Source: an optimization exercise on an open RTL-to-GDS flow (aim: small area, a short achievable clock period and few clock cycles per item). Production flows keep margins and buffers that such runs may drop.
At most, simulation tests tie the RTL to the original design; equivalence was not proved.
Some runs may be left out. An edit can pass the tests and still lose a function that they never use.
Only the layout flow was run in runs 2 to 4 and 6 to 10; the RTL was not checked for function there.

==> flow/design.v <==
`timescale 1ns / 1ps
module round_function (
  input  reg [31:0] input_text,      
  input reg [15:0] round_key,        
  output wire [31:0] output_text     
);
  assign output_text = 	{(({input_text[30:16],input_text[31]} & 		 
                           {input_text[23:16],input_text[31:24]}) ^ 
                          input_text[15:0] ^ 
                          {input_text[29:16],input_text[31:30]} ^ 
                          round_key),
                         input_text[31:16]};
endmodule
`timescale 1ns / 1ps
module key_schedule (
  input  reg [3:0][15:0] previous_four_keys,     
  output wire [63:0] next_key,                   
  input  reg [4:0]   round_counter               
);
  wire [15:0] temp, temp2;
  localparam z = 62'b01100111000011010100100010111110110011100001101010010001011111;
  localparam c = 64'hfffffffffffffffc;
  assign temp = {previous_four_keys[3][2:0],previous_four_keys[3][15:3]} ^ previous_four_keys[1];
  assign temp2 = temp ^ {temp[0],temp[15:1]};
  assign next_key = {temp2 ^ previous_four_keys[0] ^ (z[round_counter] & 1) ^c, previous_four_keys[3],previous_four_keys[2],previous_four_keys[1]};
endmodule
`timescale 1ns / 1ps
module SIMON_iterative_cipher_core (
  input  logic           clk,          
  input  logic           rst,          
  input  logic           load,         
  input  logic [31:0]    plaintext,    
  input  logic [63:0]    key,          
  input  logic [4:0]     count,        
  output logic [31:0]    ciphertext    
);
  reg [31:0] current_state;
  reg [63:0] current_key;
  wire[31:0] next_state;
  wire[63:0] next_key;
  always @ (posedge clk) begin
      if (!rst) begin
          current_state <= '0;
          current_key <= '0;
      end else begin
          if (load) begin
              current_state <= plaintext;
              current_key <= key;  
          end else begin
              current_state <= next_state;
              current_key <= next_key;
          end
      end
  end
  key_schedule current_keys (
    .previous_four_keys(current_key),
    .next_key (next_key),
    .round_counter(count)
  );
  round_function current_round(
    .input_text(current_state),
    .round_key(current_key[15:0]),
    .output_text(next_state)
  );
  assign ciphertext = next_state;
endmodule
`timescale 1ns / 1ps
module SIMON_iterative_cipher_core_ctrl(
   input  logic           clk,                   
   input  logic           rst,                   
   input  logic           ctrl_in_begin,         
   input  logic [10:0]    ctrl_in_num_blocks,    
   output logic           done_intr,             
   input  logic [63:0]    ctrl_in_key,           
   output logic           pt_clka,      
   output logic           pt_rsta,      
   output logic [31:0]    pt_addra,     
   output logic [31:0]    pt_wr_data,   
   input  logic [31:0]    pt_rd_data,   
   output logic           pt_ena,       
   output logic [3:0]     pt_wea,       
   output logic           ct_clka,      
   output logic           ct_rsta,      
   output logic [31:0]    ct_addra,     
   output logic [31:0]    ct_wr_data,   
   input  logic [31:0]    ct_rd_data,   
   output logic           ct_ena,       
   output logic [3:0]     ct_wea,       
   output logic           core_load,
   output logic [31:0]    core_plaintext,
   output logic [63:0]    core_key,
   output logic [4:0]     core_count,
   input  logic [31:0]    core_ciphertext
);
localparam START = 3'b000;
localparam READ  = 3'b001;
localparam LOAD  = 3'b010;
localparam COUNT = 3'b011;
localparam WRITE = 3'b100;
localparam DONE  = 3'b101;
reg [2:0]  current_state;
reg [2:0]  next_state;
reg [4:0]  cnt;
reg [10:0] current_block;
reg [31:0] current_addr;
reg        enable_counter;
reg        incr_block_count;
assign core_count     = cnt;
assign core_key       = ctrl_in_key;        
assign core_plaintext = pt_rd_data;
assign pt_clka    = clk;         
assign pt_rsta    = ~rst;      
assign pt_wr_data = '0;          
assign pt_ena     = 1'b1;        
assign pt_wea     = '0;          
assign ct_clka    = clk;         
assign ct_rsta    = ~rst;      
assign ct_ena     = 1'b1;        
always @ (posedge clk) begin
   if (rst == 1'b0) begin
       current_state <= START;
   end else begin
       current_state <= next_state;
   end
end
always @ (*) begin
   next_state = current_state;
   case (current_state)
       START: begin
           if (ctrl_in_begin == 1'b1) begin
               next_state = READ;    
           end else begin 
               next_state = START;          
           end
       end
       READ: begin
           next_state = LOAD;        
       end
       LOAD: begin
           next_state = COUNT;              
       end
       COUNT: begin
           if (cnt == 5'b11110) begin
               next_state = WRITE;   
           end else begin
               next_state = COUNT;          
           end
       end
       WRITE: begin
           if (current_block != ctrl_in_num_blocks - 1) begin
               next_state = READ;    
           end else begin
               next_state = DONE;          
           end
       end
       DONE: begin
           next_state = START;              
       end
   endcase
end
always @ (*) begin
   enable_counter   = 1'b0;
   core_load        = 1'b0;
   incr_block_count = 1'b0;
   done_intr        = 1'b0;
   pt_addra       = current_addr;
   ct_addra       = current_addr;
   ct_wr_data     = '0;
   ct_wea         = '0;
   case (current_state)
       START: begin
       end
       READ: begin
           pt_addra = current_addr;
       end
       LOAD: begin
           core_load = 1'b1;
       end
       COUNT: begin
           enable_counter = 1'b1;
       end
       WRITE: begin
           ct_addra         = current_addr;
           ct_wr_data       = core_ciphertext;
           ct_wea           = '1;
           incr_block_count = 1'b1;
       end
       DONE: begin
           done_intr = 1'b1;
       end     
   endcase
end
always @ (posedge clk) begin
   if (rst == 1'b0) begin
       cnt <= 5'b00000;
   end else if (enable_counter == 1'b0) begin
       cnt <= 5'b00000;
   end else if (enable_counter == 1'b1) begin
       cnt <= cnt + 1;
   end
end
always @ (posedge clk) begin
   if ((rst == 1'b0) || (current_state == START)) begin
       current_block <= 11'b0;
       current_addr <= 'b0;
   end else if (incr_block_count) begin
       current_block <= current_block + 1;
       current_addr <= current_addr + 4;
   end
end
endmodule
`timescale 1ns / 1ps
module simon_engine (
  input  logic           clk,                  
  input  logic           rst,                  
  input  logic           ctrl_in_begin,        
  input  logic [10:0]    ctrl_in_num_blocks,   
  input  logic [63:0]    ctrl_in_key,          
  output logic           done_intr,            
  output logic [31:0]    pt_addra,
  input  logic [31:0]    pt_rd_data,
  output logic [31:0]    ct_addra,
  output logic [31:0]    ct_wr_data,
  output logic [3:0]     ct_wea
);
  logic        core_load;
  logic [31:0] core_plaintext;
  logic [63:0] core_key;
  logic [4:0]  core_count;
  logic [31:0] core_ciphertext;
  SIMON_iterative_cipher_core_ctrl u_ctrl (
    .clk                (clk),
    .rst                (rst),
    .ctrl_in_begin      (ctrl_in_begin),
    .ctrl_in_num_blocks (ctrl_in_num_blocks),
    .done_intr          (done_intr),
    .ctrl_in_key        (ctrl_in_key),
    .pt_clka            (),
    .pt_rsta            (),
    .pt_addra           (pt_addra),
    .pt_wr_data         (),
    .pt_rd_data         (pt_rd_data),
    .pt_ena             (),
    .pt_wea             (),
    .ct_clka            (),
    .ct_rsta            (),
    .ct_addra           (ct_addra),
    .ct_wr_data         (ct_wr_data),
    .ct_rd_data         (32'h0),
    .ct_ena             (),
    .ct_wea             (ct_wea),
    .core_load          (core_load),
    .core_plaintext     (core_plaintext),
    .core_key           (core_key),
    .core_count         (core_count),
    .core_ciphertext    (core_ciphertext)
  );
  SIMON_iterative_cipher_core u_core (
    .clk        (clk),
    .rst        (rst),
    .load       (core_load),
    .plaintext  (core_plaintext),
    .key        (core_key),
    .count      (core_count),
    .ciphertext (core_ciphertext)
  );
endmodule
==> flow/run.sh <==
#!/bin/bash
# synth_recipe.tcl (not shown) runs the flow's synth.tcl, then flattens the netlist and writes it again
# the make line also repeats each setting of config.mk as NAME=value (left out here)
make -C /OpenROAD-flow-scripts/flow DESIGN_CONFIG=/design/flow/config.mk WORK_HOME=/design/flow/orfs CLKGATE_MAP_FILE= SYNTH_SCRIPT=/design/flow/synth_recipe.tcl finish
==> flow/config.mk <==
export PLATFORM = sky130hd
export DESIGN_NAME = simon_engine
export DESIGN_NICKNAME = simon_engine
export VERILOG_FILES = /design/flow/design.v
export SDC_FILE = /design/flow/constraint.sdc
export NUM_CORES = 4
export LEC_CHECK = 0
export CAP_MARGIN = 20
export CORE_MARGIN = 2
export CORE_UTILIZATION = 40
export SLEW_MARGIN = 20
==> flow/constraint.sdc <==
create_clock -name core_clock -period 4.0 [get_ports {clk}]
set_input_delay 0.8000 -clock core_clock [delete_from_list [all_inputs] [get_ports {clk}]]
set_output_delay 0.8000 -clock core_clock [all_outputs]
set_load 0.01 [all_outputs]
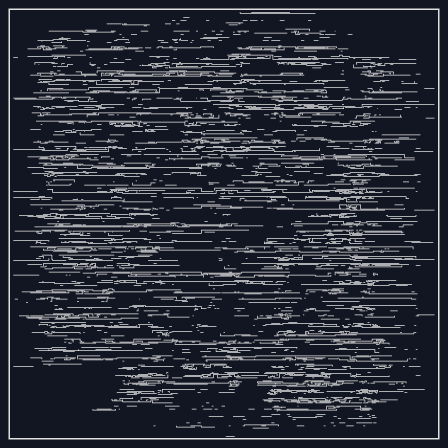
**Above:** run 1 (M1 wires).
- main direction: horizontal
- wire length on this layer: 9270 µm
- share of all routed wire: 46%
met1 Usage GRT: 27.7%
Total Wirelength: 20.3 mm

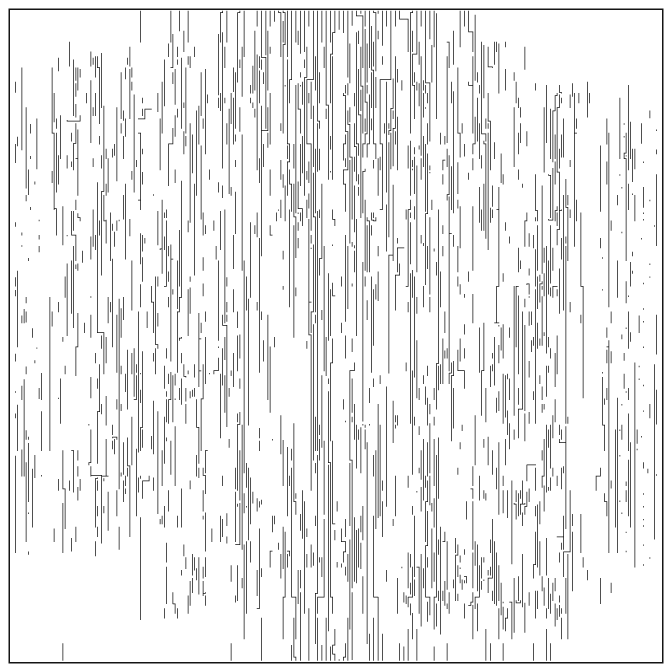
**Above:** run 1 (M2 wires).
- longest straight run: 51.0 µm
- nets with wire on the layer: 913
- main direction: vertical
- wire length on this layer: 9420 µm
- share of all routed wire: 46%
routing usage on met2: 33.5%
vias after detailed routing: 6352

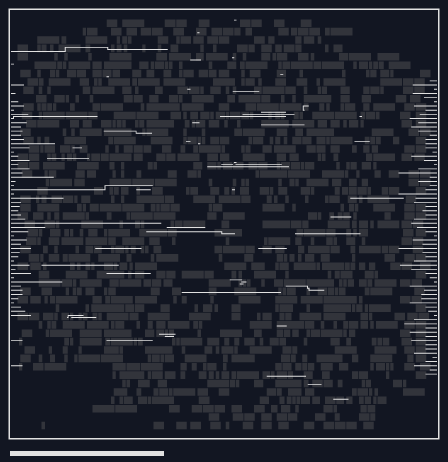
**Above:** run 1 (signal wires on met3).
Bar = 50 µm.
- nets with wire on the layer: 157
- wire length on this layer: 1190 µm
- share of all routed wire: 5.9%
met3 routing resource usage after global routing: 4.52%

==> metrics.sh, run 1 <==
RUN_STATUS='no timing/DRC/antenna violations'
FINALCLOCKSKEW_NS=0.00871
POST-CTS-SETUP-BUFFER-COUNT=0
DRC_ERRORS=0
PATH_CLK_SLEW_NS=0.07
WORST_PIN_SLEW_NS=0.852
FINISH.UTILIZATION_PCT=55.1
YS_WARN_COUNT=2
NNETSFINAL=1165
POST_CTS_HOLD_FIX_BUFS=0
BUFFERS=212
PORTION_OF_THE_LAYOUT_CELL_AREA_USED_BY_CLOCK_CELLS_PCT=6.28
PATH_CELLS='or3b_4, inv_1, buf_4, and2_1, clkdlybuf4s50_1'
TIMING_MAX_TRANSITION_VIOLATIONS_FINAL=0
HOLD_PATH.CLASS='reg -> reg'
HOLD-WORST-SLACK_NS=0.445
DESIGN.SEQ.COUNT=145
TAPS=229
WORSTSKEWPAIRLATENCY_NS=0.42
POSTROUTEANTENNANETS=0
SYNTH.YOSYS.SEQ_AREA_SHARE_PCT=39.8
YOSYS.AREA_SHARE.XOR_XNOR_PCT=17.8
ROUTE.LAYER.MET1.WL_MM=9.27
FMAX_MHz=283
WORSTREG2REGEND='u_ctrl.current_addr[29]'
GLOBAL_ROUTE_USAGE_SUM_PCT=20.8
HOLD_VIOLATIONS=0
BUFAREASHARENONCLOCK_PCT=21.5
SYN-INSTANCE-COUNT=904
RESIZED_AFTER_CTS=0
CTS_BUFFER_DEPTH=2
DIE-HEIGHT_UM=139
SYNTH-EDFF-COUNT=0
NUMBER_OF_CELLS_AFTER_DETAILED_PLACEMENT=1259
CRIT_SLOWEST_CELL='sky130_fd_sc_hd__or3b_4'
GRT_PASS1_WL_MM=31.9
MAXIMUM_NUMBER_OF_PINS_ON_ONE_NET_BEFORE_GLOBAL_ROUTE_REPAIR=98
CRIT_PATH_MAX_INCR_DELAY_NS=0.57
WIRE_PER_INST_UM=15.7
GLOBALROUTEOVERFLOWTOTAL=0
CTS_NUM_SINKS=145
TOTAL_NUMBER_OF_CELLS_ALONG_THE_WORST_SETUP_PATH=5
GRT_PASS1_VIAS=6045
SYN_AVG_CELL_AREA_UM2=8.06
REGTOREGSTARTPOINT='u_ctrl.current_state[2]'
MAXSLEWHEADROOM_PCT=42.7
AREA_DELTA_SYNTH_FINAL_PCT=35.4
ASYNC_FLOP_SHARE_PCT=0
DPL_CELL_AREA_UM2=9240
CP_NUM_BUF_INV=3
REGISTER_AREA_UM2=2900
LAYOUT.FILLER_CELLS=1754
MULTI_INPUT_AREA_SHARE_PCT=39.2
FIRST_PASS_ITERS=5
YOSYS.CELL_COUNT.TOP_TYPE='sky130_fd_sc_hd__nand2_1'
MAX_LAYER_USED='met4'
WORSTSETUPENDPOINTTYPE='output port'
POST_SYNTH_MUX_AREA_SHARE_PCT=0.739
MIN_DELAY_WORST_ENDPOINT='u_core.current_key[24]'
SYNTH_TOP_CELL_BY_AREA='sky130_fd_sc_hd__dfxtp_1'
MET2WIRELENGTH_MM=9.42
CTS-BUFFERS-INSERTED=17
WORST-SETUP-PATH-TYPE='reg -> out'
LAYOUT.COMB_GATES.MULTI_INPUT=655
POST_SYNTH_TOP_FLOP='sky130_fd_sc_hd__dfxtp_1'
WORSTPATHARRIVAL_NS=2.74
SYNTH_CELL_TYPE_COUNT=47
POSTLAYOUTSETUPSLACKWORST_NS=0.463
DOMINANT_CELLS='multi-input gates'
SYNTH_COMMON_CELLS='sky130_fd_sc_hd__nand2_1, sky130_fd_sc_hd__dfxtp_1, sky130_fd_sc_hd__xnor2_1'
MULTIINPUTGATEAREA_UM2=3870
MIN-DELAY-START='u_core.current_key[40]'
GRT_SETUP_UNREPAIRED='no'
FLOORPLAN.DIE.WIDTH_UM=139
CTS_HTREE_LEVELS=4
CTS_TREE='done'
MAXCAPVIOLATIONS=0
STARTPOINT_TYPE='flip-flop'
MET3_WIRELENGTH_FROM_DETAILED_ROUTING_MM=1.19
DIE_AREA_UM2=19300
DRIVE_ABOVE_1_SHARE_PCT=4.80
DRT_ITER0_MARKERS=260
WORSTSETUPSTARTPOINT='u_ctrl.current_state[2]'
SYN_AREA_UM2=7280
SETUP_VIOL=0
SYNTH_COMPOUND_GATE_AREA_SHARE_PCT=10.9
PERIOD_MINUS_SLACK_NS=3.54
ANTENNADIODECOUNT=0
PORT_BUFFERS=206
INITIAL_CORE_UTIL_PCT=40.7
GR-MAX-USAGE-LAYER='met2'
SEQ_AREA_SHARE_PCT=29.4
FF2FF_SETUP_SLACK_NS=1.24
SYNTH_FA_HA_AREA_SHARE_PCT=1.03
YS_SEQ_ELEMENTS=145
SYNTH_SIMPLE_GATE_AREA_SHARE_PCT=22.1
WORSTPATHMAXFANOUT=23
POSTLAYOUTCELLAREA_UM2=9860
TOP_LEVEL_PORTS=211
CRITPATHTOPFAMILY='buffers and inverters'
NONCLOCKINVERTERCOUNT=18
TNS_NS=0
ROW_CNT=49
CRITPATHCAPTURE='ct_wr_data[13]'
INSTANCES_NO_FILL=1291
WORST_EP_REQUIRED_TIME_NS=3.20
Testbench counts for the RTL of run 1, summed over its fixed seeds: cycles 133,434, blocks 3,917.
==> run 1: logic make-up (layout without fill, tap and decap cells) <==
| logic type | after synthesis | in the layout |
|---|---|---|
| AO/OA/AOI/OAI | 134 | 134 |
| XOR/XNOR | 145 | 145 |
| adder cells (fa/ha/maj) | 6 | 6 |
| buffers and inverters | 107 | 262 |
| flip-flops | 145 | 145 |
| multiplexers | 4 | 4 |
| other | 1 | 4 |
| AND/OR/NAND/NOR | 362 | 362 |
==> run 1: cells in the final DEF, fill, tap and decap left out, drive strengths merged, types with 14 or more instances in the layout <==
| cell type | netlist | layout |
|---|---|---|
| a211oi | 31 | 31 |
| a21oi | 76 | 76 |
| and2 | 18 | 18 |
| clkbuf | 46 | 18 |
| clkdlybuf4s50 | 0 | 206 |
| dfxtp | 145 | 145 |
| inv | 18 | 20 |
| nand2 | 171 | 171 |
| nor2 | 95 | 95 |
| o21ai | 14 | 14 |
| xnor2 | 110 | 110 |
| xor2 | 33 | 33 |
==> run 1: registers in the layout (all words and copies together) (netlist names) <==
name and count:
u_core.current_key 64, u_core.current_state 32, u_ctrl.current_addr 30, u_ctrl.current_block 11, u_ctrl.cnt 5, u_ctrl.current_state 3
--- run 2 (diff from run 1) ---
==> flow/design.v (replaced) <==
`timescale 1ns / 1ps
module simon_engine (
  input  logic           clk,                  
  input  logic           rst,                  
  input  logic           ctrl_in_begin,        
  input  logic [10:0]    ctrl_in_num_blocks,   
  input  logic [63:0]    ctrl_in_key,          
  output logic           done_intr,            
  output logic [31:0]    pt_addra,
  input  logic [31:0]    pt_rd_data,
  output logic [31:0]    ct_addra,
  output logic [31:0]    ct_wr_data,
  output logic [3:0]     ct_wea
);
  localparam int NL  = 4;          
  localparam int R   = 4;         
  localparam int NR  = 32 / R;           
  localparam int CW  = (NL > NR) ? $clog2(NL) : $clog2(NR);
  localparam logic [61:0] Z = 62'b01100111000011010100100010111110110011100001101010010001011111;
  localparam logic [1:0] IDLE = 2'd0, SHIFT = 2'd1, ROUND = 2'd2, DRAIN = 2'd3;
  logic [1:0]    st;
  logic [CW-1:0] cnt;
  logic [10:0]   rd;       
  logic [10:0]   wr;       
  logic [10:0]   left;     
  logic          hp;       
  logic          wea_r, done_r;
  logic [1:0]    st_n;
  logic [CW-1:0] cnt_n;
  logic [10:0]   rd_n, wr_n, left_n;
  logic          hp_n, wea_n, done_n;
  wire more = (left > NL);    
  always_comb begin
    st_n   = st;
    cnt_n  = cnt + 1'b1;
    rd_n   = rd;
    wr_n   = wea_r ? wr + 1'b1 : wr;
    left_n = wea_r ? left - 1'b1 : left;
    hp_n   = hp;
    wea_n  = 1'b0;
    done_n = 1'b0;
    case (st)
      IDLE: begin
        cnt_n = '0;
        rd_n  = '0;
        if (ctrl_in_begin) begin
          st_n   = SHIFT;
          rd_n   = 11'd1;
          wr_n   = '0;
          left_n = ctrl_in_num_blocks;
          hp_n   = 1'b0;
        end
      end
      SHIFT: begin
        if (cnt == CW'(NL - 1)) begin
          st_n  = ROUND;
          cnt_n = '0;
        end else begin
          rd_n  = rd + 1'b1;
          wea_n = hp;
        end
      end
      ROUND: begin
        if (cnt == CW'(NR - 1)) begin
          cnt_n = '0;
          wea_n = 1'b1;
          if (more) begin
            st_n = SHIFT;
            rd_n = rd + 1'b1;
            hp_n = 1'b1;
          end else begin
            st_n   = DRAIN;
            done_n = (left == 11'd1);
          end
        end
      end
      DRAIN: begin
        rd_n   = '0;
        wea_n  = (left != 11'd1);
        done_n = (left == 11'd2);
        if (left == 11'd1) st_n = IDLE;
      end
    endcase
  end
  always_ff @(posedge clk) begin
    if (!rst) begin
      st     <= IDLE;
      cnt    <= '0;
      rd     <= '0;
      wea_r  <= 1'b0;
      done_r <= 1'b0;
    end else begin
      st     <= st_n;
      cnt    <= cnt_n;
      rd     <= rd_n;
      wea_r  <= wea_n;
      done_r <= done_n;
    end
    wr   <= wr_n;
    left <= left_n;
    hp   <= hp_n;
  end
  wire shift = (st == SHIFT) || (st == DRAIN);
  logic [15:0] key [0:3];
  logic [15:0] kx  [0:3+R];
  function automatic logic [15:0] ror(input logic [15:0] v, input int s);
    ror = (v >> s) | (v << (16 - s));
  endfunction
  always_comb begin
    for (int j = 0; j < 4; j++) kx[j] = key[j];
    for (int j = 0; j < R; j++) begin
      logic [15:0] t;
      t = ror(kx[j+3], 3) ^ kx[j+1];
      kx[j+4] = kx[j] ^ t ^ ror(t, 1) ^ 16'hfffc ^ {15'd0, Z[R*cnt + j]};
    end
  end
  always_ff @(posedge clk) begin
    for (int j = 0; j < 4; j++)
      key[j] <= shift ? ctrl_in_key[16*j +: 16] : kx[j+R];
  end
  logic [32*NL-1:0] lanes;
  function automatic logic [31:0] rounds(input logic [31:0] b, input logic [16*R-1:0] k);
    logic [15:0] x, y, t;
    x = b[31:16];
    y = b[15:0];
    for (int j = 0; j < R; j++) begin
      t = x;
      x = y ^ ({x[14:0], x[15]} & {x[7:0], x[15:8]}) ^ {x[13:0], x[15:14]} ^ k[16*j +: 16];
      y = t;
    end
    rounds = {x, y};
  endfunction
  logic [16*R-1:0] rk;
  always_comb for (int j = 0; j < R; j++) rk[16*j +: 16] = key[j];
  for (genvar b = 0; b < NL; b++) begin : g_lane
    wire [31:0] prev = (b == 0) ? pt_rd_data : lanes[32*b-1 -: 32];
    always_ff @(posedge clk)
      lanes[32*b +: 32] <= shift ? prev : rounds(lanes[32*b +: 32], rk);
  end
  assign pt_addra   = {19'd0, rd, 2'b00};
  assign ct_addra   = {19'd0, wr, 2'b00};
  assign ct_wr_data = lanes[32*(NL-1) +: 32];
  assign ct_wea     = {4{wea_r}};
  assign done_intr  = done_r;
endmodule
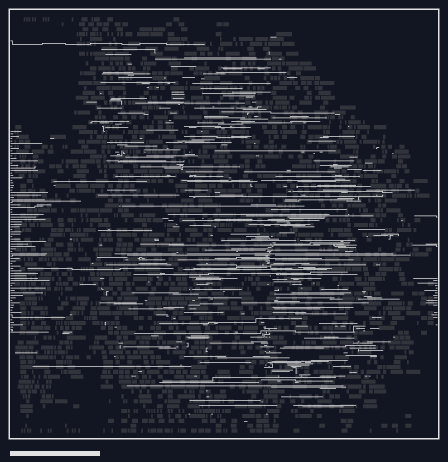
**Above:** run 2 (signal wires on met3).
Bar = 50 µm.
- nets with wire on the layer: 356
- main direction: horizontal
vias after detailed routing: 16900
Total Wirelength: 86.1 mm
met3 routing resource usage after global routing: 5.99%

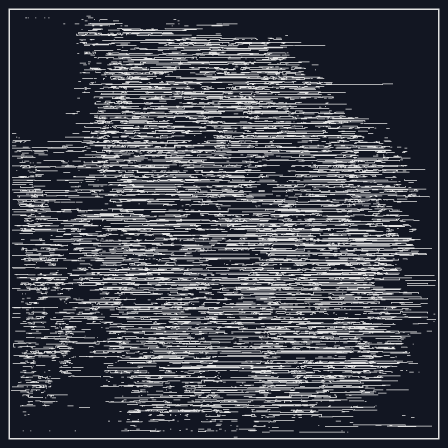
**Above:** run 2 (M1 wires).
- nets with wire on the layer: 2334
- main direction: horizontal
met1 Usage GRT: 38.8%

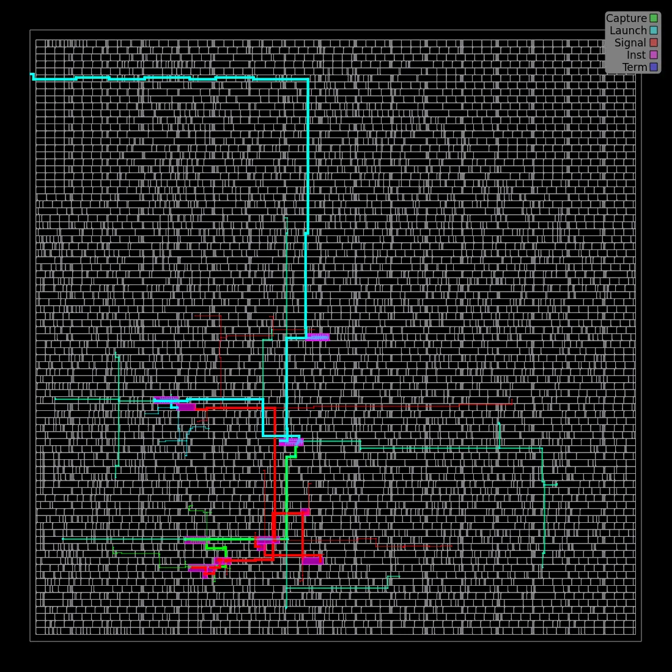
**Above:** run 2 (the worst timing path).
Tmin final: 3.65 ns
TNS Setup: 0 ns
final core area utilization: 46.5%
number of standard cells in the layout, taps in and fillers out: 3077
Final WS setup: 0.350 ns

==> run 2 against run 1 <==
Against the previous run: still clean; die area grew to 2.9 times the previous value; routed wire length grew to 4.2 times the previous value; sequential share of layout area down 11 points; global-route usage grew 9.4 points; worst hold slack improved by 0.024 ns; first-iteration DRC count rose to 6.8 times the previous value; clock skew is 0.0036 ns higher; core utilization is 8.5 points lower; critical path type is now reg -> reg.
==> metrics.sh, run 2 <==
MET3_WIRELENGTH_FROM_DETAILED_ROUTING_MM=7.78
DRC_ERRORS=0
ROW_CNT=85
STARTPOINT_TYPE='flip-flop'
NUMBER_OF_CELLS_AFTER_DETAILED_PLACEMENT=3023
SYNTH_COMMON_CELLS='sky130_fd_sc_hd__xnor2_1, sky130_fd_sc_hd__nand2_1, sky130_fd_sc_hd__xor2_1'
DOMINANT_CELLS='multi-input gates'
MAX_LAYER_USED='met5'
DRT_ITER0_MARKERS=1764
DESIGN.SEQ.COUNT=233
CRITPATHTOPFAMILY='XOR/XNOR gates'
LAYOUT.FILLER_CELLS=5059
CTS_BUFFER_DEPTH=3
WORST_PIN_SLEW_NS=1.09
POST_SYNTH_TOP_FLOP='sky130_fd_sc_hd__dfxtp_1'
TIMING_MAX_TRANSITION_VIOLATIONS_FINAL=0
MAXCAPVIOLATIONS=0
LARGEST_REGISTER_FF_COUNT=128
PATH_CELLS='xor3_1, xnor2_1, xnor3_1, xnor2_1, xnor2_1, xor2_1, xnor2_1, o21ai_1'
WORST-SETUP-PATH-TYPE='reg -> reg'
HOLD_PATH.CLASS='reg -> reg'
ANTENNADIODECOUNT=1
CTS_NUM_SINKS=233
FIRST_PASS_ITERS=5
SYNTH_CELL_TYPE_COUNT=53
SYNTH_TOP_CELL_BY_AREA='sky130_fd_sc_hd__xnor3_1'
FMAX_MHz=274
GLOBALROUTEOVERFLOWTOTAL=0
SYN_AVG_CELL_AREA_UM2=9.82
WORSTSKEWPAIRLATENCY_NS=0.60
BUFFERS=239
GLOBAL_ROUTE_USAGE_SUM_PCT=30.2
WORST_EP_REQUIRED_TIME_NS=4.48
CTS-BUFFERS-INSERTED=29
SETUP_VIOL=0
GR-MAX-USAGE-LAYER='met2'
BUFAREASHARENONCLOCK_PCT=8.97
LARGEST-REGISTER='lanes'
WORSTPATHMAXFANOUT=8
RESIZED_AFTER_CTS=0
HOLD_VIOLATIONS=0
LARGEST_REGISTERS='lanes (128), key (64)'
MULTIINPUTGATEAREA_UM2=16300
POST-CTS-SETUP-BUFFER-COUNT=0
MAXSLEWHEADROOM_PCT=26.9
PORT_BUFFERS=168
LAYOUT.COMB_GATES.MULTI_INPUT=1837
PORTION_OF_THE_LAYOUT_CELL_AREA_USED_BY_CLOCK_CELLS_PCT=3.59
DPL_CELL_AREA_UM2=24200
DIE_AREA_UM2=56500
TAPS=696
MULTI_INPUT_AREA_SHARE_PCT=65.1
SYN-INSTANCE-COUNT=2227
SYNTH.YOSYS.SEQ_AREA_SHARE_PCT=21.4
SEQ_AREA_SHARE_PCT=18.6
AREA_DELTA_SYNTH_FINAL_PCT=14.8
NONCLOCKINVERTERCOUNT=18
FINALCLOCKSKEW_NS=0.0124
GRT_SETUP_UNREPAIRED='no'
ROUTE.LAYER.MET1.WL_MM=34.8
RUN_STATUS='no timing/DRC/antenna violations'
POSTROUTEANTENNANETS=0
CRIT_PATH_MAX_INCR_DELAY_NS=0.96
CP_NUM_BUF_INV=0
ASYNC_FLOP_SHARE_PCT=0
DIE-HEIGHT_UM=238
GRT_PASS1_VIAS=17100
YS_WARN_COUNT=3
run 2: cell count changes in the layout (fill, tap and decap cells not counted), moves of 87 or more:
cell,before,now
sky130_fd_sc_hd__dfxtp_1,145,232
sky130_fd_sc_hd__o21ai_0,14,130
sky130_fd_sc_hd__xnor3_1,0,214
sky130_fd_sc_hd__xnor2_1,110,402
sky130_fd_sc_hd__nand2_1,170,314
sky130_fd_sc_hd__xor2_1,33,250
run 2: final timing paths:
path,from,end,slack (ns),cells past startpoint
hold reg to reg,cnt[0],cnt[0],0.47,1
setup reg to reg,key[1][15],key[3][4],0.35,8
hold / removal,cnt[0],cnt[0],0.47,1
setup / recovery,key[1][15],key[3][4],0.35,8
run 2: cell families after synthesis:
logic type      after synthesis  synth area share, %
fa+ha+maj                    17                0.973
simple gates                581                 12.4
flops                       233                 21.4
other cells                   1               0.0172
compound gates              234                 5.64
xor+xnor                    909                 51.8
mux                          54                 2.76
buf+inv                     198                 4.96
--- run 3 (diff from run 2) ---
--- a/flow/design.v
+++ b/flow/design.v
@@ -13,6 +13,6 @@
   output logic [3:0]     ct_wea
 );
-  localparam int NL  = 4;          
-  localparam int R   = 4;         
+  localparam int NL  = 8;          
+  localparam int R   = 2;         
   localparam int NR  = 32 / R;           
   localparam int CW  = (NL > NR) ? $clog2(NL) : $clog2(NR);
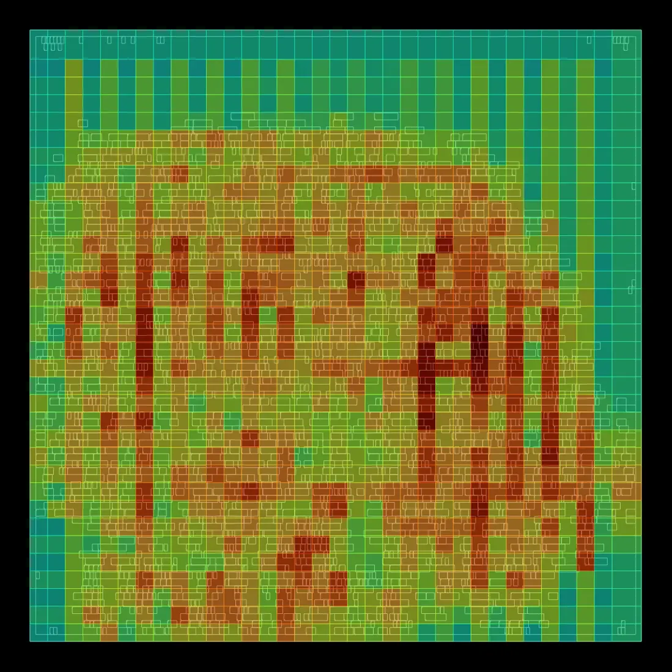
**Above:** run 3 (track usage over the die).
detail-routed net length per standard cell: 21.8 µm
met1 Usage GRT: 32.0%

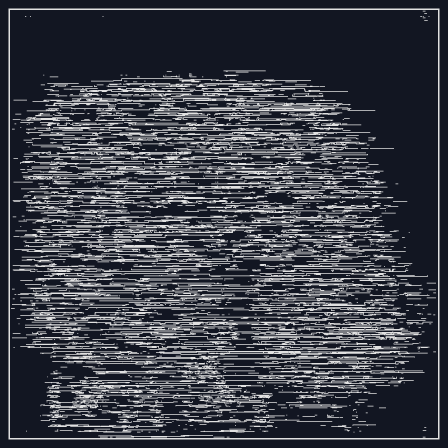
**Above:** run 3 (M1 wires).
- share of all routed wire: 45%
- longest straight run: 56.1 µm
- main direction: horizontal
- nets with wire on the layer: 2262
vias after detailed routing: 15400
Total Wirelength: 66.9 mm

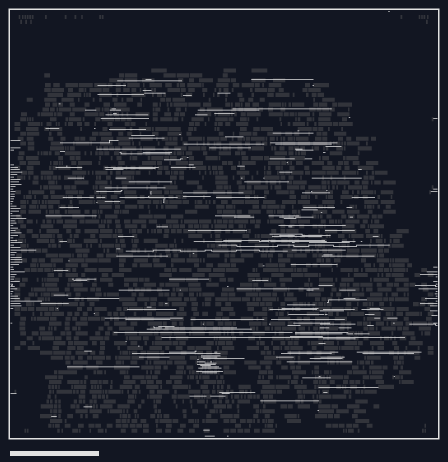
**Above:** run 3 (signal wires on met3).
Bar = 50 µm.
- share of all routed wire: 5.9%
- nets with wire on the layer: 201
- main direction: horizontal
met3 routing resource usage after global routing: 3.09%

==> run 3 against run 2 <==
Against the previous run: final area up 1.9%; worst setup slack better by 0.97 ns; critical path depth down 7; still clean on timing, DRC and antenna; synthesized cell count down 1.3%; highest routed layer is now met4; maximum frequency up 36%; first-iteration DRC count down 40%; routed wire length down 22%; sequential share of layout area up 9.7 points; clock skew up 0.0061 ns.
==> metrics.sh, run 3 <==
INSTANCES_NO_FILL=3067
FMAX_MHz=373
TNS_NS=0
POST_CTS_HOLD_FIX_BUFS=0
TOTAL_NUMBER_OF_CELLS_ALONG_THE_WORST_SETUP_PATH=1
HOLD_VIOLATIONS=0
SYN-INSTANCE-COUNT=2197
MAXIMUM_NUMBER_OF_PINS_ON_ONE_NET_BEFORE_GLOBAL_ROUTE_REPAIR=147
POST_SYNTH_TOP_FLOP='sky130_fd_sc_hd__dfxtp_1'
FINISH.UTILIZATION_PCT=46.6
MET2WIRELENGTH_MM=30.8
FINALCLOCKSKEW_NS=0.0184
MAX_LAYER_USED='met4'
GRT_SETUP_UNREPAIRED='no'
SYNTH_COMPOUND_GATE_AREA_SHARE_PCT=4.88
ROW_CNT=86
FLOORPLAN.DIE.WIDTH_UM=239
CTS_TREE='done'
DRC_ERRORS=0
ROUTE.LAYER.MET1.WL_MM=29.9
INITIAL_CORE_UTIL_PCT=40.3
CTS_NUM_SINKS=362
LAYOUT_WORST_PATH_CYCLE_SHARE_PCT=67.0
GRT_PASS1_WL_MM=99.6
SYNTH_SIMPLE_GATE_AREA_SHARE_PCT=9.64
YOSYS.AREA_SHARE.XOR_XNOR_PCT=39.3
YS_SEQ_ELEMENTS=362
ASYNC_FLOP_SHARE_PCT=0
WORST_EP_REQUIRED_TIME_NS=3.20
MET3_WIRELENGTH_FROM_DETAILED_ROUTING_MM=3.94
YOSYS.CELL_COUNT.TOP_TYPE='sky130_fd_sc_hd__nand2_1'
MAXSLEWHEADROOM_PCT=22.9
PATH_CELLS='clkdlybuf4s50_1'
HOLD-WORST-SLACK_NS=0.499
AREA_DELTA_SYNTH_FINAL_PCT=15.6
NUMBER_OF_CELLS_AFTER_DETAILED_PLACEMENT=2988
POST-CTS-SETUP-BUFFER-COUNT=0
YS_WARN_COUNT=3
GLOBALROUTEOVERFLOWTOTAL=0
RESIZED_AFTER_CTS=0
LAYOUT_COMMONEST_CELL='sky130_fd_sc_hd__nand2_1'
LAST_WEIGHTED_CONGESTION_VALUE_OF_THE_ROUTABILITY_DRIVEN_PLACER=0.884
POST_SYNTH_MUX_AREA_SHARE_PCT=8.53
WORSTSETUPSTARTPOINT='wea_r'
WORSTPATHARRIVAL_NS=1.88
DRT_ITER0_MARKERS=1065
SYN_AREA_UM2=22100
NNETSFINAL=2455
PORT_BUFFERS=168
WORSTREG2REGEND='rd[4]'
WORSTSETUPENDPOINTTYPE='output port'
WORST_PIN_SLEW_NS=1.16
ANTENNA_FOUND_INITIAL=5
CRIT_PATH_MAX_INCR_DELAY_NS=0.67
STARTPOINT_TYPE='flip-flop'
WORSTSKEWPAIRLATENCY_NS=0.58
LAYOUT.CELLS.MOST_COMMON_LIST='sky130_fd_sc_hd__nand2_1, sky130_fd_sc_hd__dfxtp_1, sky130_fd_sc_hd__xnor2_1, sky130_fd_sc_hd__xor2_1, sky130_fd_sc_hd__o21ai_0'
SYNTH_COMMON_CELLS='sky130_fd_sc_hd__nand2_1, sky130_fd_sc_hd__dfxtp_1, sky130_fd_sc_hd__xnor2_1'
FIRST_PASS_ITERS=4
GLOBAL_ROUTE_USAGE_SUM_PCT=23.4
PERIOD_MINUS_SLACK_NS=2.68
CTS_BUFFER_DEPTH=3
CORE_AREA_UM2=54900
CTS_HTREE_LEVELS=2
REGTOREGSTARTPOINT='st[1]'
CP_NUM_BUF_INV=1
DRIVE_ABOVE_1_SHARE_PCT=10.9
CLOCK_TREE.ROOT_CELL='sky130_fd_sc_hd__clkbuf_16'
DPL_CELL_AREA_UM2=24200
COMBINATIONAL_FAMILY_WITH_THE_MOST_AREA_AFTER_SYNTHESIS='XOR/XNOR gates'
CRITPATHCAPTURE='ct_wea[3]'
LARGEST-REGISTER='lanes'
DETAILEDPLACE.WORSTSLACK_NS=1.45
DRT-VIAS-PER-INSTANCE=5.02
FF2FF_SETUP_SLACK_NS=1.50
RUN_STATUS='no timing/DRC/antenna violations'
CRITPATHTOPFAMILY='flip-flops'
DETAILED_PLACE_HPWL_MM=48.7
HOLD_PATH.CLASS='reg -> reg'
SYNTH-EDFF-COUNT=1
WORSTPATHMAXFANOUT=14
CRIT_SLOWEST_CELL='sky130_fd_sc_hd__dfxtp_1'
SYNTH_TOP_CELL_BY_AREA='sky130_fd_sc_hd__dfxtp_1'
POSTLAYOUTCELLAREA_UM2=25600
SYN_AVG_CELL_AREA_UM2=10.1
SETUP_VIOL=0
PATH_CLK_SLEW_NS=0.06
SYNTH_CELL_TYPE_COUNT=52
WORST-R2R-CELL-COUNT=7
SYNTH_FA_HA_AREA_SHARE_PCT=0.961
POSTLAYOUTSETUPSLACKWORST_NS=1.32
POST_SYNTH_MAIN_AREA_CONTRIBUTORS='sky130_fd_sc_hd__dfxtp_1, sky130_fd_sc_hd__xnor3_1, sky130_fd_sc_hd__xnor2_1'
POSTROUTEANTENNANETS=0
MAXCAPVIOLATIONS=0
LARGEST_REGISTER_FF_COUNT=256
TIMING_MAX_TRANSITION_VIOLATIONS_FINAL=0
GRT_PASS1_VIAS=15700
SYNTH.YOSYS.SEQ_AREA_SHARE_PCT=32.8
DIE_AREA_UM2=57200
TOP_LEVEL_PORTS=211
CTS-BUFFERS-INSERTED=42
SHARE_OF_THE_SYNTHESIZED_AREA_IN_THE_TOP_CELL_TYPE_PCT=32.7
DIE-HEIGHT_UM=239
LARGEST_REGISTERS='lanes (256), key (64)'
WORST-SETUP-PATH-TYPE='reg -> out'
-- run 3: layout make-up --
| class | count | area (µm²) |
|---|---|---|
| fill | 5214 | 29300 |
| multi-input combinational | 1722 | 14200 |
| sequential | 362 | 7260 |
| timing repair buffer | 189 | 1890 |
| clock buffer | 64 | 1220 |
| tap | 704 | 881 |
| clock inverter | 11 | 98.8 |
| inverter | 11 | 41.3 |
| antenna | 4 | 10.0 |
-- run 3: worst min path at each step --
stage                     slack (ns)  depth (start not counted)    endpoint       start
after floorplan                 0.46                          1      cnt[0]      cnt[0]
after global placement          0.48                          1      cnt[0]      cnt[0]
after detailed placement        0.49                          1  lanes[235]  lanes[203]
after CTS                       0.51                          1  lanes[238]  lanes[206]
after global routing            0.52                          1  lanes[238]  lanes[206]
final                           0.50                          1  lanes[238]  lanes[206]
-- run 3: layer usage --
| metal | global-route usage, % | vias up |
|---|---|---|
| li1 | - | 7375 |
| met1 | 32.0 | 7417 |
| met2 | 37.7 | 491 |
| met3 | 3.09 | 107 |
| met4 | 9.00 | 0 |
| met5 | 0 | - |
--- run 4 (diff from run 3) ---
--- a/flow/config.mk
+++ b/flow/config.mk
@@ -6,6 +6,8 @@
 export NUM_CORES = 4
 export LEC_CHECK = 0
+export ABC_CLOCK_PERIOD_IN_PS = 1800
 export CAP_MARGIN = 20
 export CORE_MARGIN = 2
 export CORE_UTILIZATION = 40
+export SETUP_SLACK_MARGIN = 2.2
 export SLEW_MARGIN = 20
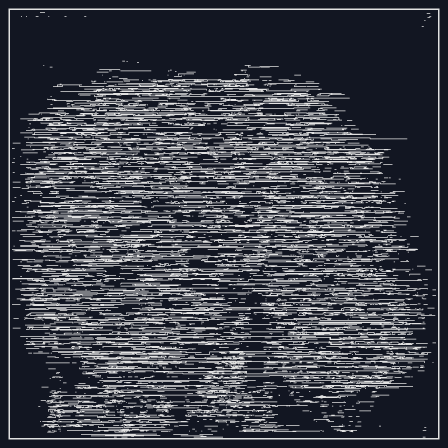
**Above:** run 4 (M1 wires).
- share of all routed wire: 42%
- main direction: horizontal
Total Wirelength: 75.2 mm
vias after detailed routing: 16500
met1 Usage GRT: 32.6%

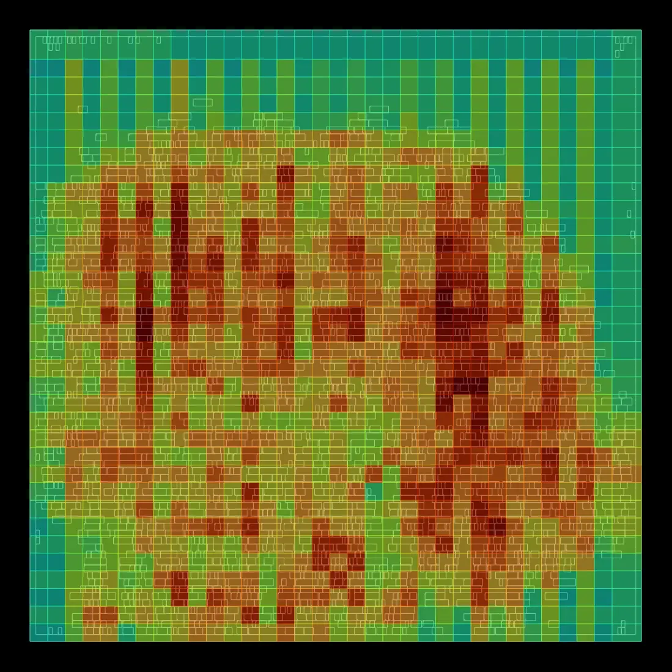
**Above:** run 4 (track usage over the die).
met3 routing resource usage after global routing: 3.13%
detail-routed net length per standard cell: 23.5 µm
final core area utilization: 51.1%

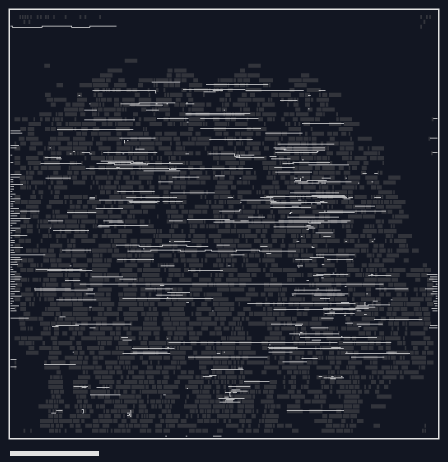
**Above:** run 4 (signal wires on met3).
Bar = 50 µm.
- longest straight run: 170 µm
- share of all routed wire: 5.7%

==> run 4 against run 3 <==
Against the previous run: count of clock-buffer cells in the layout shrank 1; critical endpoint is now ct_wea[1]; largest cell class unchanged.
==> metrics.sh, run 4 <==
CRITPATHTOPFAMILY='flip-flops'
YS_SEQ_ELEMENTS=362
CTS_NUM_SINKS=362
GR-MAX-USAGE-LAYER='met2'
AREA_DELTA_SYNTH_FINAL_PCT=26.7
DOMINANT_CELLS='multi-input gates'
LAYOUT_WORST_PATH_CYCLE_SHARE_PCT=48.8
LAST_WEIGHTED_CONGESTION_VALUE_OF_THE_ROUTABILITY_DRIVEN_PLACER=0.849
LAYOUT.COMB_GATES.MULTI_INPUT=1723
FIRST_PASS_ITERS=5
MULTI_INPUT_AREA_SHARE_PCT=52.1
CRIT_SLOWEST_CELL='sky130_fd_sc_hd__dfxtp_4'
DRIVE_ABOVE_1_SHARE_PCT=24.6
REGTOREGSTARTPOINT='left[7]'
RESIZED_AFTER_CTS=492
WORST-SETUP-PATH-TYPE='reg -> out'
YOSYS.CELL_COUNT.TOP_TYPE='sky130_fd_sc_hd__nand2_1'
SHARE_OF_THE_SYNTHESIZED_AREA_IN_THE_TOP_CELL_TYPE_PCT=32.7
PORT_BUFFERS=168
PATH_CELLS='buf_8, buf_6'
BUFFERS=314
LAYOUT_COMMONEST_CELL='sky130_fd_sc_hd__nand2_1'
HOLD_PATH.CLASS='reg -> reg'
WORSTSKEWPAIRLATENCY_NS=0.59
PATH_CLK_SLEW_NS=0.06
CTS_TREE='done'
LARGEST-REGISTER='lanes'
BUFAREASHARENONCLOCK_PCT=12.7
POST_CTS_HOLD_FIX_BUFS=0
POSTLAYOUTSETUPSLACKWORST_NS=2.05
MET3_WIRELENGTH_FROM_DETAILED_ROUTING_MM=4.31
DRT-VIAS-PER-INSTANCE=5.17
GLOBAL_ROUTE_USAGE_SUM_PCT=24.7
LAYOUT.CELLS.MOST_COMMON_LIST='sky130_fd_sc_hd__nand2_1, sky130_fd_sc_hd__xnor2_1, sky130_fd_sc_hd__xor2_1, sky130_fd_sc_hd__dfxtp_1, sky130_fd_sc_hd__mux2_2'
GRT_PASS1_WL_MM=105
DETAILEDPLACE.WORSTSLACK_NS=1.51
LARGEST_REGISTERS='lanes (256), key (64)'
MIN_DELAY_WORST_ENDPOINT='cnt[0]'
LARGEST_REGISTER_FF_COUNT=256
NONCLOCKINVERTERCOUNT=11
MET2WIRELENGTH_MM=35.7
DESIGN.SEQ.COUNT=362
SYN_AREA_UM2=22100
INITIAL_CORE_UTIL_PCT=40.3
WORST-R2R-CELL-COUNT=6
ROW_CNT=86
SYNTH_CELL_TYPE_COUNT=52
CORE_AREA_UM2=54900
SETUP_VIOL=0
POSTLAYOUTCELLAREA_UM2=28000
CTS-BUFFERS-INSERTED=42
MAXSLEWHEADROOM_PCT=56.2
RUN_STATUS='no timing/DRC/antenna violations'
MULTIINPUTGATEAREA_UM2=14600
SYN-INSTANCE-COUNT=2197
WORST_EP_REQUIRED_TIME_NS=3.20
YS_WARN_COUNT=3
USE_MET2_PCT=40.6
TIMING_MAX_TRANSITION_VIOLATIONS_FINAL=0
ANTENNA_FOUND_INITIAL=4
CTS_HTREE_LEVELS=2
STARTPOINT_TYPE='flip-flop'
WORSTPATHARRIVAL_NS=1.15
MIN-DELAY-START='cnt[0]'
CTS_BUFFER_DEPTH=3
REGISTER_AREA_UM2=7510
SYNTH-EDFF-COUNT=1
INSTANCES_NO_FILL=3195
POST-CTS-SETUP-BUFFER-COUNT=72
TOP_LEVEL_PORTS=211
SYNTH.YOSYS.SEQ_AREA_SHARE_PCT=32.8
NNETSFINAL=2581
PERIOD_MINUS_SLACK_NS=1.95
MAX_LAYER_USED='met4'
DRT_ITER0_MARKERS=1284
DRC_ERRORS=0
GRT_SETUP_UNREPAIRED='yes'
WORSTHOLDPATHCELLS=1
POSTROUTEANTENNANETS=0
HOLD_VIOLATIONS=0
ROUTE.LAYER.MET1.WL_MM=31.9
SYN_AVG_CELL_AREA_UM2=10.1
CRIT_PATH_MAX_INCR_DELAY_NS=0.36
NUMBER_OF_CELLS_AFTER_DETAILED_PLACEMENT=2987
ASYNC_FLOP_SHARE_PCT=0
FF2FF_SETUP_SLACK_NS=2.08
WORSTPATHMAXFANOUT=4
GRT_PASS1_VIAS=16500
FMAX_MHz=512
ANTENNADIODECOUNT=4
PORTION_OF_THE_LAYOUT_CELL_AREA_USED_BY_CLOCK_CELLS_PCT=5.11
TAPS=704
POST_SYNTH_MAIN_AREA_CONTRIBUTORS='sky130_fd_sc_hd__dfxtp_1, sky130_fd_sc_hd__xnor3_1, sky130_fd_sc_hd__xnor2_1'
HOLD-WORST-SLACK_NS=0.489
TNS_NS=0
FLOORPLAN.DIE.WIDTH_UM=239
CLKBUF_COUNT=63
-- run 4: cells by family after synthesis --
| kind of cell | Yosys count | share of synthesized area (%) |
|---|---|---|
| buffers and inverters | 154 | 3.84 |
| flip-flops | 362 | 32.8 |
| AND/OR/NAND/NOR | 526 | 9.64 |
| other | 1 | 0.0169 |
| multiplexers | 168 | 8.53 |
| adder cells (fa/ha/maj) | 17 | 0.961 |
| XOR/XNOR | 760 | 39.3 |
| AO/OA/AOI/OAI | 209 | 4.88 |
-- run 4: how the worst max path moves through the flow --
stage	from	to	slack, ns	depth (start not counted)
detailed placement	ctrl_in_begin	left[7]	1.51	3
finish	wea_r	ct_wea[1]	2.05	2
floorplan	st[1]	hp	2.19	8
CTS	wea_r	ct_wea[1]	2.01	2
global route	wea_r	ct_wea[1]	2.02	2
global placement	ctrl_in_begin	rd[0]	1.54	4
--- run 5 (diff from run 4) ---
--- a/flow/design.v
+++ b/flow/design.v
@@ -16,5 +16,5 @@
   localparam int R   = 2;         
   localparam int NR  = 32 / R;           
-  localparam int CW  = (NL > NR) ? $clog2(NL) : $clog2(NR);
+  localparam int CW  = 4;                 
   localparam logic [61:0] Z = 62'b01100111000011010100100010111110110011100001101010010001011111;
   localparam logic [1:0] IDLE = 2'd0, SHIFT = 2'd1, ROUND = 2'd2, DRAIN = 2'd3;
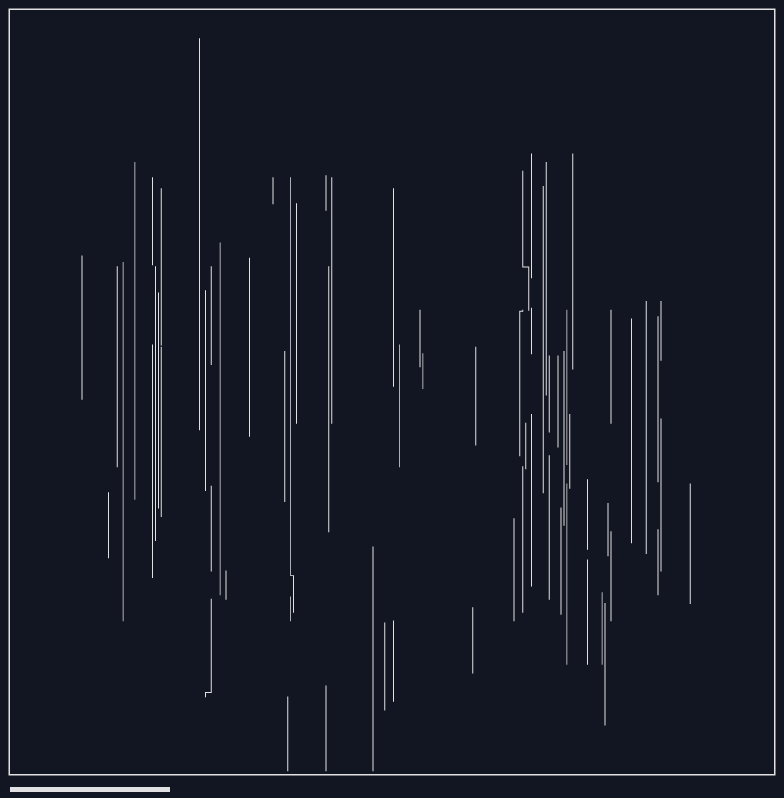
**Above:** run 5 (metal 4).
Bar = 50 µm.
- main direction: vertical
- longest straight run: 125 µm
- nets with wire on the layer: 52

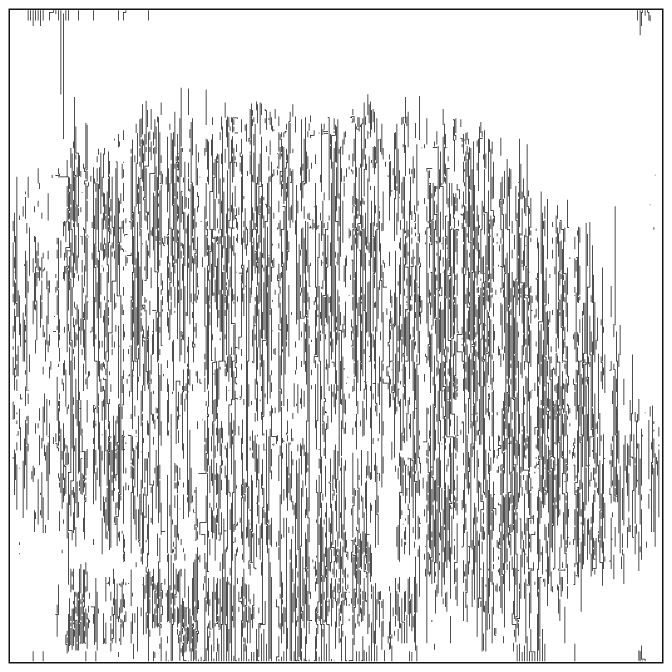
**Above:** run 5 (M2 wires).
- share of all routed wire: 48%
- nets with wire on the layer: 2198
- main direction: vertical
- wire length on this layer: 35.7 mm
- longest straight run: 89.1 µm
routing usage on met2: 40.6%

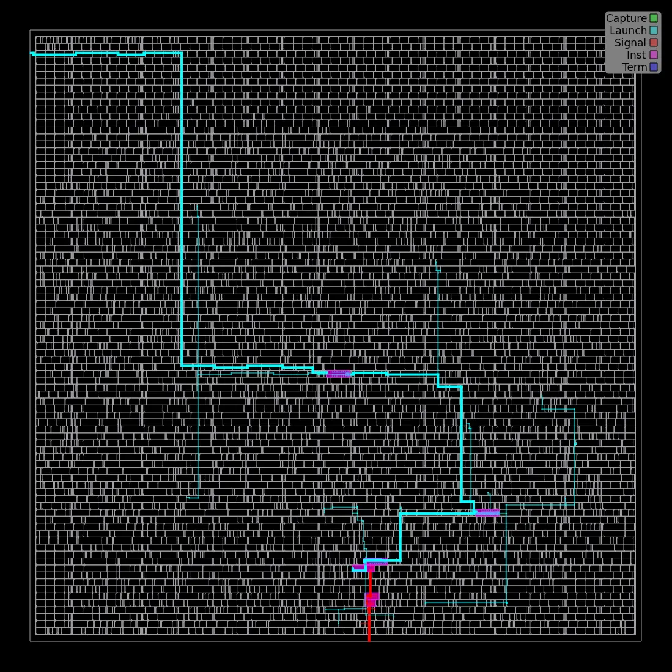
**Above:** run 5 (the worst timing path).
Tmin final: 1.95 ns
Final WS setup: 2.05 ns
number of standard cells in the layout, taps in and fillers out: 3195

==> run 5 against run 4 <==
Against the previous run: still clean on timing, DRC and antenna; global-route usage unchanged; synthesized area unchanged; critical path depth unchanged; maximum frequency unchanged; final cell count unchanged; largest cell class unchanged; via count unchanged; worst hold slack unchanged.
==> metrics.sh, run 5 <==
LAYOUT.FILLER_CELLS=4936
LARGEST_REGISTER_FF_COUNT=256
FMAX_MHz=512
WORSTSETUPENDPOINTTYPE='output port'
CRIT_PATH_MAX_INCR_DELAY_NS=0.36
SYN_AVG_CELL_AREA_UM2=10.1
ROUTE.LAYER.MET1.WL_MM=31.9
SYN_AREA_UM2=22100
PORT_BUFFERS=168
GLOBALROUTEOVERFLOWTOTAL=0
GLOBAL_ROUTE_USAGE_SUM_PCT=24.7
WORSTSKEWPAIRLATENCY_NS=0.59
MAXSLEWHEADROOM_PCT=56.2
PATH_CELLS='buf_8, buf_6'
LARGEST_REGISTERS='lanes (256), key (64)'
CTS_NUM_SINKS=362
BUFFERS=314
GLOBALROUTEMET1UTIL_PCT=32.6
WIRE_PER_INST_UM=23.5
YOSYS.CELL_COUNT.TOP_TYPE='sky130_fd_sc_hd__nand2_1'
DIE_AREA_UM2=57200
CRIT_SLOWEST_CELL='sky130_fd_sc_hd__dfxtp_4'
NONCLOCKINVERTERCOUNT=11
HOLD_PATH.CLASS='reg -> reg'
DRT-VIAS-PER-INSTANCE=5.17
MAXIMUM_NUMBER_OF_PINS_ON_ONE_NET_BEFORE_GLOBAL_ROUTE_REPAIR=56
CRITPATHTOPFAMILY='flip-flops'
MIN-DELAY-START='cnt[0]'
ANTENNADIODECOUNT=4
LAYOUT.CELLS.MOST_COMMON_LIST='sky130_fd_sc_hd__nand2_1, sky130_fd_sc_hd__xnor2_1, sky130_fd_sc_hd__xor2_1, sky130_fd_sc_hd__dfxtp_1, sky130_fd_sc_hd__mux2_2'
CTS_HTREE_LEVELS=2
SYN-INSTANCE-COUNT=2197
ASYNC_FLOP_SHARE_PCT=0
WORSTHOLDPATHCELLS=1
WORST_EP_REQUIRED_TIME_NS=3.20
FIRST_PASS_ITERS=5
ROW_CNT=86
CTS_TREE='done'
WORST_PIN_SLEW_NS=0.653
MAX_LAYER_USED='met4'
ROUTED_WIRELENGTH_MM=75.2
PATH_CLK_SLEW_NS=0.06
GR-MAX-USAGE-LAYER='met2'
GLOBAL_ROUTE.USAGE.MET3_PCT=3.13
POST_SYNTH_MAIN_AREA_CONTRIBUTORS='sky130_fd_sc_hd__dfxtp_1, sky130_fd_sc_hd__xnor3_1, sky130_fd_sc_hd__xnor2_1'
AREA_DELTA_SYNTH_FINAL_PCT=26.7
INITIAL_CORE_UTIL_PCT=40.3
DRIVE_ABOVE_1_SHARE_PCT=24.6
CTS_BUFFER_DEPTH=3
SYNTH_COMMON_CELLS='sky130_fd_sc_hd__nand2_1, sky130_fd_sc_hd__dfxtp_1, sky130_fd_sc_hd__xnor2_1'
DETAILED_PLACE_HPWL_MM=48.8
POST_SYNTH_TOP_FLOP='sky130_fd_sc_hd__dfxtp_1'
RUN_STATUS='no timing/DRC/antenna violations'
WORSTPATHMAXFANOUT=4
NUMBER_OF_CELLS_AFTER_DETAILED_PLACEMENT=2987
YS_WARN_COUNT=3
DOMINANT_CELLS='multi-input gates'
HOLD-WORST-SLACK_NS=0.489
SETUP_VIOL=0
VIAS=16500
POSTROUTEANTENNANETS=0
FLOORPLAN.DIE.WIDTH_UM=239
LAYOUT_COMMONEST_CELL='sky130_fd_sc_hd__nand2_1'
WORSTSETUPSTARTPOINT='wea_r'
BUFAREASHARENONCLOCK_PCT=12.7
SYNTH_TOP_CELL_BY_AREA='sky130_fd_sc_hd__dfxtp_1'
TOP_LEVEL_PORTS=211
REGISTER_AREA_UM2=7510
TOTAL_NUMBER_OF_CELLS_ALONG_THE_WORST_SETUP_PATH=2
GRT_PASS1_VIAS=16500
MET2WIRELENGTH_MM=35.7
WORST-R2R-CELL-COUNT=6
WORSTPATHARRIVAL_NS=1.15
SHARE_OF_THE_SYNTHESIZED_AREA_IN_THE_TOP_CELL_TYPE_PCT=32.7
DRT_ITER0_MARKERS=1284
CRITPATHCAPTURE='ct_wea[1]'
PORTION_OF_THE_LAYOUT_CELL_AREA_USED_BY_CLOCK_CELLS_PCT=5.11
MULTI_INPUT_AREA_SHARE_PCT=52.1
FF2FF_SETUP_SLACK_NS=2.08
GRT_SETUP_UNREPAIRED='yes'
WORST-SETUP-PATH-TYPE='reg -> out'
SYNTH-EDFF-COUNT=1
MAXCAPVIOLATIONS=0
DESIGN.SEQ.COUNT=362
DIE-HEIGHT_UM=239
SEQ_AREA_SHARE_PCT=26.8
REGTOREGSTARTPOINT='left[7]'
TIMING_MAX_TRANSITION_VIOLATIONS_FINAL=0
SYNTH_CELL_TYPE_COUNT=52
TAPS=704
DRC_ERRORS=0
ANTENNA_FOUND_INITIAL=4
LARGEST-REGISTER='lanes'
GRT_PASS1_WL_MM=105
DETAILEDPLACE.WORSTSLACK_NS=1.51
CTS-BUFFERS-INSERTED=42
CORE_AREA_UM2=54900
HOLD_VIOLATIONS=0
FINALCLOCKSKEW_NS=0.0253
YS_SEQ_ELEMENTS=362
MET3_WIRELENGTH_FROM_DETAILED_ROUTING_MM=4.31
WORSTREG2REGEND='rd[10]'
CLKBUF_COUNT=63
MULTIINPUTGATEAREA_UM2=14600
LAYOUT.COMB_GATES.MULTI_INPUT=1723
POST_CTS_HOLD_FIX_BUFS=0
STARTPOINT_TYPE='flip-flop'
CLOCK_TREE.ROOT_CELL='sky130_fd_sc_hd__clkbuf_16'
CP_NUM_BUF_INV=2
MIN_DELAY_WORST_ENDPOINT='cnt[0]'
LAST_WEIGHTED_CONGESTION_VALUE_OF_THE_ROUTABILITY_DRIVEN_PLACER=0.849
Testbench counts for the RTL of run 5, summed over its fixed seeds: cycles 13,789, blocks 3,917.
-- run 5: cell counts after synthesis --
No cell type changed its count.
-- run 5: what timing repair did --
| action | CTS | global route |
|---|---|---|
| buffers inserted | 72 | 23 |
| setup endpoints to repair | 401 | 268 |
| gates resized for setup | 492 | 86 |
| pin swaps | 32 | 29 |
| gates cloned | 5 | 27 |
-- run 5: through the flow --
stage	utilization, %	cell area (µm²)
CTS	49.2	27000
floorplan	-	22500
global route	51.1	28000
detailed placement	44.2	24300
global placement	44.2	24300
finish	51.1	28000
-- run 5: cell families after synthesis --
logic type | synth area share [%]
compound gates | 4.88
xor+xnor | 39.3
fa+ha+maj | 0.961
buf+inv | 3.84
flops | 32.8
mux | 8.53
other cells | 0.0169
simple gates | 9.64
--- run 6 (diff from run 5) ---
==> flow/design.v (replaced) <==
`timescale 1ns / 1ps
module simon_engine (
  input  logic           clk,                  
  input  logic           rst,                  
  input  logic           ctrl_in_begin,        
  input  logic [10:0]    ctrl_in_num_blocks,   
  input  logic [63:0]    ctrl_in_key,          
  output logic           done_intr,            
  output logic [31:0]    pt_addra,
  input  logic [31:0]    pt_rd_data,
  output logic [31:0]    ct_addra,
  output logic [31:0]    ct_wr_data,
  output logic [3:0]     ct_wea
);
  localparam int R  = 2;         
  localparam int NS = 32 / R;           
  localparam int CW = $clog2(NS);
  localparam logic [61:0] Z = 62'b01100111000011010100100010111110110011100001101010010001011111;
  logic          run;      
  logic [CW-1:0] cnt;      
  logic [10:0]   rd;       
  logic [10:0]   wr;       
  logic [10:0]   left;     
  logic          wea_r, done_r;
  logic          run_n;
  logic [CW-1:0] cnt_n;
  logic [10:0]   rd_n, wr_n, left_n;
  logic          wea_n, done_n;
  always_comb begin
    run_n  = run;
    cnt_n  = cnt;
    rd_n   = rd + 1'b1;
    wr_n   = wr + 1'b1;
    left_n = left - 1'b1;
    wea_n  = 1'b0;
    done_n = 1'b0;
    if (!run) begin
      cnt_n  = '0;
      rd_n   = '0;
      wr_n   = '0;
      left_n = ctrl_in_num_blocks;
      if (ctrl_in_begin) begin
        run_n = 1'b1;
        rd_n  = 11'd1;
      end
    end else if (wea_r) begin
      wea_n  = (left != 11'd1);
      done_n = (left == 11'd2);
      if (left == 11'd1) begin
        run_n = 1'b0;
        rd_n  = '0;
      end
    end else begin
      wr_n   = wr;
      left_n = left;
      if (cnt == CW'(NS - 1)) begin
        wea_n  = 1'b1;
        done_n = (left == 11'd1);
      end else begin
        cnt_n = cnt + 1'b1;
      end
    end
  end
  always_ff @(posedge clk) begin
    if (!rst) begin
      run    <= 1'b0;
      rd     <= '0;
      wea_r  <= 1'b0;
      done_r <= 1'b0;
    end else begin
      run    <= run_n;
      rd     <= rd_n;
      wea_r  <= wea_n;
      done_r <= done_n;
    end
    cnt  <= cnt_n;
    wr   <= wr_n;
    left <= left_n;
  end
  function automatic logic [15:0] ror(input logic [15:0] v, input int s);
    ror = (v >> s) | (v << (16 - s));
  endfunction
  function automatic logic [63:0] kstep(input logic [63:0] k, input int i);
    logic [15:0] kx [0:3+R];
    logic [15:0] t;
    for (int j = 0; j < 4; j++) kx[j] = k[16*j +: 16];
    for (int j = 0; j < R; j++) begin
      t = ror(kx[j+3], 3) ^ kx[j+1];
      kx[j+4] = kx[j] ^ t ^ ror(t, 1) ^ 16'hfffc ^ {15'd0, Z[i + j]};
    end
    for (int j = 0; j < 4; j++) kstep[16*j +: 16] = kx[j+R];
  endfunction
  logic [63:0] ks;
  logic [63:0] ks_next;
  always_comb begin
    ks_next = '0;
    for (int c = 0; c < NS; c++)
      if (cnt == CW'(c)) ks_next = kstep(ks, R * c);
  end
  always_ff @(posedge clk)
    ks <= run ? ks_next : ctrl_in_key;
  logic [16*R-1:0] rk [0:NS-1];
  assign rk[0] = ctrl_in_key[16*R-1:0];
  for (genvar s = 1; s < NS; s++) begin : g_rk
    always_ff @(posedge clk)
      if (run && !wea_r && cnt == CW'(s - 1)) rk[s] <= ks_next[16*R-1:0];
  end
  function automatic logic [31:0] rounds(input logic [31:0] b, input logic [16*R-1:0] k);
    logic [15:0] x, y, t;
    x = b[31:16];
    y = b[15:0];
    for (int j = 0; j < R; j++) begin
      t = x;
      x = y ^ ({x[14:0], x[15]} & {x[7:0], x[15:8]}) ^ {x[13:0], x[15:14]} ^ k[16*j +: 16];
      y = t;
    end
    rounds = {x, y};
  endfunction
  logic [31:0] d [0:NS];
  assign d[0] = pt_rd_data;
  for (genvar s = 0; s < NS; s++) begin : g_stage
    always_ff @(posedge clk)
      d[s+1] <= rounds(d[s], rk[s]);
  end
  assign pt_addra   = {19'd0, rd, 2'b00};
  assign ct_addra   = {19'd0, wr, 2'b00};
  assign ct_wr_data = d[NS];
  assign ct_wea     = {4{wea_r}};
  assign done_intr  = done_r;
endmodule
--- a/flow/config.mk
+++ b/flow/config.mk
@@ -6,8 +6,6 @@
 export NUM_CORES = 4
 export LEC_CHECK = 0
-export ABC_CLOCK_PERIOD_IN_PS = 1800
 export CAP_MARGIN = 20
 export CORE_MARGIN = 2
 export CORE_UTILIZATION = 40
-export SETUP_SLACK_MARGIN = 2.2
 export SLEW_MARGIN = 20
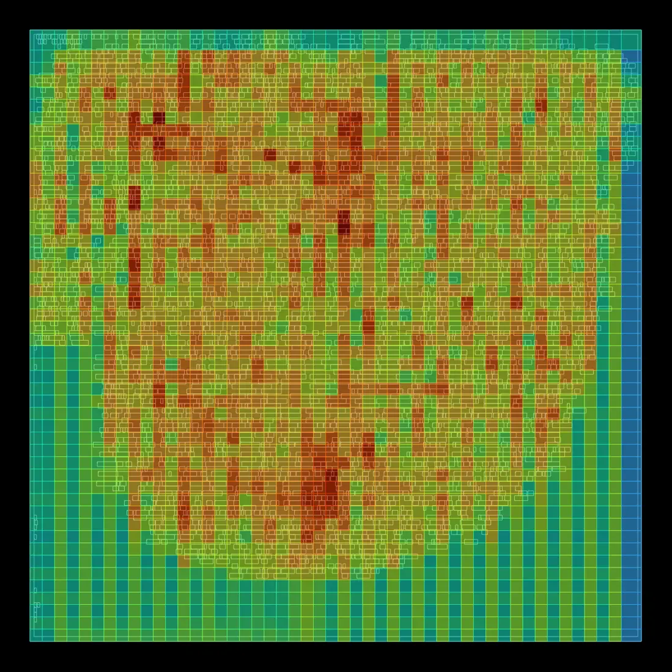
**Above:** run 6 (track usage over the die).
routing usage on met2: 34.3%
met1 Usage GRT: 30.3%
met3 routing resource usage after global routing: 3.49%
layer with the highest usage after global routing: met2
Global Route Usage Sum: 21.4%

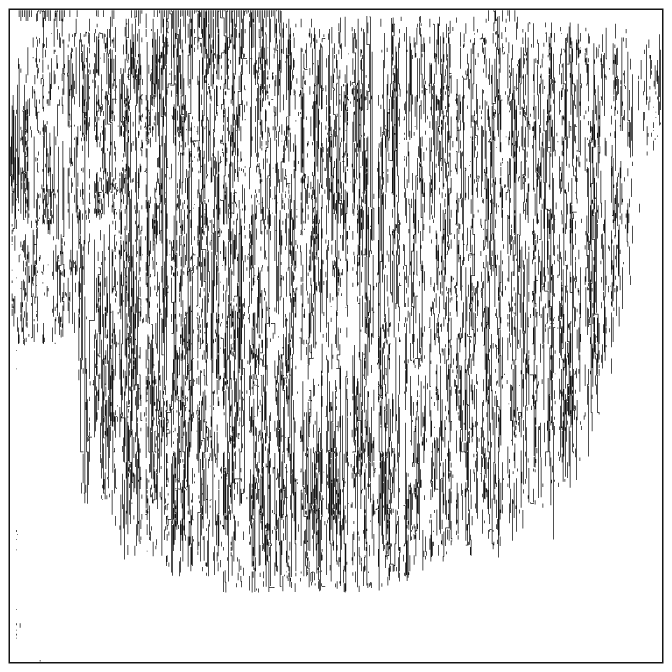
**Above:** run 6 (M2 wires).
- wire length on this layer: 58.5 mm
- longest straight run: 116 µm
vias after detailed routing: 25600
Total Wirelength: 126 mm

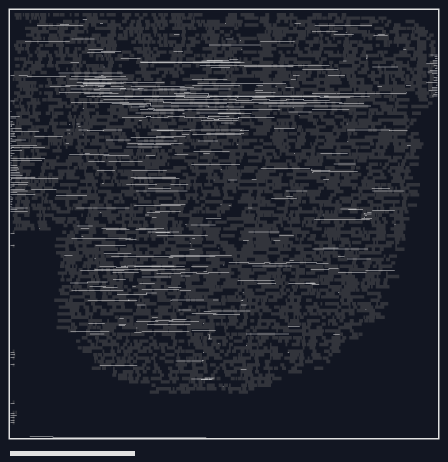
**Above:** run 6 (signal wires on met3).
Bar = 100 µm.
- wire length on this layer: 7520 µm
- share of all routed wire: 6.0%

==> run 6 against run 5 <==
Against the previous run: sequential cell count is 734 higher; non-clock buffer count is 100 lower; largest cell class is now sequential cells; core utilization is 4.3 points lower; still clean.
==> metrics.sh, run 6 <==
RUN_STATUS='no timing/DRC/antenna violations'
WIRE_PER_INST_UM=22.8
WORSTPATHARRIVAL_NS=3.57
SYNTH.YOSYS.SEQ_AREA_SHARE_PCT=58.6
DRC_ERRORS=0
BUFFERS=214
AREA_DELTA_SYNTH_FINAL_PCT=16.3
LAYOUT.CELLS.MOST_COMMON_LIST='sky130_fd_sc_hd__xnor2_1, sky130_fd_sc_hd__dfxtp_1, sky130_fd_sc_hd__nand2_1, sky130_fd_sc_hd__edfxtp_1, sky130_fd_sc_hd__clkdlybuf4s50_1'
HOLD-WORST-SLACK_NS=0.508
SHARE_OF_THE_SYNTHESIZED_AREA_IN_THE_TOP_CELL_TYPE_PCT=32.2
RESIZED_AFTER_CTS=0
MULTIINPUTGATEAREA_UM2=18700
SYN_AVG_CELL_AREA_UM2=12.7
SYNTH_COMMON_CELLS='sky130_fd_sc_hd__xnor2_1, sky130_fd_sc_hd__dfxtp_1, sky130_fd_sc_hd__nand2_1'
CORE_AREA_UM2=114000
PERIOD_MINUS_SLACK_NS=2.99
GRT_PASS1_WL_MM=181
WORST_PIN_SLEW_NS=1.17
CLKBUF_COUNT=168
DETAILED_PLACE_HPWL_MM=89.6
PORT_BUFFERS=168
GLOBALROUTEOVERFLOWTOTAL=0
GRT_SETUP_UNREPAIRED='no'
CTS_HTREE_LEVELS=3
FINISH.UTILIZATION_PCT=46.7
CRITPATHTOPFAMILY='simple AND/OR/NAND/NOR gates'
LARGEST_REGISTERS='d (512), rk (480), ks (64)'
SEQ_AREA_SHARE_PCT=50.4
CTS-BUFFERS-INSERTED=112
FMAX_MHz=335
LAST_WEIGHTED_CONGESTION_VALUE_OF_THE_ROUTABILITY_DRIVEN_PLACER=0.867
LARGEST-REGISTER='d'
TNS_NS=0
HOLD_VIOLATIONS=0
PORTION_OF_THE_LAYOUT_CELL_AREA_USED_BY_CLOCK_CELLS_PCT=7.11
FLOORPLAN.DIE.WIDTH_UM=342
ANTENNADIODECOUNT=3
LAYOUT_COMMONEST_CELL='sky130_fd_sc_hd__xnor2_1'
POSTLAYOUTSETUPSLACKWORST_NS=1.01
TAPS=1512
POST_SYNTH_TOP_FLOP='sky130_fd_sc_hd__dfxtp_1'
WORSTSKEWPAIRLATENCY_NS=0.71
YS_SEQ_ELEMENTS=1096
ROW_CNT=124
YOSYS.CELL_COUNT.TOP_TYPE='sky130_fd_sc_hd__xnor2_1'
ASYNC_FLOP_SHARE_PCT=0
WORSTPATHMAXFANOUT=20
POST_SYNTH_MAIN_AREA_CONTRIBUTORS='sky130_fd_sc_hd__edfxtp_1, sky130_fd_sc_hd__xnor2_1, sky130_fd_sc_hd__dfxtp_1'
SYN_AREA_UM2=45800
PATH_CLK_SLEW_NS=0.06
POSTROUTEANTENNANETS=0
CTS_TREE='done'
LAYOUT.COMB_GATES.MULTI_INPUT=2482
GRT_PASS1_VIAS=25600
INITIAL_CORE_UTIL_PCT=40.2
LAYOUT_WORST_PATH_CYCLE_SHARE_PCT=74.6
DESIGN.SEQ.COUNT=1096
STARTPOINT_TYPE='flip-flop'
DIE_AREA_UM2=117000
SETUP_VIOL=0
TOP_LEVEL_PORTS=211
BUFAREASHARENONCLOCK_PCT=3.80
POSTLAYOUTCELLAREA_UM2=53300
DRT-VIAS-PER-INSTANCE=4.62
NNETSFINAL=4038
MAXIMUM_NUMBER_OF_PINS_ON_ONE_NET_BEFORE_GLOBAL_ROUTE_REPAIR=46
LAYOUT.FILLER_CELLS=10200
WORSTSETUPENDPOINTTYPE='flip-flop'
DETAILEDPLACE.WORSTSLACK_NS=1.07
CRIT_SLOWEST_CELL='sky130_fd_sc_hd__and2_1'
PATH_CELLS='inv_1, ha_1, nor3_1, nand2_1, buf_4, and2_1, mux2_2'
POST-CTS-SETUP-BUFFER-COUNT=0
MULTI_INPUT_AREA_SHARE_PCT=35.0
DIE-HEIGHT_UM=342
SYNTH_CELL_TYPE_COUNT=45
CRIT_PATH_MAX_INCR_DELAY_NS=0.52
WORST_EP_REQUIRED_TIME_NS=4.58
ANTENNA_FOUND_INITIAL=9
LARGEST_REGISTER_FF_COUNT=512
REGISTER_AREA_UM2=26900
MAXSLEWHEADROOM_PCT=21.9
YS_WARN_COUNT=19
SYNTH_TOP_CELL_BY_AREA='sky130_fd_sc_hd__edfxtp_1'
CP_NUM_BUF_INV=2
INSTANCES_NO_FILL=5534
FIRST_PASS_ITERS=5
DOMINANT_CELLS='sequential cells'
[run 6: changes by cell type after synthesis, sizes merged, moves of 8 or more]
cell     before   now
and2          5    40
buf          93    53
clkbuf       50    18
dfxtp       361   605
edfxtp        1   491
ha           17     9
mux2        165    36
nand2       436   536
nor2         29    40
o21ai       180    12
o2bb2ai       0    21
xnor2       330  1619
xnor3       140     9
xor2        285    29
[run 6: routing by layer]
layer	global-route usage (%)	wire (µm)
met2	34.3	58500
met3	3.49	7520
met4	4.77	2360
met5	0	13
met1	30.3	57900
[run 6: cells by family (layout without fill, tap and decap cells)]
group,Yosys count,in the layout,synth area share [%]
xor gates and xnor gates,1660,1660,32.2
DFF,1096,1096,58.6
other,1,45,0.00819
adders and majority gates,9,9,0.246
muxes,42,42,1.02
AOI/OAI and AO/OA,60,60,0.899
and+or+nand+nor,669,669,5.96
buffers and inverters,84,441,1.09
[run 6: final timing paths]
check | startpoint | to | slack [ns] | cells past startpoint
worst min-delay path | wr[5] | wr[5] | 0.51 | 2
worst max register to register | cnt[0] | ks[16] | 1.01 | 7
worst max-delay path | cnt[0] | ks[16] | 1.01 | 7
worst min register to register | wr[5] | wr[5] | 0.51 | 2
--- run 7 (diff from run 6) ---
--- a/flow/design.v
+++ b/flow/design.v
@@ -13,6 +13,7 @@
   output logic [3:0]     ct_wea
 );
-  localparam int R  = 2;         
-  localparam int NS = 32 / R;           
+  localparam int R  = 3;         
+  localparam int NS = (32 + R - 1) / R;  
+  localparam int RL = 32 - R * (NS - 1);  
   localparam int CW = $clog2(NS);
   localparam logic [61:0] Z = 62'b01100111000011010100100010111110110011100001101010010001011111;
@@ -106,9 +107,9 @@
       if (run && !wea_r && cnt == CW'(s - 1)) rk[s] <= ks_next[16*R-1:0];
   end
-  function automatic logic [31:0] rounds(input logic [31:0] b, input logic [16*R-1:0] k);
+  function automatic logic [31:0] rounds(input logic [31:0] b, input logic [16*R-1:0] k, input int n);
     logic [15:0] x, y, t;
     x = b[31:16];
     y = b[15:0];
-    for (int j = 0; j < R; j++) begin
+    for (int j = 0; j < n; j++) begin
       t = x;
       x = y ^ ({x[14:0], x[15]} & {x[7:0], x[15:8]}) ^ {x[13:0], x[15:14]} ^ k[16*j +: 16];
@@ -121,5 +122,5 @@
   for (genvar s = 0; s < NS; s++) begin : g_stage
     always_ff @(posedge clk)
-      d[s+1] <= rounds(d[s], rk[s]);
+      d[s+1] <= rounds(d[s], rk[s], (s == NS - 1) ? RL : R);
   end
   assign pt_addra   = {19'd0, rd, 2'b00};
--- a/flow/config.mk
+++ b/flow/config.mk
@@ -6,6 +6,8 @@
 export NUM_CORES = 4
 export LEC_CHECK = 0
+export ABC_CLOCK_PERIOD_IN_PS = 1800
 export CAP_MARGIN = 20
 export CORE_MARGIN = 2
 export CORE_UTILIZATION = 40
+export SETUP_SLACK_MARGIN = 2.2
 export SLEW_MARGIN = 20
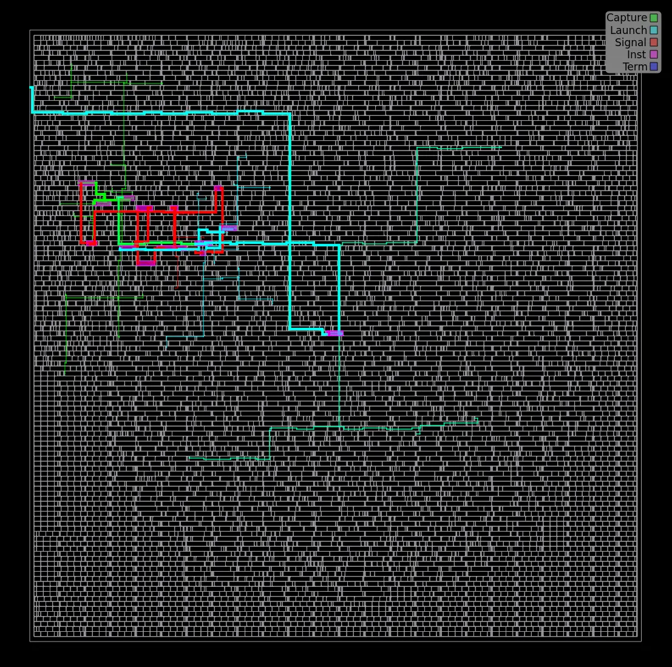
**Above:** run 7 (the worst timing path).
final core area utilization: 66.8%
Tmin final: 2.64 ns
Final WS setup: 1.36 ns
number of standard cells in the layout, taps in and fillers out: 6199

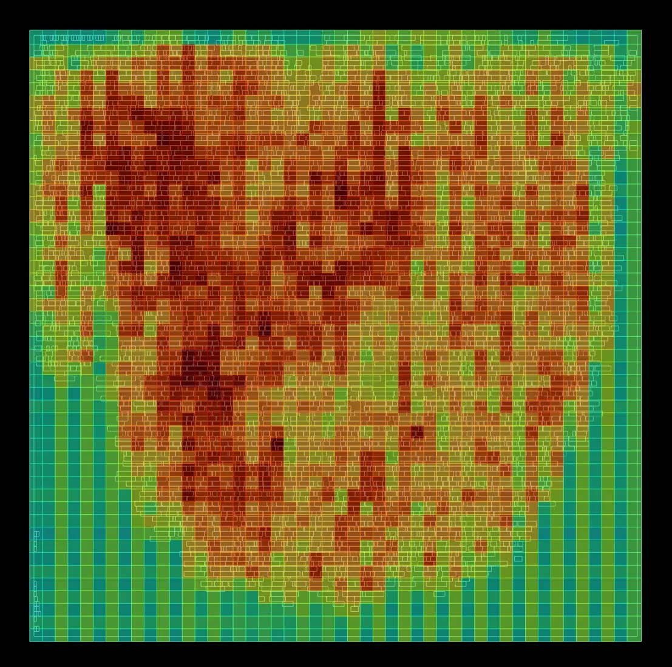
**Above:** run 7 (track usage over the die).
detail-routed net length per standard cell: 27.6 µm
met1 Usage GRT: 36.8%

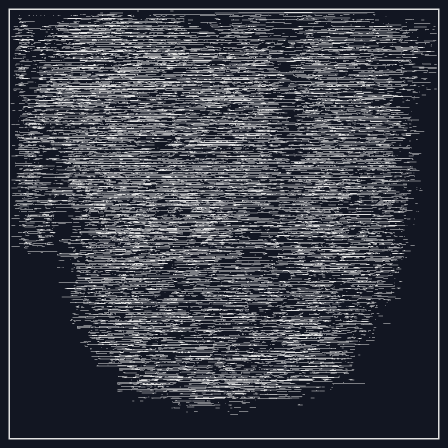
**Above:** run 7 (M1 wires).
Total Wirelength: 171 mm
vias after detailed routing: 32200

==> run 7 against run 6 <==
Against the previous run: core utilization increased by 20 points; non-clock buffer count grew 816; via count is 26% higher; final cell count grew 12%; largest cell class is now multi-input gates.
==> metrics.sh, run 7 <==
RUN_STATUS='no timing/DRC/antenna violations'
MAXIMUM_NUMBER_OF_PINS_ON_ONE_NET_BEFORE_GLOBAL_ROUTE_REPAIR=66
SYNTH_TOP_CELL_BY_AREA='sky130_fd_sc_hd__xnor2_1'
TNS_NS=0
GR-MAX-USAGE-LAYER='met2'
LAYOUT_WORST_PATH_CYCLE_SHARE_PCT=65.9
SETUP_VIOL=0
DRC_ERRORS=0
HOLD-WORST-SLACK_NS=0.393
ROUTE.LAYER.MET1.WL_MM=63.9
CTS_TREE='done'
MAXSLEWHEADROOM_PCT=38.3
CP_NUM_BUF_INV=1
RESIZED_AFTER_CTS=1970
NUMBER_OF_CELLS_AFTER_DETAILED_PLACEMENT=5140
SYNTH-EDFF-COUNT=475
MAX_LAYER_USED='met5'
ASYNC_FLOP_SHARE_PCT=0
SYN-INSTANCE-COUNT=3548
WORST-SETUP-PATH-TYPE='reg -> reg'
PATH_CELLS='xnor3_2, xnor2_4, xor2_4, buf_6, xnor2_2, xnor2_1, mux2i_1, mux2_4'
MIN-DELAY-START='ctrl_in_key[6]'
DIE-HEIGHT_UM=332
GLOBAL_ROUTE_USAGE_SUM_PCT=28.0
WORSTSETUPENDPOINTTYPE='flip-flop'
FMAX_MHz=379
SYN_AREA_UM2=43000
LARGEST_REGISTER_FF_COUNT=464
GRT_PASS1_VIAS=31000
POSTLAYOUTCELLAREA_UM2=71400
PORT_BUFFERS=168
DIE_AREA_UM2=110000
HOLD_PATH.CLASS='in -> reg'
FINALCLOCKSKEW_NS=0.0708
CRIT_SLOWEST_CELL='sky130_fd_sc_hd__mux2i_1'
SHARE_OF_THE_SYNTHESIZED_AREA_IN_THE_TOP_CELL_TYPE_PCT=34.0
LARGEST-REGISTER='rk'
MAXCAPVIOLATIONS=0
POST_SYNTH_TOP_FLOP='sky130_fd_sc_hd__edfxtp_1'
ROW_CNT=120
LAYOUT_COMMONEST_CELL='sky130_fd_sc_hd__xnor2_2'
MET2WIRELENGTH_MM=80.6
YS_SEQ_ELEMENTS=920
GLOBAL_ROUTE.USAGE.MET3_PCT=4.69
YOSYS.CELL_COUNT.TOP_TYPE='sky130_fd_sc_hd__xnor2_1'
SYNTH_COMMON_CELLS='sky130_fd_sc_hd__xnor2_1, sky130_fd_sc_hd__nand2_1, sky130_fd_sc_hd__edfxtp_1'
DRIVE_ABOVE_1_SHARE_PCT=57.0
WORSTPATHMAXFANOUT=3
DRT-VIAS-PER-INSTANCE=5.20
POSTROUTEANTENNANETS=0
SYNTH_CELL_TYPE_COUNT=51
USE_MET2_PCT=45.3
ANTENNA_FOUND_INITIAL=29
TOP_LEVEL_PORTS=211
POST-CTS-SETUP-BUFFER-COUNT=623
SYN_AVG_CELL_AREA_UM2=12.1
POST_CTS_HOLD_FIX_BUFS=0
DETAILED_PLACE_HPWL_MM=90.9
CORE_AREA_UM2=107000
TIMING_MAX_TRANSITION_VIOLATIONS_FINAL=0
WORST_EP_REQUIRED_TIME_NS=4.64
POST_SYNTH_MAIN_AREA_CONTRIBUTORS='sky130_fd_sc_hd__xnor2_1, sky130_fd_sc_hd__edfxtp_1, sky130_fd_sc_hd__dfxtp_1'
[run 7: cell count changes after synthesis, moves of 13 or more]
cell and delta:
sky130_fd_sc_hd__dfxtp_1 -160, sky130_fd_sc_hd__xor2_1 +20, sky130_fd_sc_hd__nor2_1 +15, sky130_fd_sc_hd__xnor2_1 +53, sky130_fd_sc_hd__nand2_1 -13, sky130_fd_sc_hd__mux2_2 +14, sky130_fd_sc_hd__o2bb2ai_1 -21, sky130_fd_sc_hd__edfxtp_1 -16
[run 7: cell type report]
cell class                 instances  area (µm²)
clock buffer                     144        2930
multi-input combinational       2620       31900
sequential                       920       23600
tap                             1403        1760
fill                            6798       35500
inverter                          21        93.8
antenna                           15        37.5
timing repair buffer            1030       10500
clock inverter                    46         474
[run 7: kinds of logic after synthesis]
family,Yosys count,share of synthesized area (%)
other cells,1,0.00871
xor+xnor,1738,36.0
buf+inv,94,1.25
mux,60,1.55
compound gates,52,0.706
simple gates,674,6.41
fa+ha+maj,9,0.262
flops,920,53.8
[run 7: path summary, 6_finish.rpt]
check                               to  cells past startpoint
worst max register to register  ks[56]                      8
worst min-delay path             ks[6]                      2
worst min register to register   wr[5]                      2
worst max-delay path            ks[56]                      8
--- run 8 (diff from run 7) ---
--- a/flow/design.v
+++ b/flow/design.v
@@ -13,5 +13,5 @@
   output logic [3:0]     ct_wea
 );
-  localparam int R  = 3;         
+  localparam int R  = 4;         
   localparam int NS = (32 + R - 1) / R;  
   localparam int RL = 32 - R * (NS - 1);  
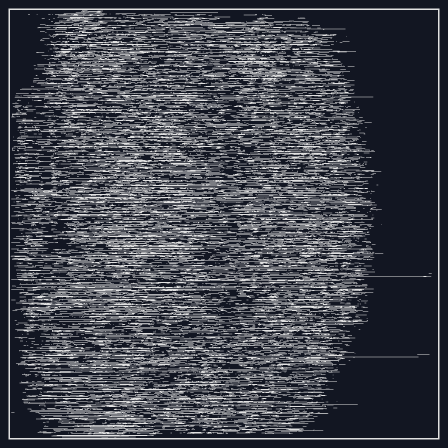
**Above:** run 8 (M1 wires).
- longest straight run: 72.2 µm
- wire length on this layer: 75.3 mm
- main direction: horizontal
- share of all routed wire: 34%
met1 Usage GRT: 40.4%
Total Wirelength: 224 mm
vias after detailed routing: 38000

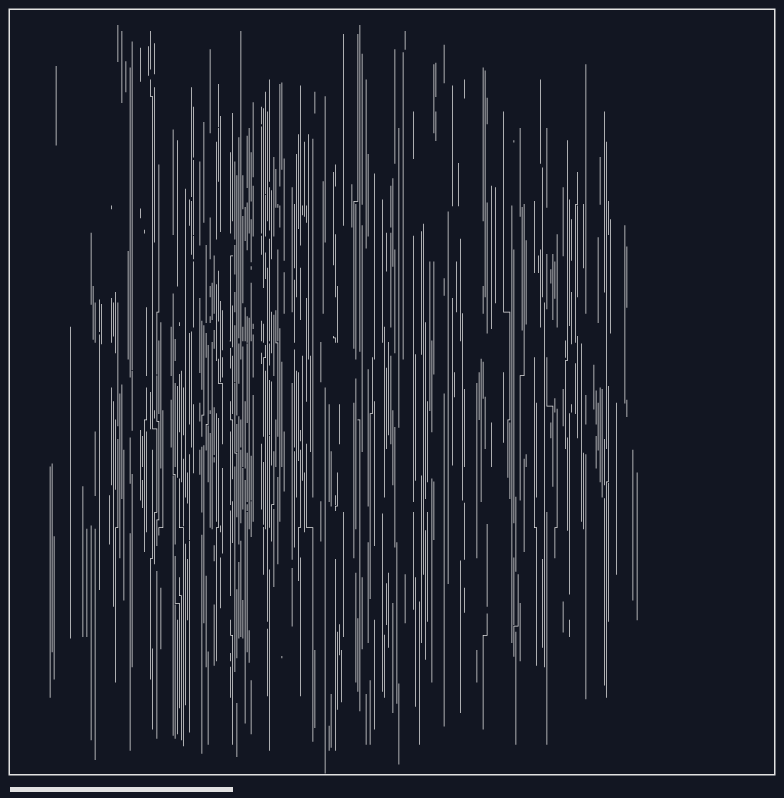
**Above:** run 8 (metal 4).
Bar = 100 µm.

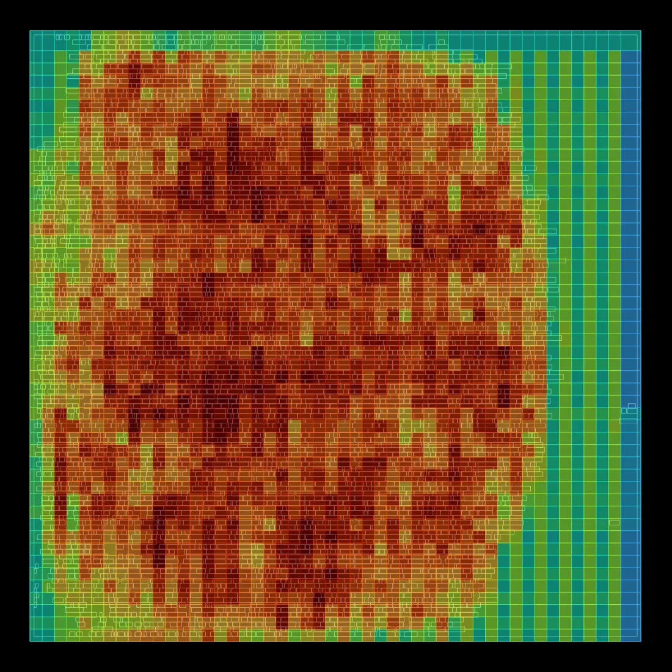
**Above:** run 8 (track usage over the die).
routing usage on met2: 50.4%
detail-routed net length per standard cell: 34.4 µm
final core area utilization: 70.5%
Global Route Usage Sum: 31.5%

==> run 8 against run 7 <==
Against the previous run: count of clock-buffer cells in the layout decreased by 25; first-iteration DRC count grew 39%; core utilization is 3.7 points higher; die area is 6.4% higher; non-clock buffer count grew 424; worst setup slack lost 0.70 ns; critical path depth unchanged; final cell count increased by 5.1%; critical path type unchanged; highest routed layer unchanged.
==> metrics.sh, run 8 <==
WORSTPATHARRIVAL_NS=3.95
COMBINATIONAL_FAMILY_WITH_THE_MOST_AREA_AFTER_SYNTHESIS='XOR/XNOR gates'
FMAX_MHz=300
FF2FF_SETUP_SLACK_NS=0.66
POST_SYNTH_MAIN_AREA_CONTRIBUTORS='sky130_fd_sc_hd__edfxtp_1, sky130_fd_sc_hd__xnor3_1, sky130_fd_sc_hd__dfxtp_1'
MAX_LAYER_USED='met5'
DIE_AREA_UM2=117000
POST_SYNTH_TOP_FLOP='sky130_fd_sc_hd__edfxtp_1'
TIMING_MAX_TRANSITION_VIOLATIONS_FINAL=0
SYNTH_COMPOUND_GATE_AREA_SHARE_PCT=1.92
PERIOD_MINUS_SLACK_NS=3.34
FINALCLOCKSKEW_NS=0.0582
CRIT_PATH_MAX_INCR_DELAY_NS=0.63
MAXIMUM_NUMBER_OF_PINS_ON_ONE_NET_BEFORE_GLOBAL_ROUTE_REPAIR=62
ANTENNA_FOUND_INITIAL=40
CTS_NUM_SINKS=807
LAYOUT_COMMONEST_CELL='sky130_fd_sc_hd__buf_4'
SYN_AREA_UM2=45800
POST_SYNTH_MUX_AREA_SHARE_PCT=1.60
HOLD-WORST-SLACK_NS=0.369
LARGEST_REGISTER_FF_COUNT=448
WORSTPATHMAXFANOUT=4
GR-MAX-USAGE-LAYER='met2'
ROW_CNT=124
DETAILED_PLACE_HPWL_MM=116
ROUTE.LAYER.MET1.WL_MM=75.3
HOLD_PATH.CLASS='in -> reg'
SETUP_VIOL=0
WORSTHOLDPATHCELLS=2
GLOBALROUTEOVERFLOWTOTAL=0
FIRST_PASS_ITERS=6
MIN-DELAY-START='ctrl_in_key[10]'
CTS_TREE='done'
SYNTH_FA_HA_AREA_SHARE_PCT=0.300
CORE_AREA_UM2=114000
LAYOUT.CELLS.MOST_COMMON_LIST='sky130_fd_sc_hd__buf_4, sky130_fd_sc_hd__buf_6, sky130_fd_sc_hd__edfxtp_1, sky130_fd_sc_hd__xnor2_1, sky130_fd_sc_hd__xnor2_4'
WORST-R2R-CELL-COUNT=8
NUMBER_OF_CELLS_AFTER_DETAILED_PLACEMENT=5140
YOSYS.CELL_COUNT.TOP_TYPE='sky130_fd_sc_hd__xnor2_1'
CLOCK_TREE.ROOT_CELL='sky130_fd_sc_hd__clkbuf_16'
SYNTH_COMMON_CELLS='sky130_fd_sc_hd__xnor2_1, sky130_fd_sc_hd__edfxtp_1, sky130_fd_sc_hd__xnor3_1'
CTS-BUFFERS-INSERTED=87
YOSYS.AREA_SHARE.XOR_XNOR_PCT=41.4
CTS_BUFFER_DEPTH=3
DETAILEDPLACE.WORSTSLACK_NS=-0.0157
GRT_PASS1_VIAS=34300
DRT-VIAS-PER-INSTANCE=5.83
INSTANCES_NO_FILL=6515
MAXSLEWHEADROOM_PCT=37.9
FLOORPLAN.DIE.WIDTH_UM=342
SYN-INSTANCE-COUNT=3370
POST_CTS_HOLD_FIX_BUFS=0
NNETSFINAL=4998
PATH_CELLS='xor2_1, xnor3_1, xnor3_2, xnor2_2, xnor2_2, mux2i_2, buf_6, mux2_4'
LAST_WEIGHTED_CONGESTION_VALUE_OF_THE_ROUTABILITY_DRIVEN_PLACER=0.931
SHARE_OF_THE_SYNTHESIZED_AREA_IN_THE_TOP_CELL_TYPE_PCT=30.1
WORSTSKEWPAIRLATENCY_NS=0.70
MIN_DELAY_WORST_ENDPOINT='ks[10]'
GRT_PASS1_WL_MM=260
YS_WARN_COUNT=11
SYNTH-EDFF-COUNT=459
SYNTH_CELL_TYPE_COUNT=46
PATH_CLK_SLEW_NS=0.07
YS_SEQ_ELEMENTS=807
WORST-SETUP-PATH-TYPE='reg -> reg'
POSTLAYOUTCELLAREA_UM2=80300
WORSTSETUPENDPOINTTYPE='flip-flop'
SYNTH.YOSYS.SEQ_AREA_SHARE_PCT=45.3
LARGEST_REGISTERS='rk (448), d (256), ks (64)'
STARTPOINT_TYPE='flip-flop'
DRC_ERRORS=0
SYN_AVG_CELL_AREA_UM2=13.6
GRT_SETUP_UNREPAIRED='yes'
RUN_STATUS='no timing/DRC/antenna violations'
CTS_HTREE_LEVELS=3
WORST_EP_REQUIRED_TIME_NS=4.62
CRIT_SLOWEST_CELL='sky130_fd_sc_hd__xor2_1'
LARGEST-REGISTER='rk'
TNS_NS=0
MET3_WIRELENGTH_FROM_DETAILED_ROUTING_MM=24.6
DRIVE_ABOVE_1_SHARE_PCT=67.1
HOLD_VIOLATIONS=0
WORST_PIN_SLEW_NS=0.925
CP_NUM_BUF_INV=1
MET2WIRELENGTH_MM=102
INITIAL_CORE_UTIL_PCT=40.2
LAYOUT_WORST_PATH_CYCLE_SHARE_PCT=83.5
DRT_ITER0_MARKERS=4360
SYNTH_TOP_CELL_BY_AREA='sky130_fd_sc_hd__edfxtp_1'
WORSTREG2REGEND='ks[56]'
MAXCAPVIOLATIONS=0
PATH_COMMON_CELL='sky130_fd_sc_hd__xnor2_2'
PORT_BUFFERS=168
AREA_DELTA_SYNTH_FINAL_PCT=75.4
REGTOREGSTARTPOINT='ks[31]'
LAYOUT.FILLER_CELLS=6092
DIE-HEIGHT_UM=342
ASYNC_FLOP_SHARE_PCT=0
POSTLAYOUTSETUPSLACKWORST_NS=0.661
POSTROUTEANTENNANETS=0
DPL_CELL_AREA_UM2=50700
GLOBAL_ROUTE.USAGE.MET3_PCT=5.68
SYNTH_SIMPLE_GATE_AREA_SHARE_PCT=8.25
TOP_LEVEL_PORTS=211
CRITPATHTOPFAMILY='XOR/XNOR gates'
run 8: cell types whose count changed in the layout (fill, tap and decap cells not counted), sizes merged, moves of 152 or more:
cell	previous run	this run
buf	925	1378
nor2	55	207
xnor2	1672	674
xnor3	12	429
xor2	52	310
nand2	523	271
run 8: worst max path at each step:
stage / cells past startpoint / from / to / slack, ns
floorplan: 4 / run / rk[7][0] / 1.24
CTS: 9 / ks[25] / ks[61] / 1.12
global placement: 9 / ctrl_in_key[6] / d[1][17] / 0.03
finish: 8 / ks[31] / ks[56] / 0.66
global route: 9 / ks[31] / ks[57] / 0.77
detailed placement: 9 / ctrl_in_key[6] / d[1][17] / -0.02
run 8: layout make-up:
type                    count  area, µm²  share of cell area, %
well taps                1512       1890                   2.35
diodes                     52        130                  0.162
repair buffers           1454      15600                   19.4
flip-flops and latches    807      21300                   26.5
multi-input cells        2508      38300                   47.7
clock buffers             119       2560                   3.18
clock inverters            44        463                  0.576
inverters                  19       86.3                  0.107
run 8: timing repair:
item,4_1_cts,5_1_grt
gates resized for setup,2937,808
pin swaps,716,561
setup endpoints to repair,1290,1102
cloned,13,4
buffers inserted,668,475
--- run 9 (diff from run 8) ---
--- a/flow/design.v
+++ b/flow/design.v
@@ -13,5 +13,5 @@
   output logic [3:0]     ct_wea
 );
-  localparam int R  = 4;         
+  localparam int R  = 3;         
   localparam int NS = (32 + R - 1) / R;  
   localparam int RL = 32 - R * (NS - 1);  
@@ -82,28 +82,30 @@
     ror = (v >> s) | (v << (16 - s));
   endfunction
-  function automatic logic [63:0] kstep(input logic [63:0] k, input int i);
+  function automatic logic [R-1:0] zbits(input logic [CW-1:0] c);
+    zbits = '0;
+    for (int n = 0; n < NS; n++)
+      if (c == CW'(n)) zbits = Z[R*n +: R];
+  endfunction
+  function automatic logic [63:0] kstep(input logic [63:0] k, input logic [R-1:0] zb);
     logic [15:0] kx [0:3+R];
-    logic [15:0] t;
     for (int j = 0; j < 4; j++) kx[j] = k[16*j +: 16];
-    for (int j = 0; j < R; j++) begin
-      t = ror(kx[j+3], 3) ^ kx[j+1];
-      kx[j+4] = kx[j] ^ t ^ ror(t, 1) ^ 16'hfffc ^ {15'd0, Z[i + j]};
-    end
+    for (int j = 0; j < R; j++)
+      kx[j+4] = (kx[j] ^ kx[j+1] ^ ror(kx[j+1], 1) ^ 16'hfffc ^ {15'd0, zb[j]})
+              ^ (ror(kx[j+3], 3) ^ ror(kx[j+3], 4));
     for (int j = 0; j < 4; j++) kstep[16*j +: 16] = kx[j+R];
   endfunction
   logic [63:0] ks;
-  logic [63:0] ks_next;
-  always_comb begin
-    ks_next = '0;
-    for (int c = 0; c < NS; c++)
-      if (cnt == CW'(c)) ks_next = kstep(ks, R * c);
-  end
+  wire  [63:0] ks_next = kstep(ks, zbits(cnt));
   always_ff @(posedge clk)
     ks <= run ? ks_next : ctrl_in_key;
+  localparam int ND = 4 / R;
   logic [16*R-1:0] rk [0:NS-1];
-  assign rk[0] = ctrl_in_key[16*R-1:0];
-  for (genvar s = 1; s < NS; s++) begin : g_rk
-    always_ff @(posedge clk)
-      if (run && !wea_r && cnt == CW'(s - 1)) rk[s] <= ks_next[16*R-1:0];
+  for (genvar s = 0; s < NS; s++) begin : g_rk
+    if (s < ND) begin : g_direct
+      assign rk[s] = ctrl_in_key[16*R*s +: 16*R];
+    end else begin : g_reg
+      always_ff @(posedge clk)
+        if (run && !wea_r && cnt == CW'(s - 1)) rk[s] <= ks_next[16*R-1:0];
+    end
   end
   function automatic logic [31:0] rounds(input logic [31:0] b, input logic [16*R-1:0] k, input int n);
--- a/flow/config.mk
+++ b/flow/config.mk
@@ -6,8 +6,8 @@
 export NUM_CORES = 4
 export LEC_CHECK = 0
-export ABC_CLOCK_PERIOD_IN_PS = 1800
+export ABC_CLOCK_PERIOD_IN_PS = 2100
 export CAP_MARGIN = 20
 export CORE_MARGIN = 2
 export CORE_UTILIZATION = 40
-export SETUP_SLACK_MARGIN = 2.2
+export SETUP_SLACK_MARGIN = 1.9
 export SLEW_MARGIN = 20
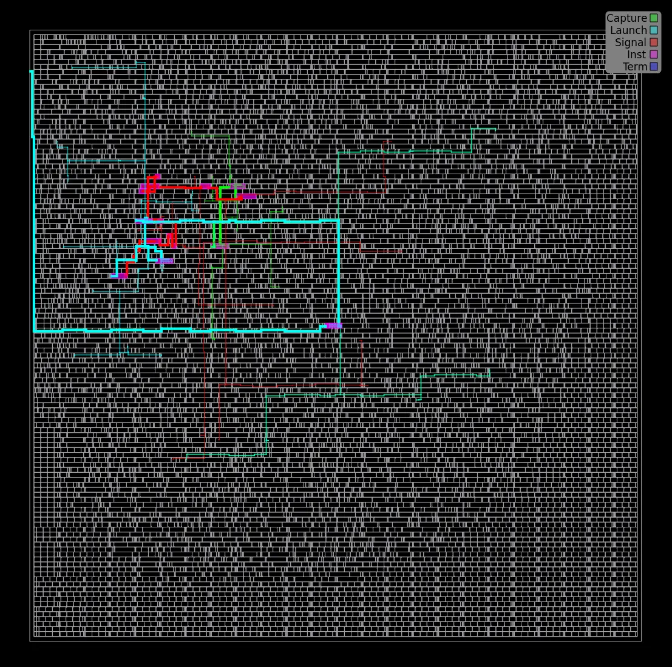
**Above:** run 9 (the worst timing path).
Tmin final: 2.28 ns
Final WS setup: 1.72 ns
final core area utilization: 51.3%
number of standard cells in the layout, taps in and fillers out: 5317

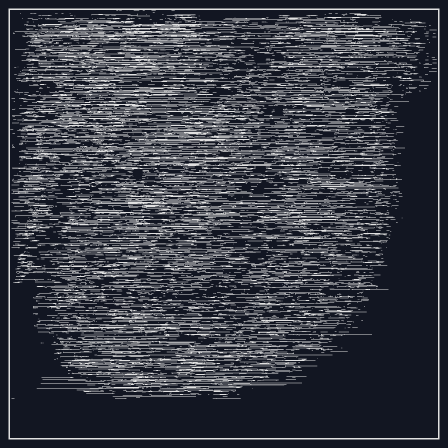
**Above:** run 9 (M1 wires).
met1 Usage GRT: 33.2%
vias after detailed routing: 26200
Total Wirelength: 139 mm

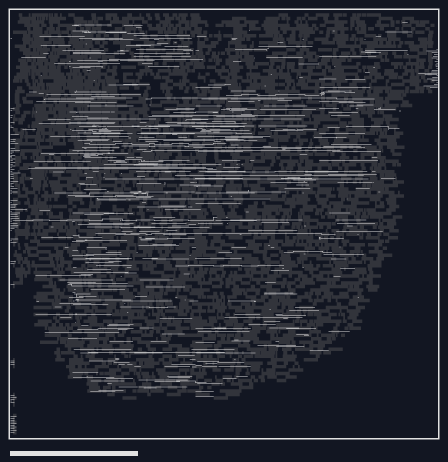
**Above:** run 9 (signal wires on met3).
Bar = 100 µm.
- longest straight run: 206 µm
- nets with wire on the layer: 365
- share of all routed wire: 8.5%
- wire length on this layer: 11900 µm
met3 routing resource usage after global routing: 5.99%

==> run 9 against run 8 <==
Against the previous run: via count shrank 31%; final area shrank 31%; still clean; sequential cell count grew 113; non-clock buffer count shrank 1035; worst hold slack gained 0.10 ns; synthesized cell count shrank 2.1%; global-route usage shrank 7.0 points; sequential share of layout area grew 15 points; largest cell class is now sequential cells; highest routed layer unchanged.
==> metrics.sh, run 9 <==
POSTLAYOUTCELLAREA_UM2=55700
SYN-INSTANCE-COUNT=3300
CRITPATHTOPFAMILY='XOR/XNOR gates'
YOSYS.AREA_SHARE.XOR_XNOR_PCT=37.9
LARGEST-REGISTER='rk'
GR-MAX-USAGE-LAYER='met2'
DRT_ITER0_MARKERS=2662
AREA_DELTA_SYNTH_FINAL_PCT=27.6
SYN_AREA_UM2=43600
POST_SYNTH_MAIN_AREA_CONTRIBUTORS='sky130_fd_sc_hd__edfxtp_1, sky130_fd_sc_hd__xnor2_1, sky130_fd_sc_hd__dfxtp_1'
CRIT_SLOWEST_CELL='sky130_fd_sc_hd__dfxtp_4'
ANTENNADIODECOUNT=18
CTS_BUFFER_DEPTH=3
SYNTH_COMMON_CELLS='sky130_fd_sc_hd__xnor2_1, sky130_fd_sc_hd__nand2_1, sky130_fd_sc_hd__edfxtp_1'
WORSTSETUPENDPOINTTYPE='flip-flop'
POSTROUTEANTENNANETS=0
CLOCK_TREE.ROOT_CELL='sky130_fd_sc_hd__clkbuf_16'
PORT_BUFFERS=168
CTS_NUM_SINKS=920
PATH_CLK_SLEW_NS=0.07
SETUP_VIOL=0
ROW_CNT=121
HOLD-WORST-SLACK_NS=0.473
ROUTE.LAYER.MET1.WL_MM=58.4
ASYNC_FLOP_SHARE_PCT=0
GRT_PASS1_WL_MM=191
WORSTSETUPSTARTPOINT='cnt[0]'
GRT_SETUP_UNREPAIRED='yes'
DOMINANT_CELLS='sequential cells'
YOSYS.CELL_COUNT.TOP_TYPE='sky130_fd_sc_hd__xnor2_1'
MULTIINPUTGATEAREA_UM2=23100
INITIAL_CORE_UTIL_PCT=40.2
FF2FF_SETUP_SLACK_NS=1.72
POST_SYNTH_TOP_FLOP='sky130_fd_sc_hd__edfxtp_1'
YS_WARN_COUNT=4
WORST-R2R-CELL-COUNT=8
HOLD_PATH.CLASS='in -> reg'
MAX_LAYER_USED='met5'
USE_MET2_PCT=37.8
BUFAREASHARENONCLOCK_PCT=7.13
WORSTREG2REGEND='rk[1][32]'
WORST_EP_REQUIRED_TIME_NS=4.40
WORSTSKEWPAIRLATENCY_NS=0.70
DESIGN.SEQ.COUNT=920
LAYOUT.CELLS.MOST_COMMON_LIST='sky130_fd_sc_hd__xnor2_1, sky130_fd_sc_hd__nand2_1, sky130_fd_sc_hd__edfxtp_1, sky130_fd_sc_hd__dfxtp_1, sky130_fd_sc_hd__xnor2_2'
TNS_NS=0
MULTI_INPUT_AREA_SHARE_PCT=41.4
STARTPOINT_TYPE='flip-flop'
LARGEST_REGISTER_FF_COUNT=464
CLKBUF_COUNT=132
DRT-VIAS-PER-INSTANCE=4.93
GLOBALROUTEOVERFLOWTOTAL=0
FIRST_PASS_ITERS=7
GRT_PASS1_VIAS=25500
WORST-SETUP-PATH-TYPE='reg -> reg'
WORSTHOLDPATHCELLS=2
CTS-BUFFERS-INSERTED=98
TOTAL_NUMBER_OF_CELLS_ALONG_THE_WORST_SETUP_PATH=8
SYNTH-EDFF-COUNT=475
WORSTPATHARRIVAL_NS=2.69
SYNTH.YOSYS.SEQ_AREA_SHARE_PCT=53.1
SHARE_OF_THE_SYNTHESIZED_AREA_IN_THE_TOP_CELL_TYPE_PCT=32.7
MAXCAPVIOLATIONS=0
NUMBER_OF_CELLS_AFTER_DETAILED_PLACEMENT=4910
SYNTH_TOP_CELL_BY_AREA='sky130_fd_sc_hd__edfxtp_1'
POST_SYNTH_MUX_AREA_SHARE_PCT=1.22
CRITPATHCAPTURE='rk[1][32]'
WORST_PIN_SLEW_NS=0.873
HOLD_VIOLATIONS=0
TOP_LEVEL_PORTS=211
WORSTPATHMAXFANOUT=10
DRC_ERRORS=0
MET3_WIRELENGTH_FROM_DETAILED_ROUTING_MM=11.9
MET2WIRELENGTH_MM=64.1
WIRE_PER_INST_UM=26.2
DETAILED_PLACE_HPWL_MM=90.7
GLOBAL_ROUTE_USAGE_SUM_PCT=24.4
PORTION_OF_THE_LAYOUT_CELL_AREA_USED_BY_CLOCK_CELLS_PCT=6.14
TIMING_MAX_TRANSITION_VIOLATIONS_FINAL=0
FMAX_MHz=438
REGISTER_AREA_UM2=23300
SYNTH_COMPOUND_GATE_AREA_SHARE_PCT=0.539
LARGEST_REGISTERS='rk (464), d (352), ks (64)'
NNETSFINAL=3920
FLOORPLAN.DIE.WIDTH_UM=334
ANTENNA_FOUND_INITIAL=31
FINALCLOCKSKEW_NS=0.0487
PATH_CELLS='ha_4, nand2b_1, a31oi_1, a21oi_2, buf_4, xnor2_2, xnor2_4, buf_8'
MAXIMUM_NUMBER_OF_PINS_ON_ONE_NET_BEFORE_GLOBAL_ROUTE_REPAIR=74
MAXSLEWHEADROOM_PCT=41.8
DETAILEDPLACE.WORSTSLACK_NS=0.859
DIE-HEIGHT_UM=334
NONCLOCKINVERTERCOUNT=19
SYN_AVG_CELL_AREA_UM2=13.2
TAPS=1414
SEQ_AREA_SHARE_PCT=41.9
DIE_AREA_UM2=112000
LAYOUT_WORST_PATH_CYCLE_SHARE_PCT=57.1
SYNTH_SIMPLE_GATE_AREA_SHARE_PCT=5.78
YS_SEQ_ELEMENTS=920
LAYOUT.FILLER_CELLS=9134
COMBINATIONAL_FAMILY_WITH_THE_MOST_AREA_AFTER_SYNTHESIS='XOR/XNOR gates'
SYNTH_FA_HA_AREA_SHARE_PCT=0.258
LAYOUT.COMB_GATES.MULTI_INPUT=2343
LAST_WEIGHTED_CONGESTION_VALUE_OF_THE_ROUTABILITY_DRIVEN_PLACER=0.883
BUFFERS=419
SYNTH_CELL_TYPE_COUNT=47
CP_NUM_BUF_INV=2
DRIVE_ABOVE_1_SHARE_PCT=25.5
REGTOREGSTARTPOINT='cnt[0]'
CTS_TREE='done'
CORE_AREA_UM2=109000
CRIT_PATH_MAX_INCR_DELAY_NS=0.39
DPL_CELL_AREA_UM2=47600
LAYOUT_COMMONEST_CELL='sky130_fd_sc_hd__xnor2_1'
CTS_HTREE_LEVELS=3
RUN_STATUS='no timing/DRC/antenna violations'
## run 9: changes by cell type in the layout (fill, tap and decap cells not counted), sizes merged, moves of 111 or more
| cell | previous run | this run |
|---|---|---|
| and3 | 138 | 7 |
| xor2 | 310 | 199 |
| buf | 1378 | 268 |
| xnor2 | 674 | 1164 |
| nor2 | 207 | 47 |
| xnor3 | 429 | 185 |
| nand2 | 271 | 521 |
| nor4 | 130 | 4 |
## run 9: worst min path at each step
stage           endpoint           start  slack, ns
6_report           ks[9]  ctrl_in_key[9]       0.47
3_5_place_dp      rd[10]          rd[10]       0.50
2_1_floorplan  rk[10][9]          ks[57]       0.48
4_1_cts           rd[10]          rd[10]       0.51
5_1_grt            ks[9]  ctrl_in_key[9]       0.46
3_3_place_gp      rd[10]          rd[10]       0.51
## run 9: kinds of logic after synthesis
logic type      count (synthesis)
compound gates                 44
xor+xnor                     1561
fa+ha+maj                       9
buf+inv                        86
flops                         920
mux                            47
other cells                     1
simple gates                  632
## run 9: timing repair
action	4_1_cts	5_1_grt
setup endpoints to repair	882	387
gates cloned	10	1
resized for setup	492	213
hold buffers	0	0
setup buffers	118	76
pin swaps	52	89
--- run 10 (diff from run 9) ---
--- a/flow/design.v
+++ b/flow/design.v
@@ -82,8 +82,6 @@
     ror = (v >> s) | (v << (16 - s));
   endfunction
-  function automatic logic [R-1:0] zbits(input logic [CW-1:0] c);
-    zbits = '0;
-    for (int n = 0; n < NS; n++)
-      if (c == CW'(n)) zbits = Z[R*n +: R];
+  function automatic logic [R-1:0] zbits(input int n);
+    zbits = Z[R*n +: R];
   endfunction
   function automatic logic [63:0] kstep(input logic [63:0] k, input logic [R-1:0] zb);
@@ -95,8 +93,13 @@
     for (int j = 0; j < 4; j++) kstep[16*j +: 16] = kx[j+R];
   endfunction
-  logic [63:0] ks;
-  wire  [63:0] ks_next = kstep(ks, zbits(cnt));
-  always_ff @(posedge clk)
-    ks <= run ? ks_next : ctrl_in_key;
+  logic [63:0]  ks;
+  logic [R-1:0] zr;
+  always_ff @(posedge clk) begin
+    if (!run)                    ks <= kstep(ctrl_in_key, zbits(0));
+    else if (cnt < CW'(NS - 2))  ks <= kstep(ks, zr);
+    zr <= zbits(0);
+    for (int n = 0; n < NS - 1; n++)
+      if (run_n && cnt_n == CW'(n)) zr <= zbits(n + 1);
+  end
   localparam int ND = 4 / R;
   logic [16*R-1:0] rk [0:NS-1];
@@ -104,7 +107,9 @@
     if (s < ND) begin : g_direct
       assign rk[s] = ctrl_in_key[16*R*s +: 16*R];
+    end else if (s == NS - 1) begin : g_last
+      assign rk[s] = ks[16*R-1:0];
     end else begin : g_reg
       always_ff @(posedge clk)
-        if (run && !wea_r && cnt == CW'(s - 1)) rk[s] <= ks_next[16*R-1:0];
+        if (run && !wea_r && cnt == CW'(s - 1)) rk[s] <= ks[16*R-1:0];
     end
   end
--- a/flow/config.mk
+++ b/flow/config.mk
@@ -6,8 +6,8 @@
 export NUM_CORES = 4
 export LEC_CHECK = 0
-export ABC_CLOCK_PERIOD_IN_PS = 2100
+export ABC_CLOCK_PERIOD_IN_PS = 2000
 export CAP_MARGIN = 20
 export CORE_MARGIN = 2
 export CORE_UTILIZATION = 40
-export SETUP_SLACK_MARGIN = 1.9
+export SETUP_SLACK_MARGIN = 2.0
 export SLEW_MARGIN = 20
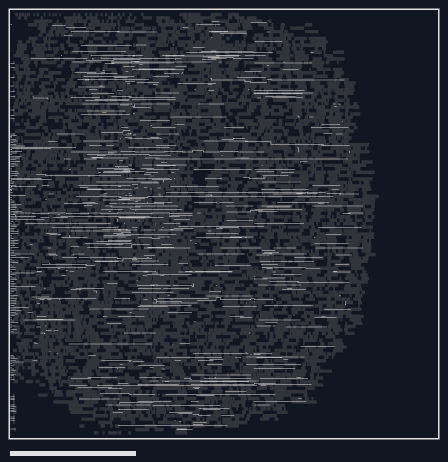
**Above:** run 10 (signal wires on met3).
Bar = 100 µm.
vias after detailed routing: 28100
Total Wirelength: 145 mm
met3 routing resource usage after global routing: 3.28%

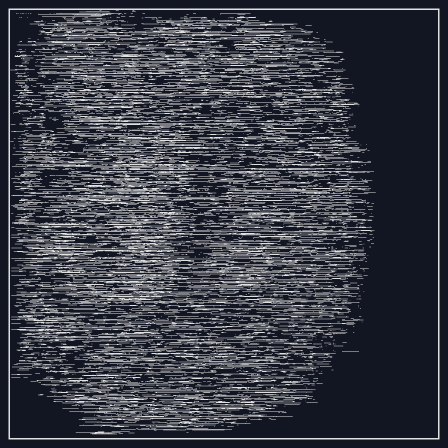
**Above:** run 10 (M1 wires).
met1 Usage GRT: 34.2%

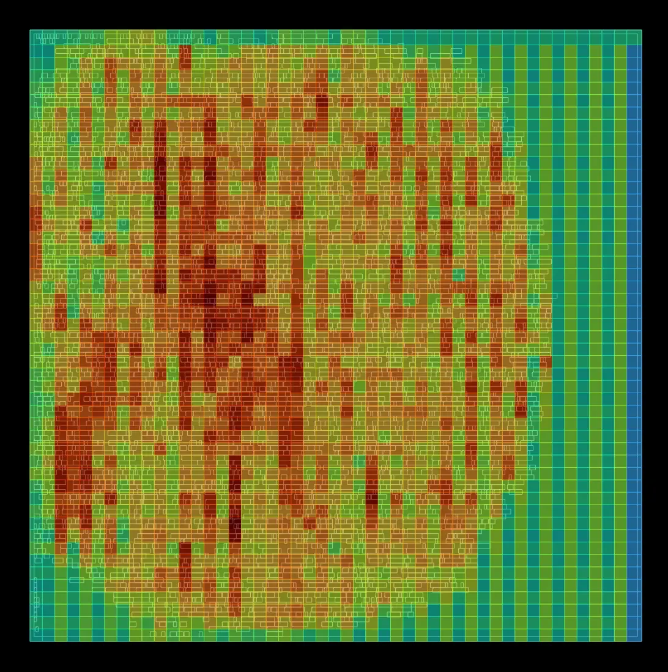
**Above:** run 10 (track usage over the die).
Global Route Usage Sum: 24.5%
detail-routed net length per standard cell: 25.5 µm
final core area utilization: 52.9%
routing usage on met2: 39.0%

==> run 10 against run 9 <==
Against the previous run: still clean; synthesized cell count up 5.3%; count of clock-buffer cells in the layout up 3; die area up 3.1%; routed wire length up 4.5%; sequential share of layout area down 2.9 points; register-to-register slack worse by 0.05 ns; critical path depth down 1; core utilization up 1.6 points; critical path type unchanged; largest cell class is now multi-input gates.
==> metrics.sh, run 10 <==
NONCLOCKINVERTERCOUNT=10
SYNTH_COMPOUND_GATE_AREA_SHARE_PCT=0.553
YOSYS.AREA_SHARE.XOR_XNOR_PCT=40.5
DETAILED_PLACE_HPWL_MM=96.9
WORSTHOLDPATHCELLS=0
POSTROUTEANTENNANETS=0
SYNTH_SIMPLE_GATE_AREA_SHARE_PCT=5.67
CRIT_PATH_MAX_INCR_DELAY_NS=0.44
LARGEST_REGISTER_FF_COUNT=432
CLOCK_TREE.ROOT_CELL='sky130_fd_sc_hd__clkbuf_16'
GRT_SETUP_UNREPAIRED='yes'
LAYOUT.COMB_GATES.MULTI_INPUT=2532
REGTOREGSTARTPOINT='ks[12]'
GRT_PASS1_VIAS=27500
SYNTH_FA_HA_AREA_SHARE_PCT=0.250
CLKBUF_COUNT=135
GLOBALROUTEOVERFLOWTOTAL=0
HOLD_PATH.CLASS='reg -> reg'
MAXIMUM_NUMBER_OF_PINS_ON_ONE_NET_BEFORE_GLOBAL_ROUTE_REPAIR=85
SEQ_AREA_SHARE_PCT=38.9
WORST-R2R-CELL-COUNT=7
LAYOUT.FILLER_CELLS=9465
PORT_BUFFERS=168
DPL_CELL_AREA_UM2=49100
AREA_DELTA_SYNTH_FINAL_PCT=31.7
CORE_AREA_UM2=112000
CTS_TREE='done'
DETAILEDPLACE.WORSTSLACK_NS=0.552
POST_CTS_HOLD_FIX_BUFS=0
POSTLAYOUTSETUPSLACKWORST_NS=1.66
FLOORPLAN.DIE.WIDTH_UM=339
LARGEST_REGISTERS='rk (432), d (352), ks (64)'
PORTION_OF_THE_LAYOUT_CELL_AREA_USED_BY_CLOCK_CELLS_PCT=5.35
SYNTH_CELL_TYPE_COUNT=45
TNS_NS=0
WORST_EP_REQUIRED_TIME_NS=4.41
WORSTREG2REGEND='ks[54]'
PERIOD_MINUS_SLACK_NS=2.34
MAXCAPVIOLATIONS=0
REGISTER_AREA_UM2=23100
CP_NUM_BUF_INV=1
MET2WIRELENGTH_MM=67.7
DRT_ITER0_MARKERS=2731
DIE-HEIGHT_UM=339
GR-MAX-USAGE-LAYER='met2'
NUMBER_OF_CELLS_AFTER_DETAILED_PLACEMENT=5164
MULTI_INPUT_AREA_SHARE_PCT=44.1
FIRST_PASS_ITERS=5
ROW_CNT=123
MIN-DELAY-START='ks[41]'
ANTENNADIODECOUNT=13
DOMINANT_CELLS='multi-input gates'
TOTAL_NUMBER_OF_CELLS_ALONG_THE_WORST_SETUP_PATH=7
ANTENNA_FOUND_INITIAL=17
CTS_NUM_SINKS=891
BUFFERS=587
FF2FF_SETUP_SLACK_NS=1.66
HOLD-WORST-SLACK_NS=0.451
INITIAL_CORE_UTIL_PCT=40.2
WORSTPATHMAXFANOUT=2
CRIT_SLOWEST_CELL='sky130_fd_sc_hd__edfxtp_1'
RUN_STATUS='no timing/DRC/antenna violations'
SETUP_VIOL=0
WORSTSETUPENDPOINTTYPE='flip-flop'
ROUTE.LAYER.MET1.WL_MM=60.9
SHARE_OF_THE_SYNTHESIZED_AREA_IN_THE_TOP_CELL_TYPE_PCT=33.8
TIMING_MAX_TRANSITION_VIOLATIONS_FINAL=0
DRC_ERRORS=0
WORSTSKEWPAIRLATENCY_NS=0.68
FMAX_MHz=428
MAXSLEWHEADROOM_PCT=31.4
LAST_WEIGHTED_CONGESTION_VALUE_OF_THE_ROUTABILITY_DRIVEN_PLACER=0.859
CRITPATHTOPFAMILY='XOR/XNOR gates'
LARGEST-REGISTER='rk'
SYNTH_COMMON_CELLS='sky130_fd_sc_hd__xnor2_1, sky130_fd_sc_hd__nand2_1, sky130_fd_sc_hd__edfxtp_1'
YS_SEQ_ELEMENTS=891
GRT_PASS1_WL_MM=202
DRT-VIAS-PER-INSTANCE=4.93
[run 10: changes by cell type in the layout (fill, tap and decap cells not counted), moves of 23 or more]
| cell | before | now |
|---|---|---|
| sky130_fd_sc_hd__xnor2_4 | 33 | 56 |
| sky130_fd_sc_hd__mux2_2 | 43 | 19 |
| sky130_fd_sc_hd__xnor2_2 | 240 | 344 |
| sky130_fd_sc_hd__xnor3_1 | 116 | 51 |
| sky130_fd_sc_hd__edfxtp_1 | 475 | 507 |
| sky130_fd_sc_hd__xnor3_2 | 68 | 138 |
| sky130_fd_sc_hd__clkdlybuf4s50_1 | 88 | 29 |
| sky130_fd_sc_hd__buf_2 | 15 | 53 |
| sky130_fd_sc_hd__dfxtp_2 | 50 | 119 |
| sky130_fd_sc_hd__buf_4 | 202 | 365 |
| sky130_fd_sc_hd__buf_6 | 20 | 51 |
| sky130_fd_sc_hd__dfxtp_1 | 370 | 257 |
[run 10: repair_timing]
action	4_1_cts	5_1_grt
setup buffers	212	141
resized for setup	889	399
gates cloned	0	3
setup endpoints to repair	697	479
pin swaps	179	184

==> screenshots <==
The worst timing path.
shot_01.png
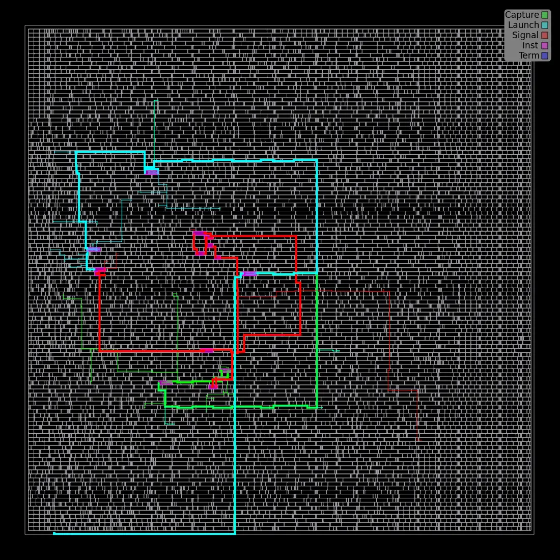
shot_02.png
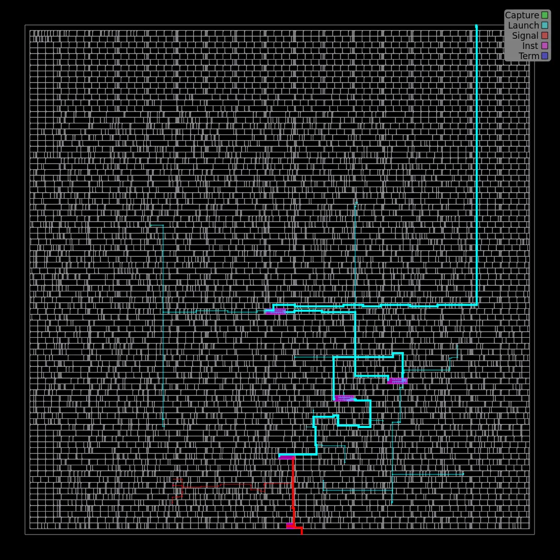
The one with the highest utilization is shot_01.png.
The one with the most cells is shot_01.png.
shot_02.png comes from run 3.
shot_01.png comes from run 8.

-- separate check: timing with driven ports --
No port has a modelled driver above. Below, the same layouts with a new extraction and two added sets of constraints.
Step 1: set_driving_cell puts a clkbuf_16 on clk and a buf_2 on each other input, an assumption about the parent block.
Step 2 adds t to the input delays and takes it off the output delays; t is the mean of the earliest and latest rising clock arrival at the registers after step 1. Input paths then give back, and output paths get back, about the clock's delay inside the block.
Slacks: no drivers / after step 1 / after step 2; pairs: no drivers / after step 1.
run	t, ns	slack for setup (ns)	hold WS [ns]	latest minus earliest clock arrival (ns)	pins driven straight from the clock port
run 1	0.461	0.463 / 0.418 / 0.449	0.445 / 0.445 / 0.445	0.011 / 0.011	1
run 2	0.650	0.350 / 0.350 / 0.350	0.469 / 0.469 / 0.469	0.014 / 0.014	1
run 3	0.626	1.320 / 1.260 / 1.503	0.499 / 0.499 / 0.499	0.021 / 0.020	1
run 4	0.643	2.048 / 1.984 / 1.746	0.489 / 0.489 / 0.489	0.026 / 0.026	1
run 5	0.643	2.048 / 1.984 / 1.746	0.489 / 0.489 / 0.489	0.026 / 0.026	1
run 6	0.766	1.014 / 1.014 / 1.014	0.508 / 0.508 / 0.508	0.032 / 0.031	1
run 7	0.780	1.364 / 1.364 / 1.364	0.393 / 0.336 / 0.533	0.072 / 0.072	1
run 8	0.744	0.661 / 0.661 / 0.614	0.369 / 0.350 / 0.508	0.062 / 0.061	1
run 9	0.751	1.715 / 1.715 / 1.188	0.473 / 0.420 / 0.512	0.050 / 0.050	1
run 10	0.742	1.662 / 1.662 / 1.119	0.451 / 0.451 / 0.451	0.042 / 0.041	1
After both steps setup and hold are still met in every run listed. For run 10, which loses most, drivers alone change the setup slack by 0.000 ns; drivers and shift together by -0.543 ns.
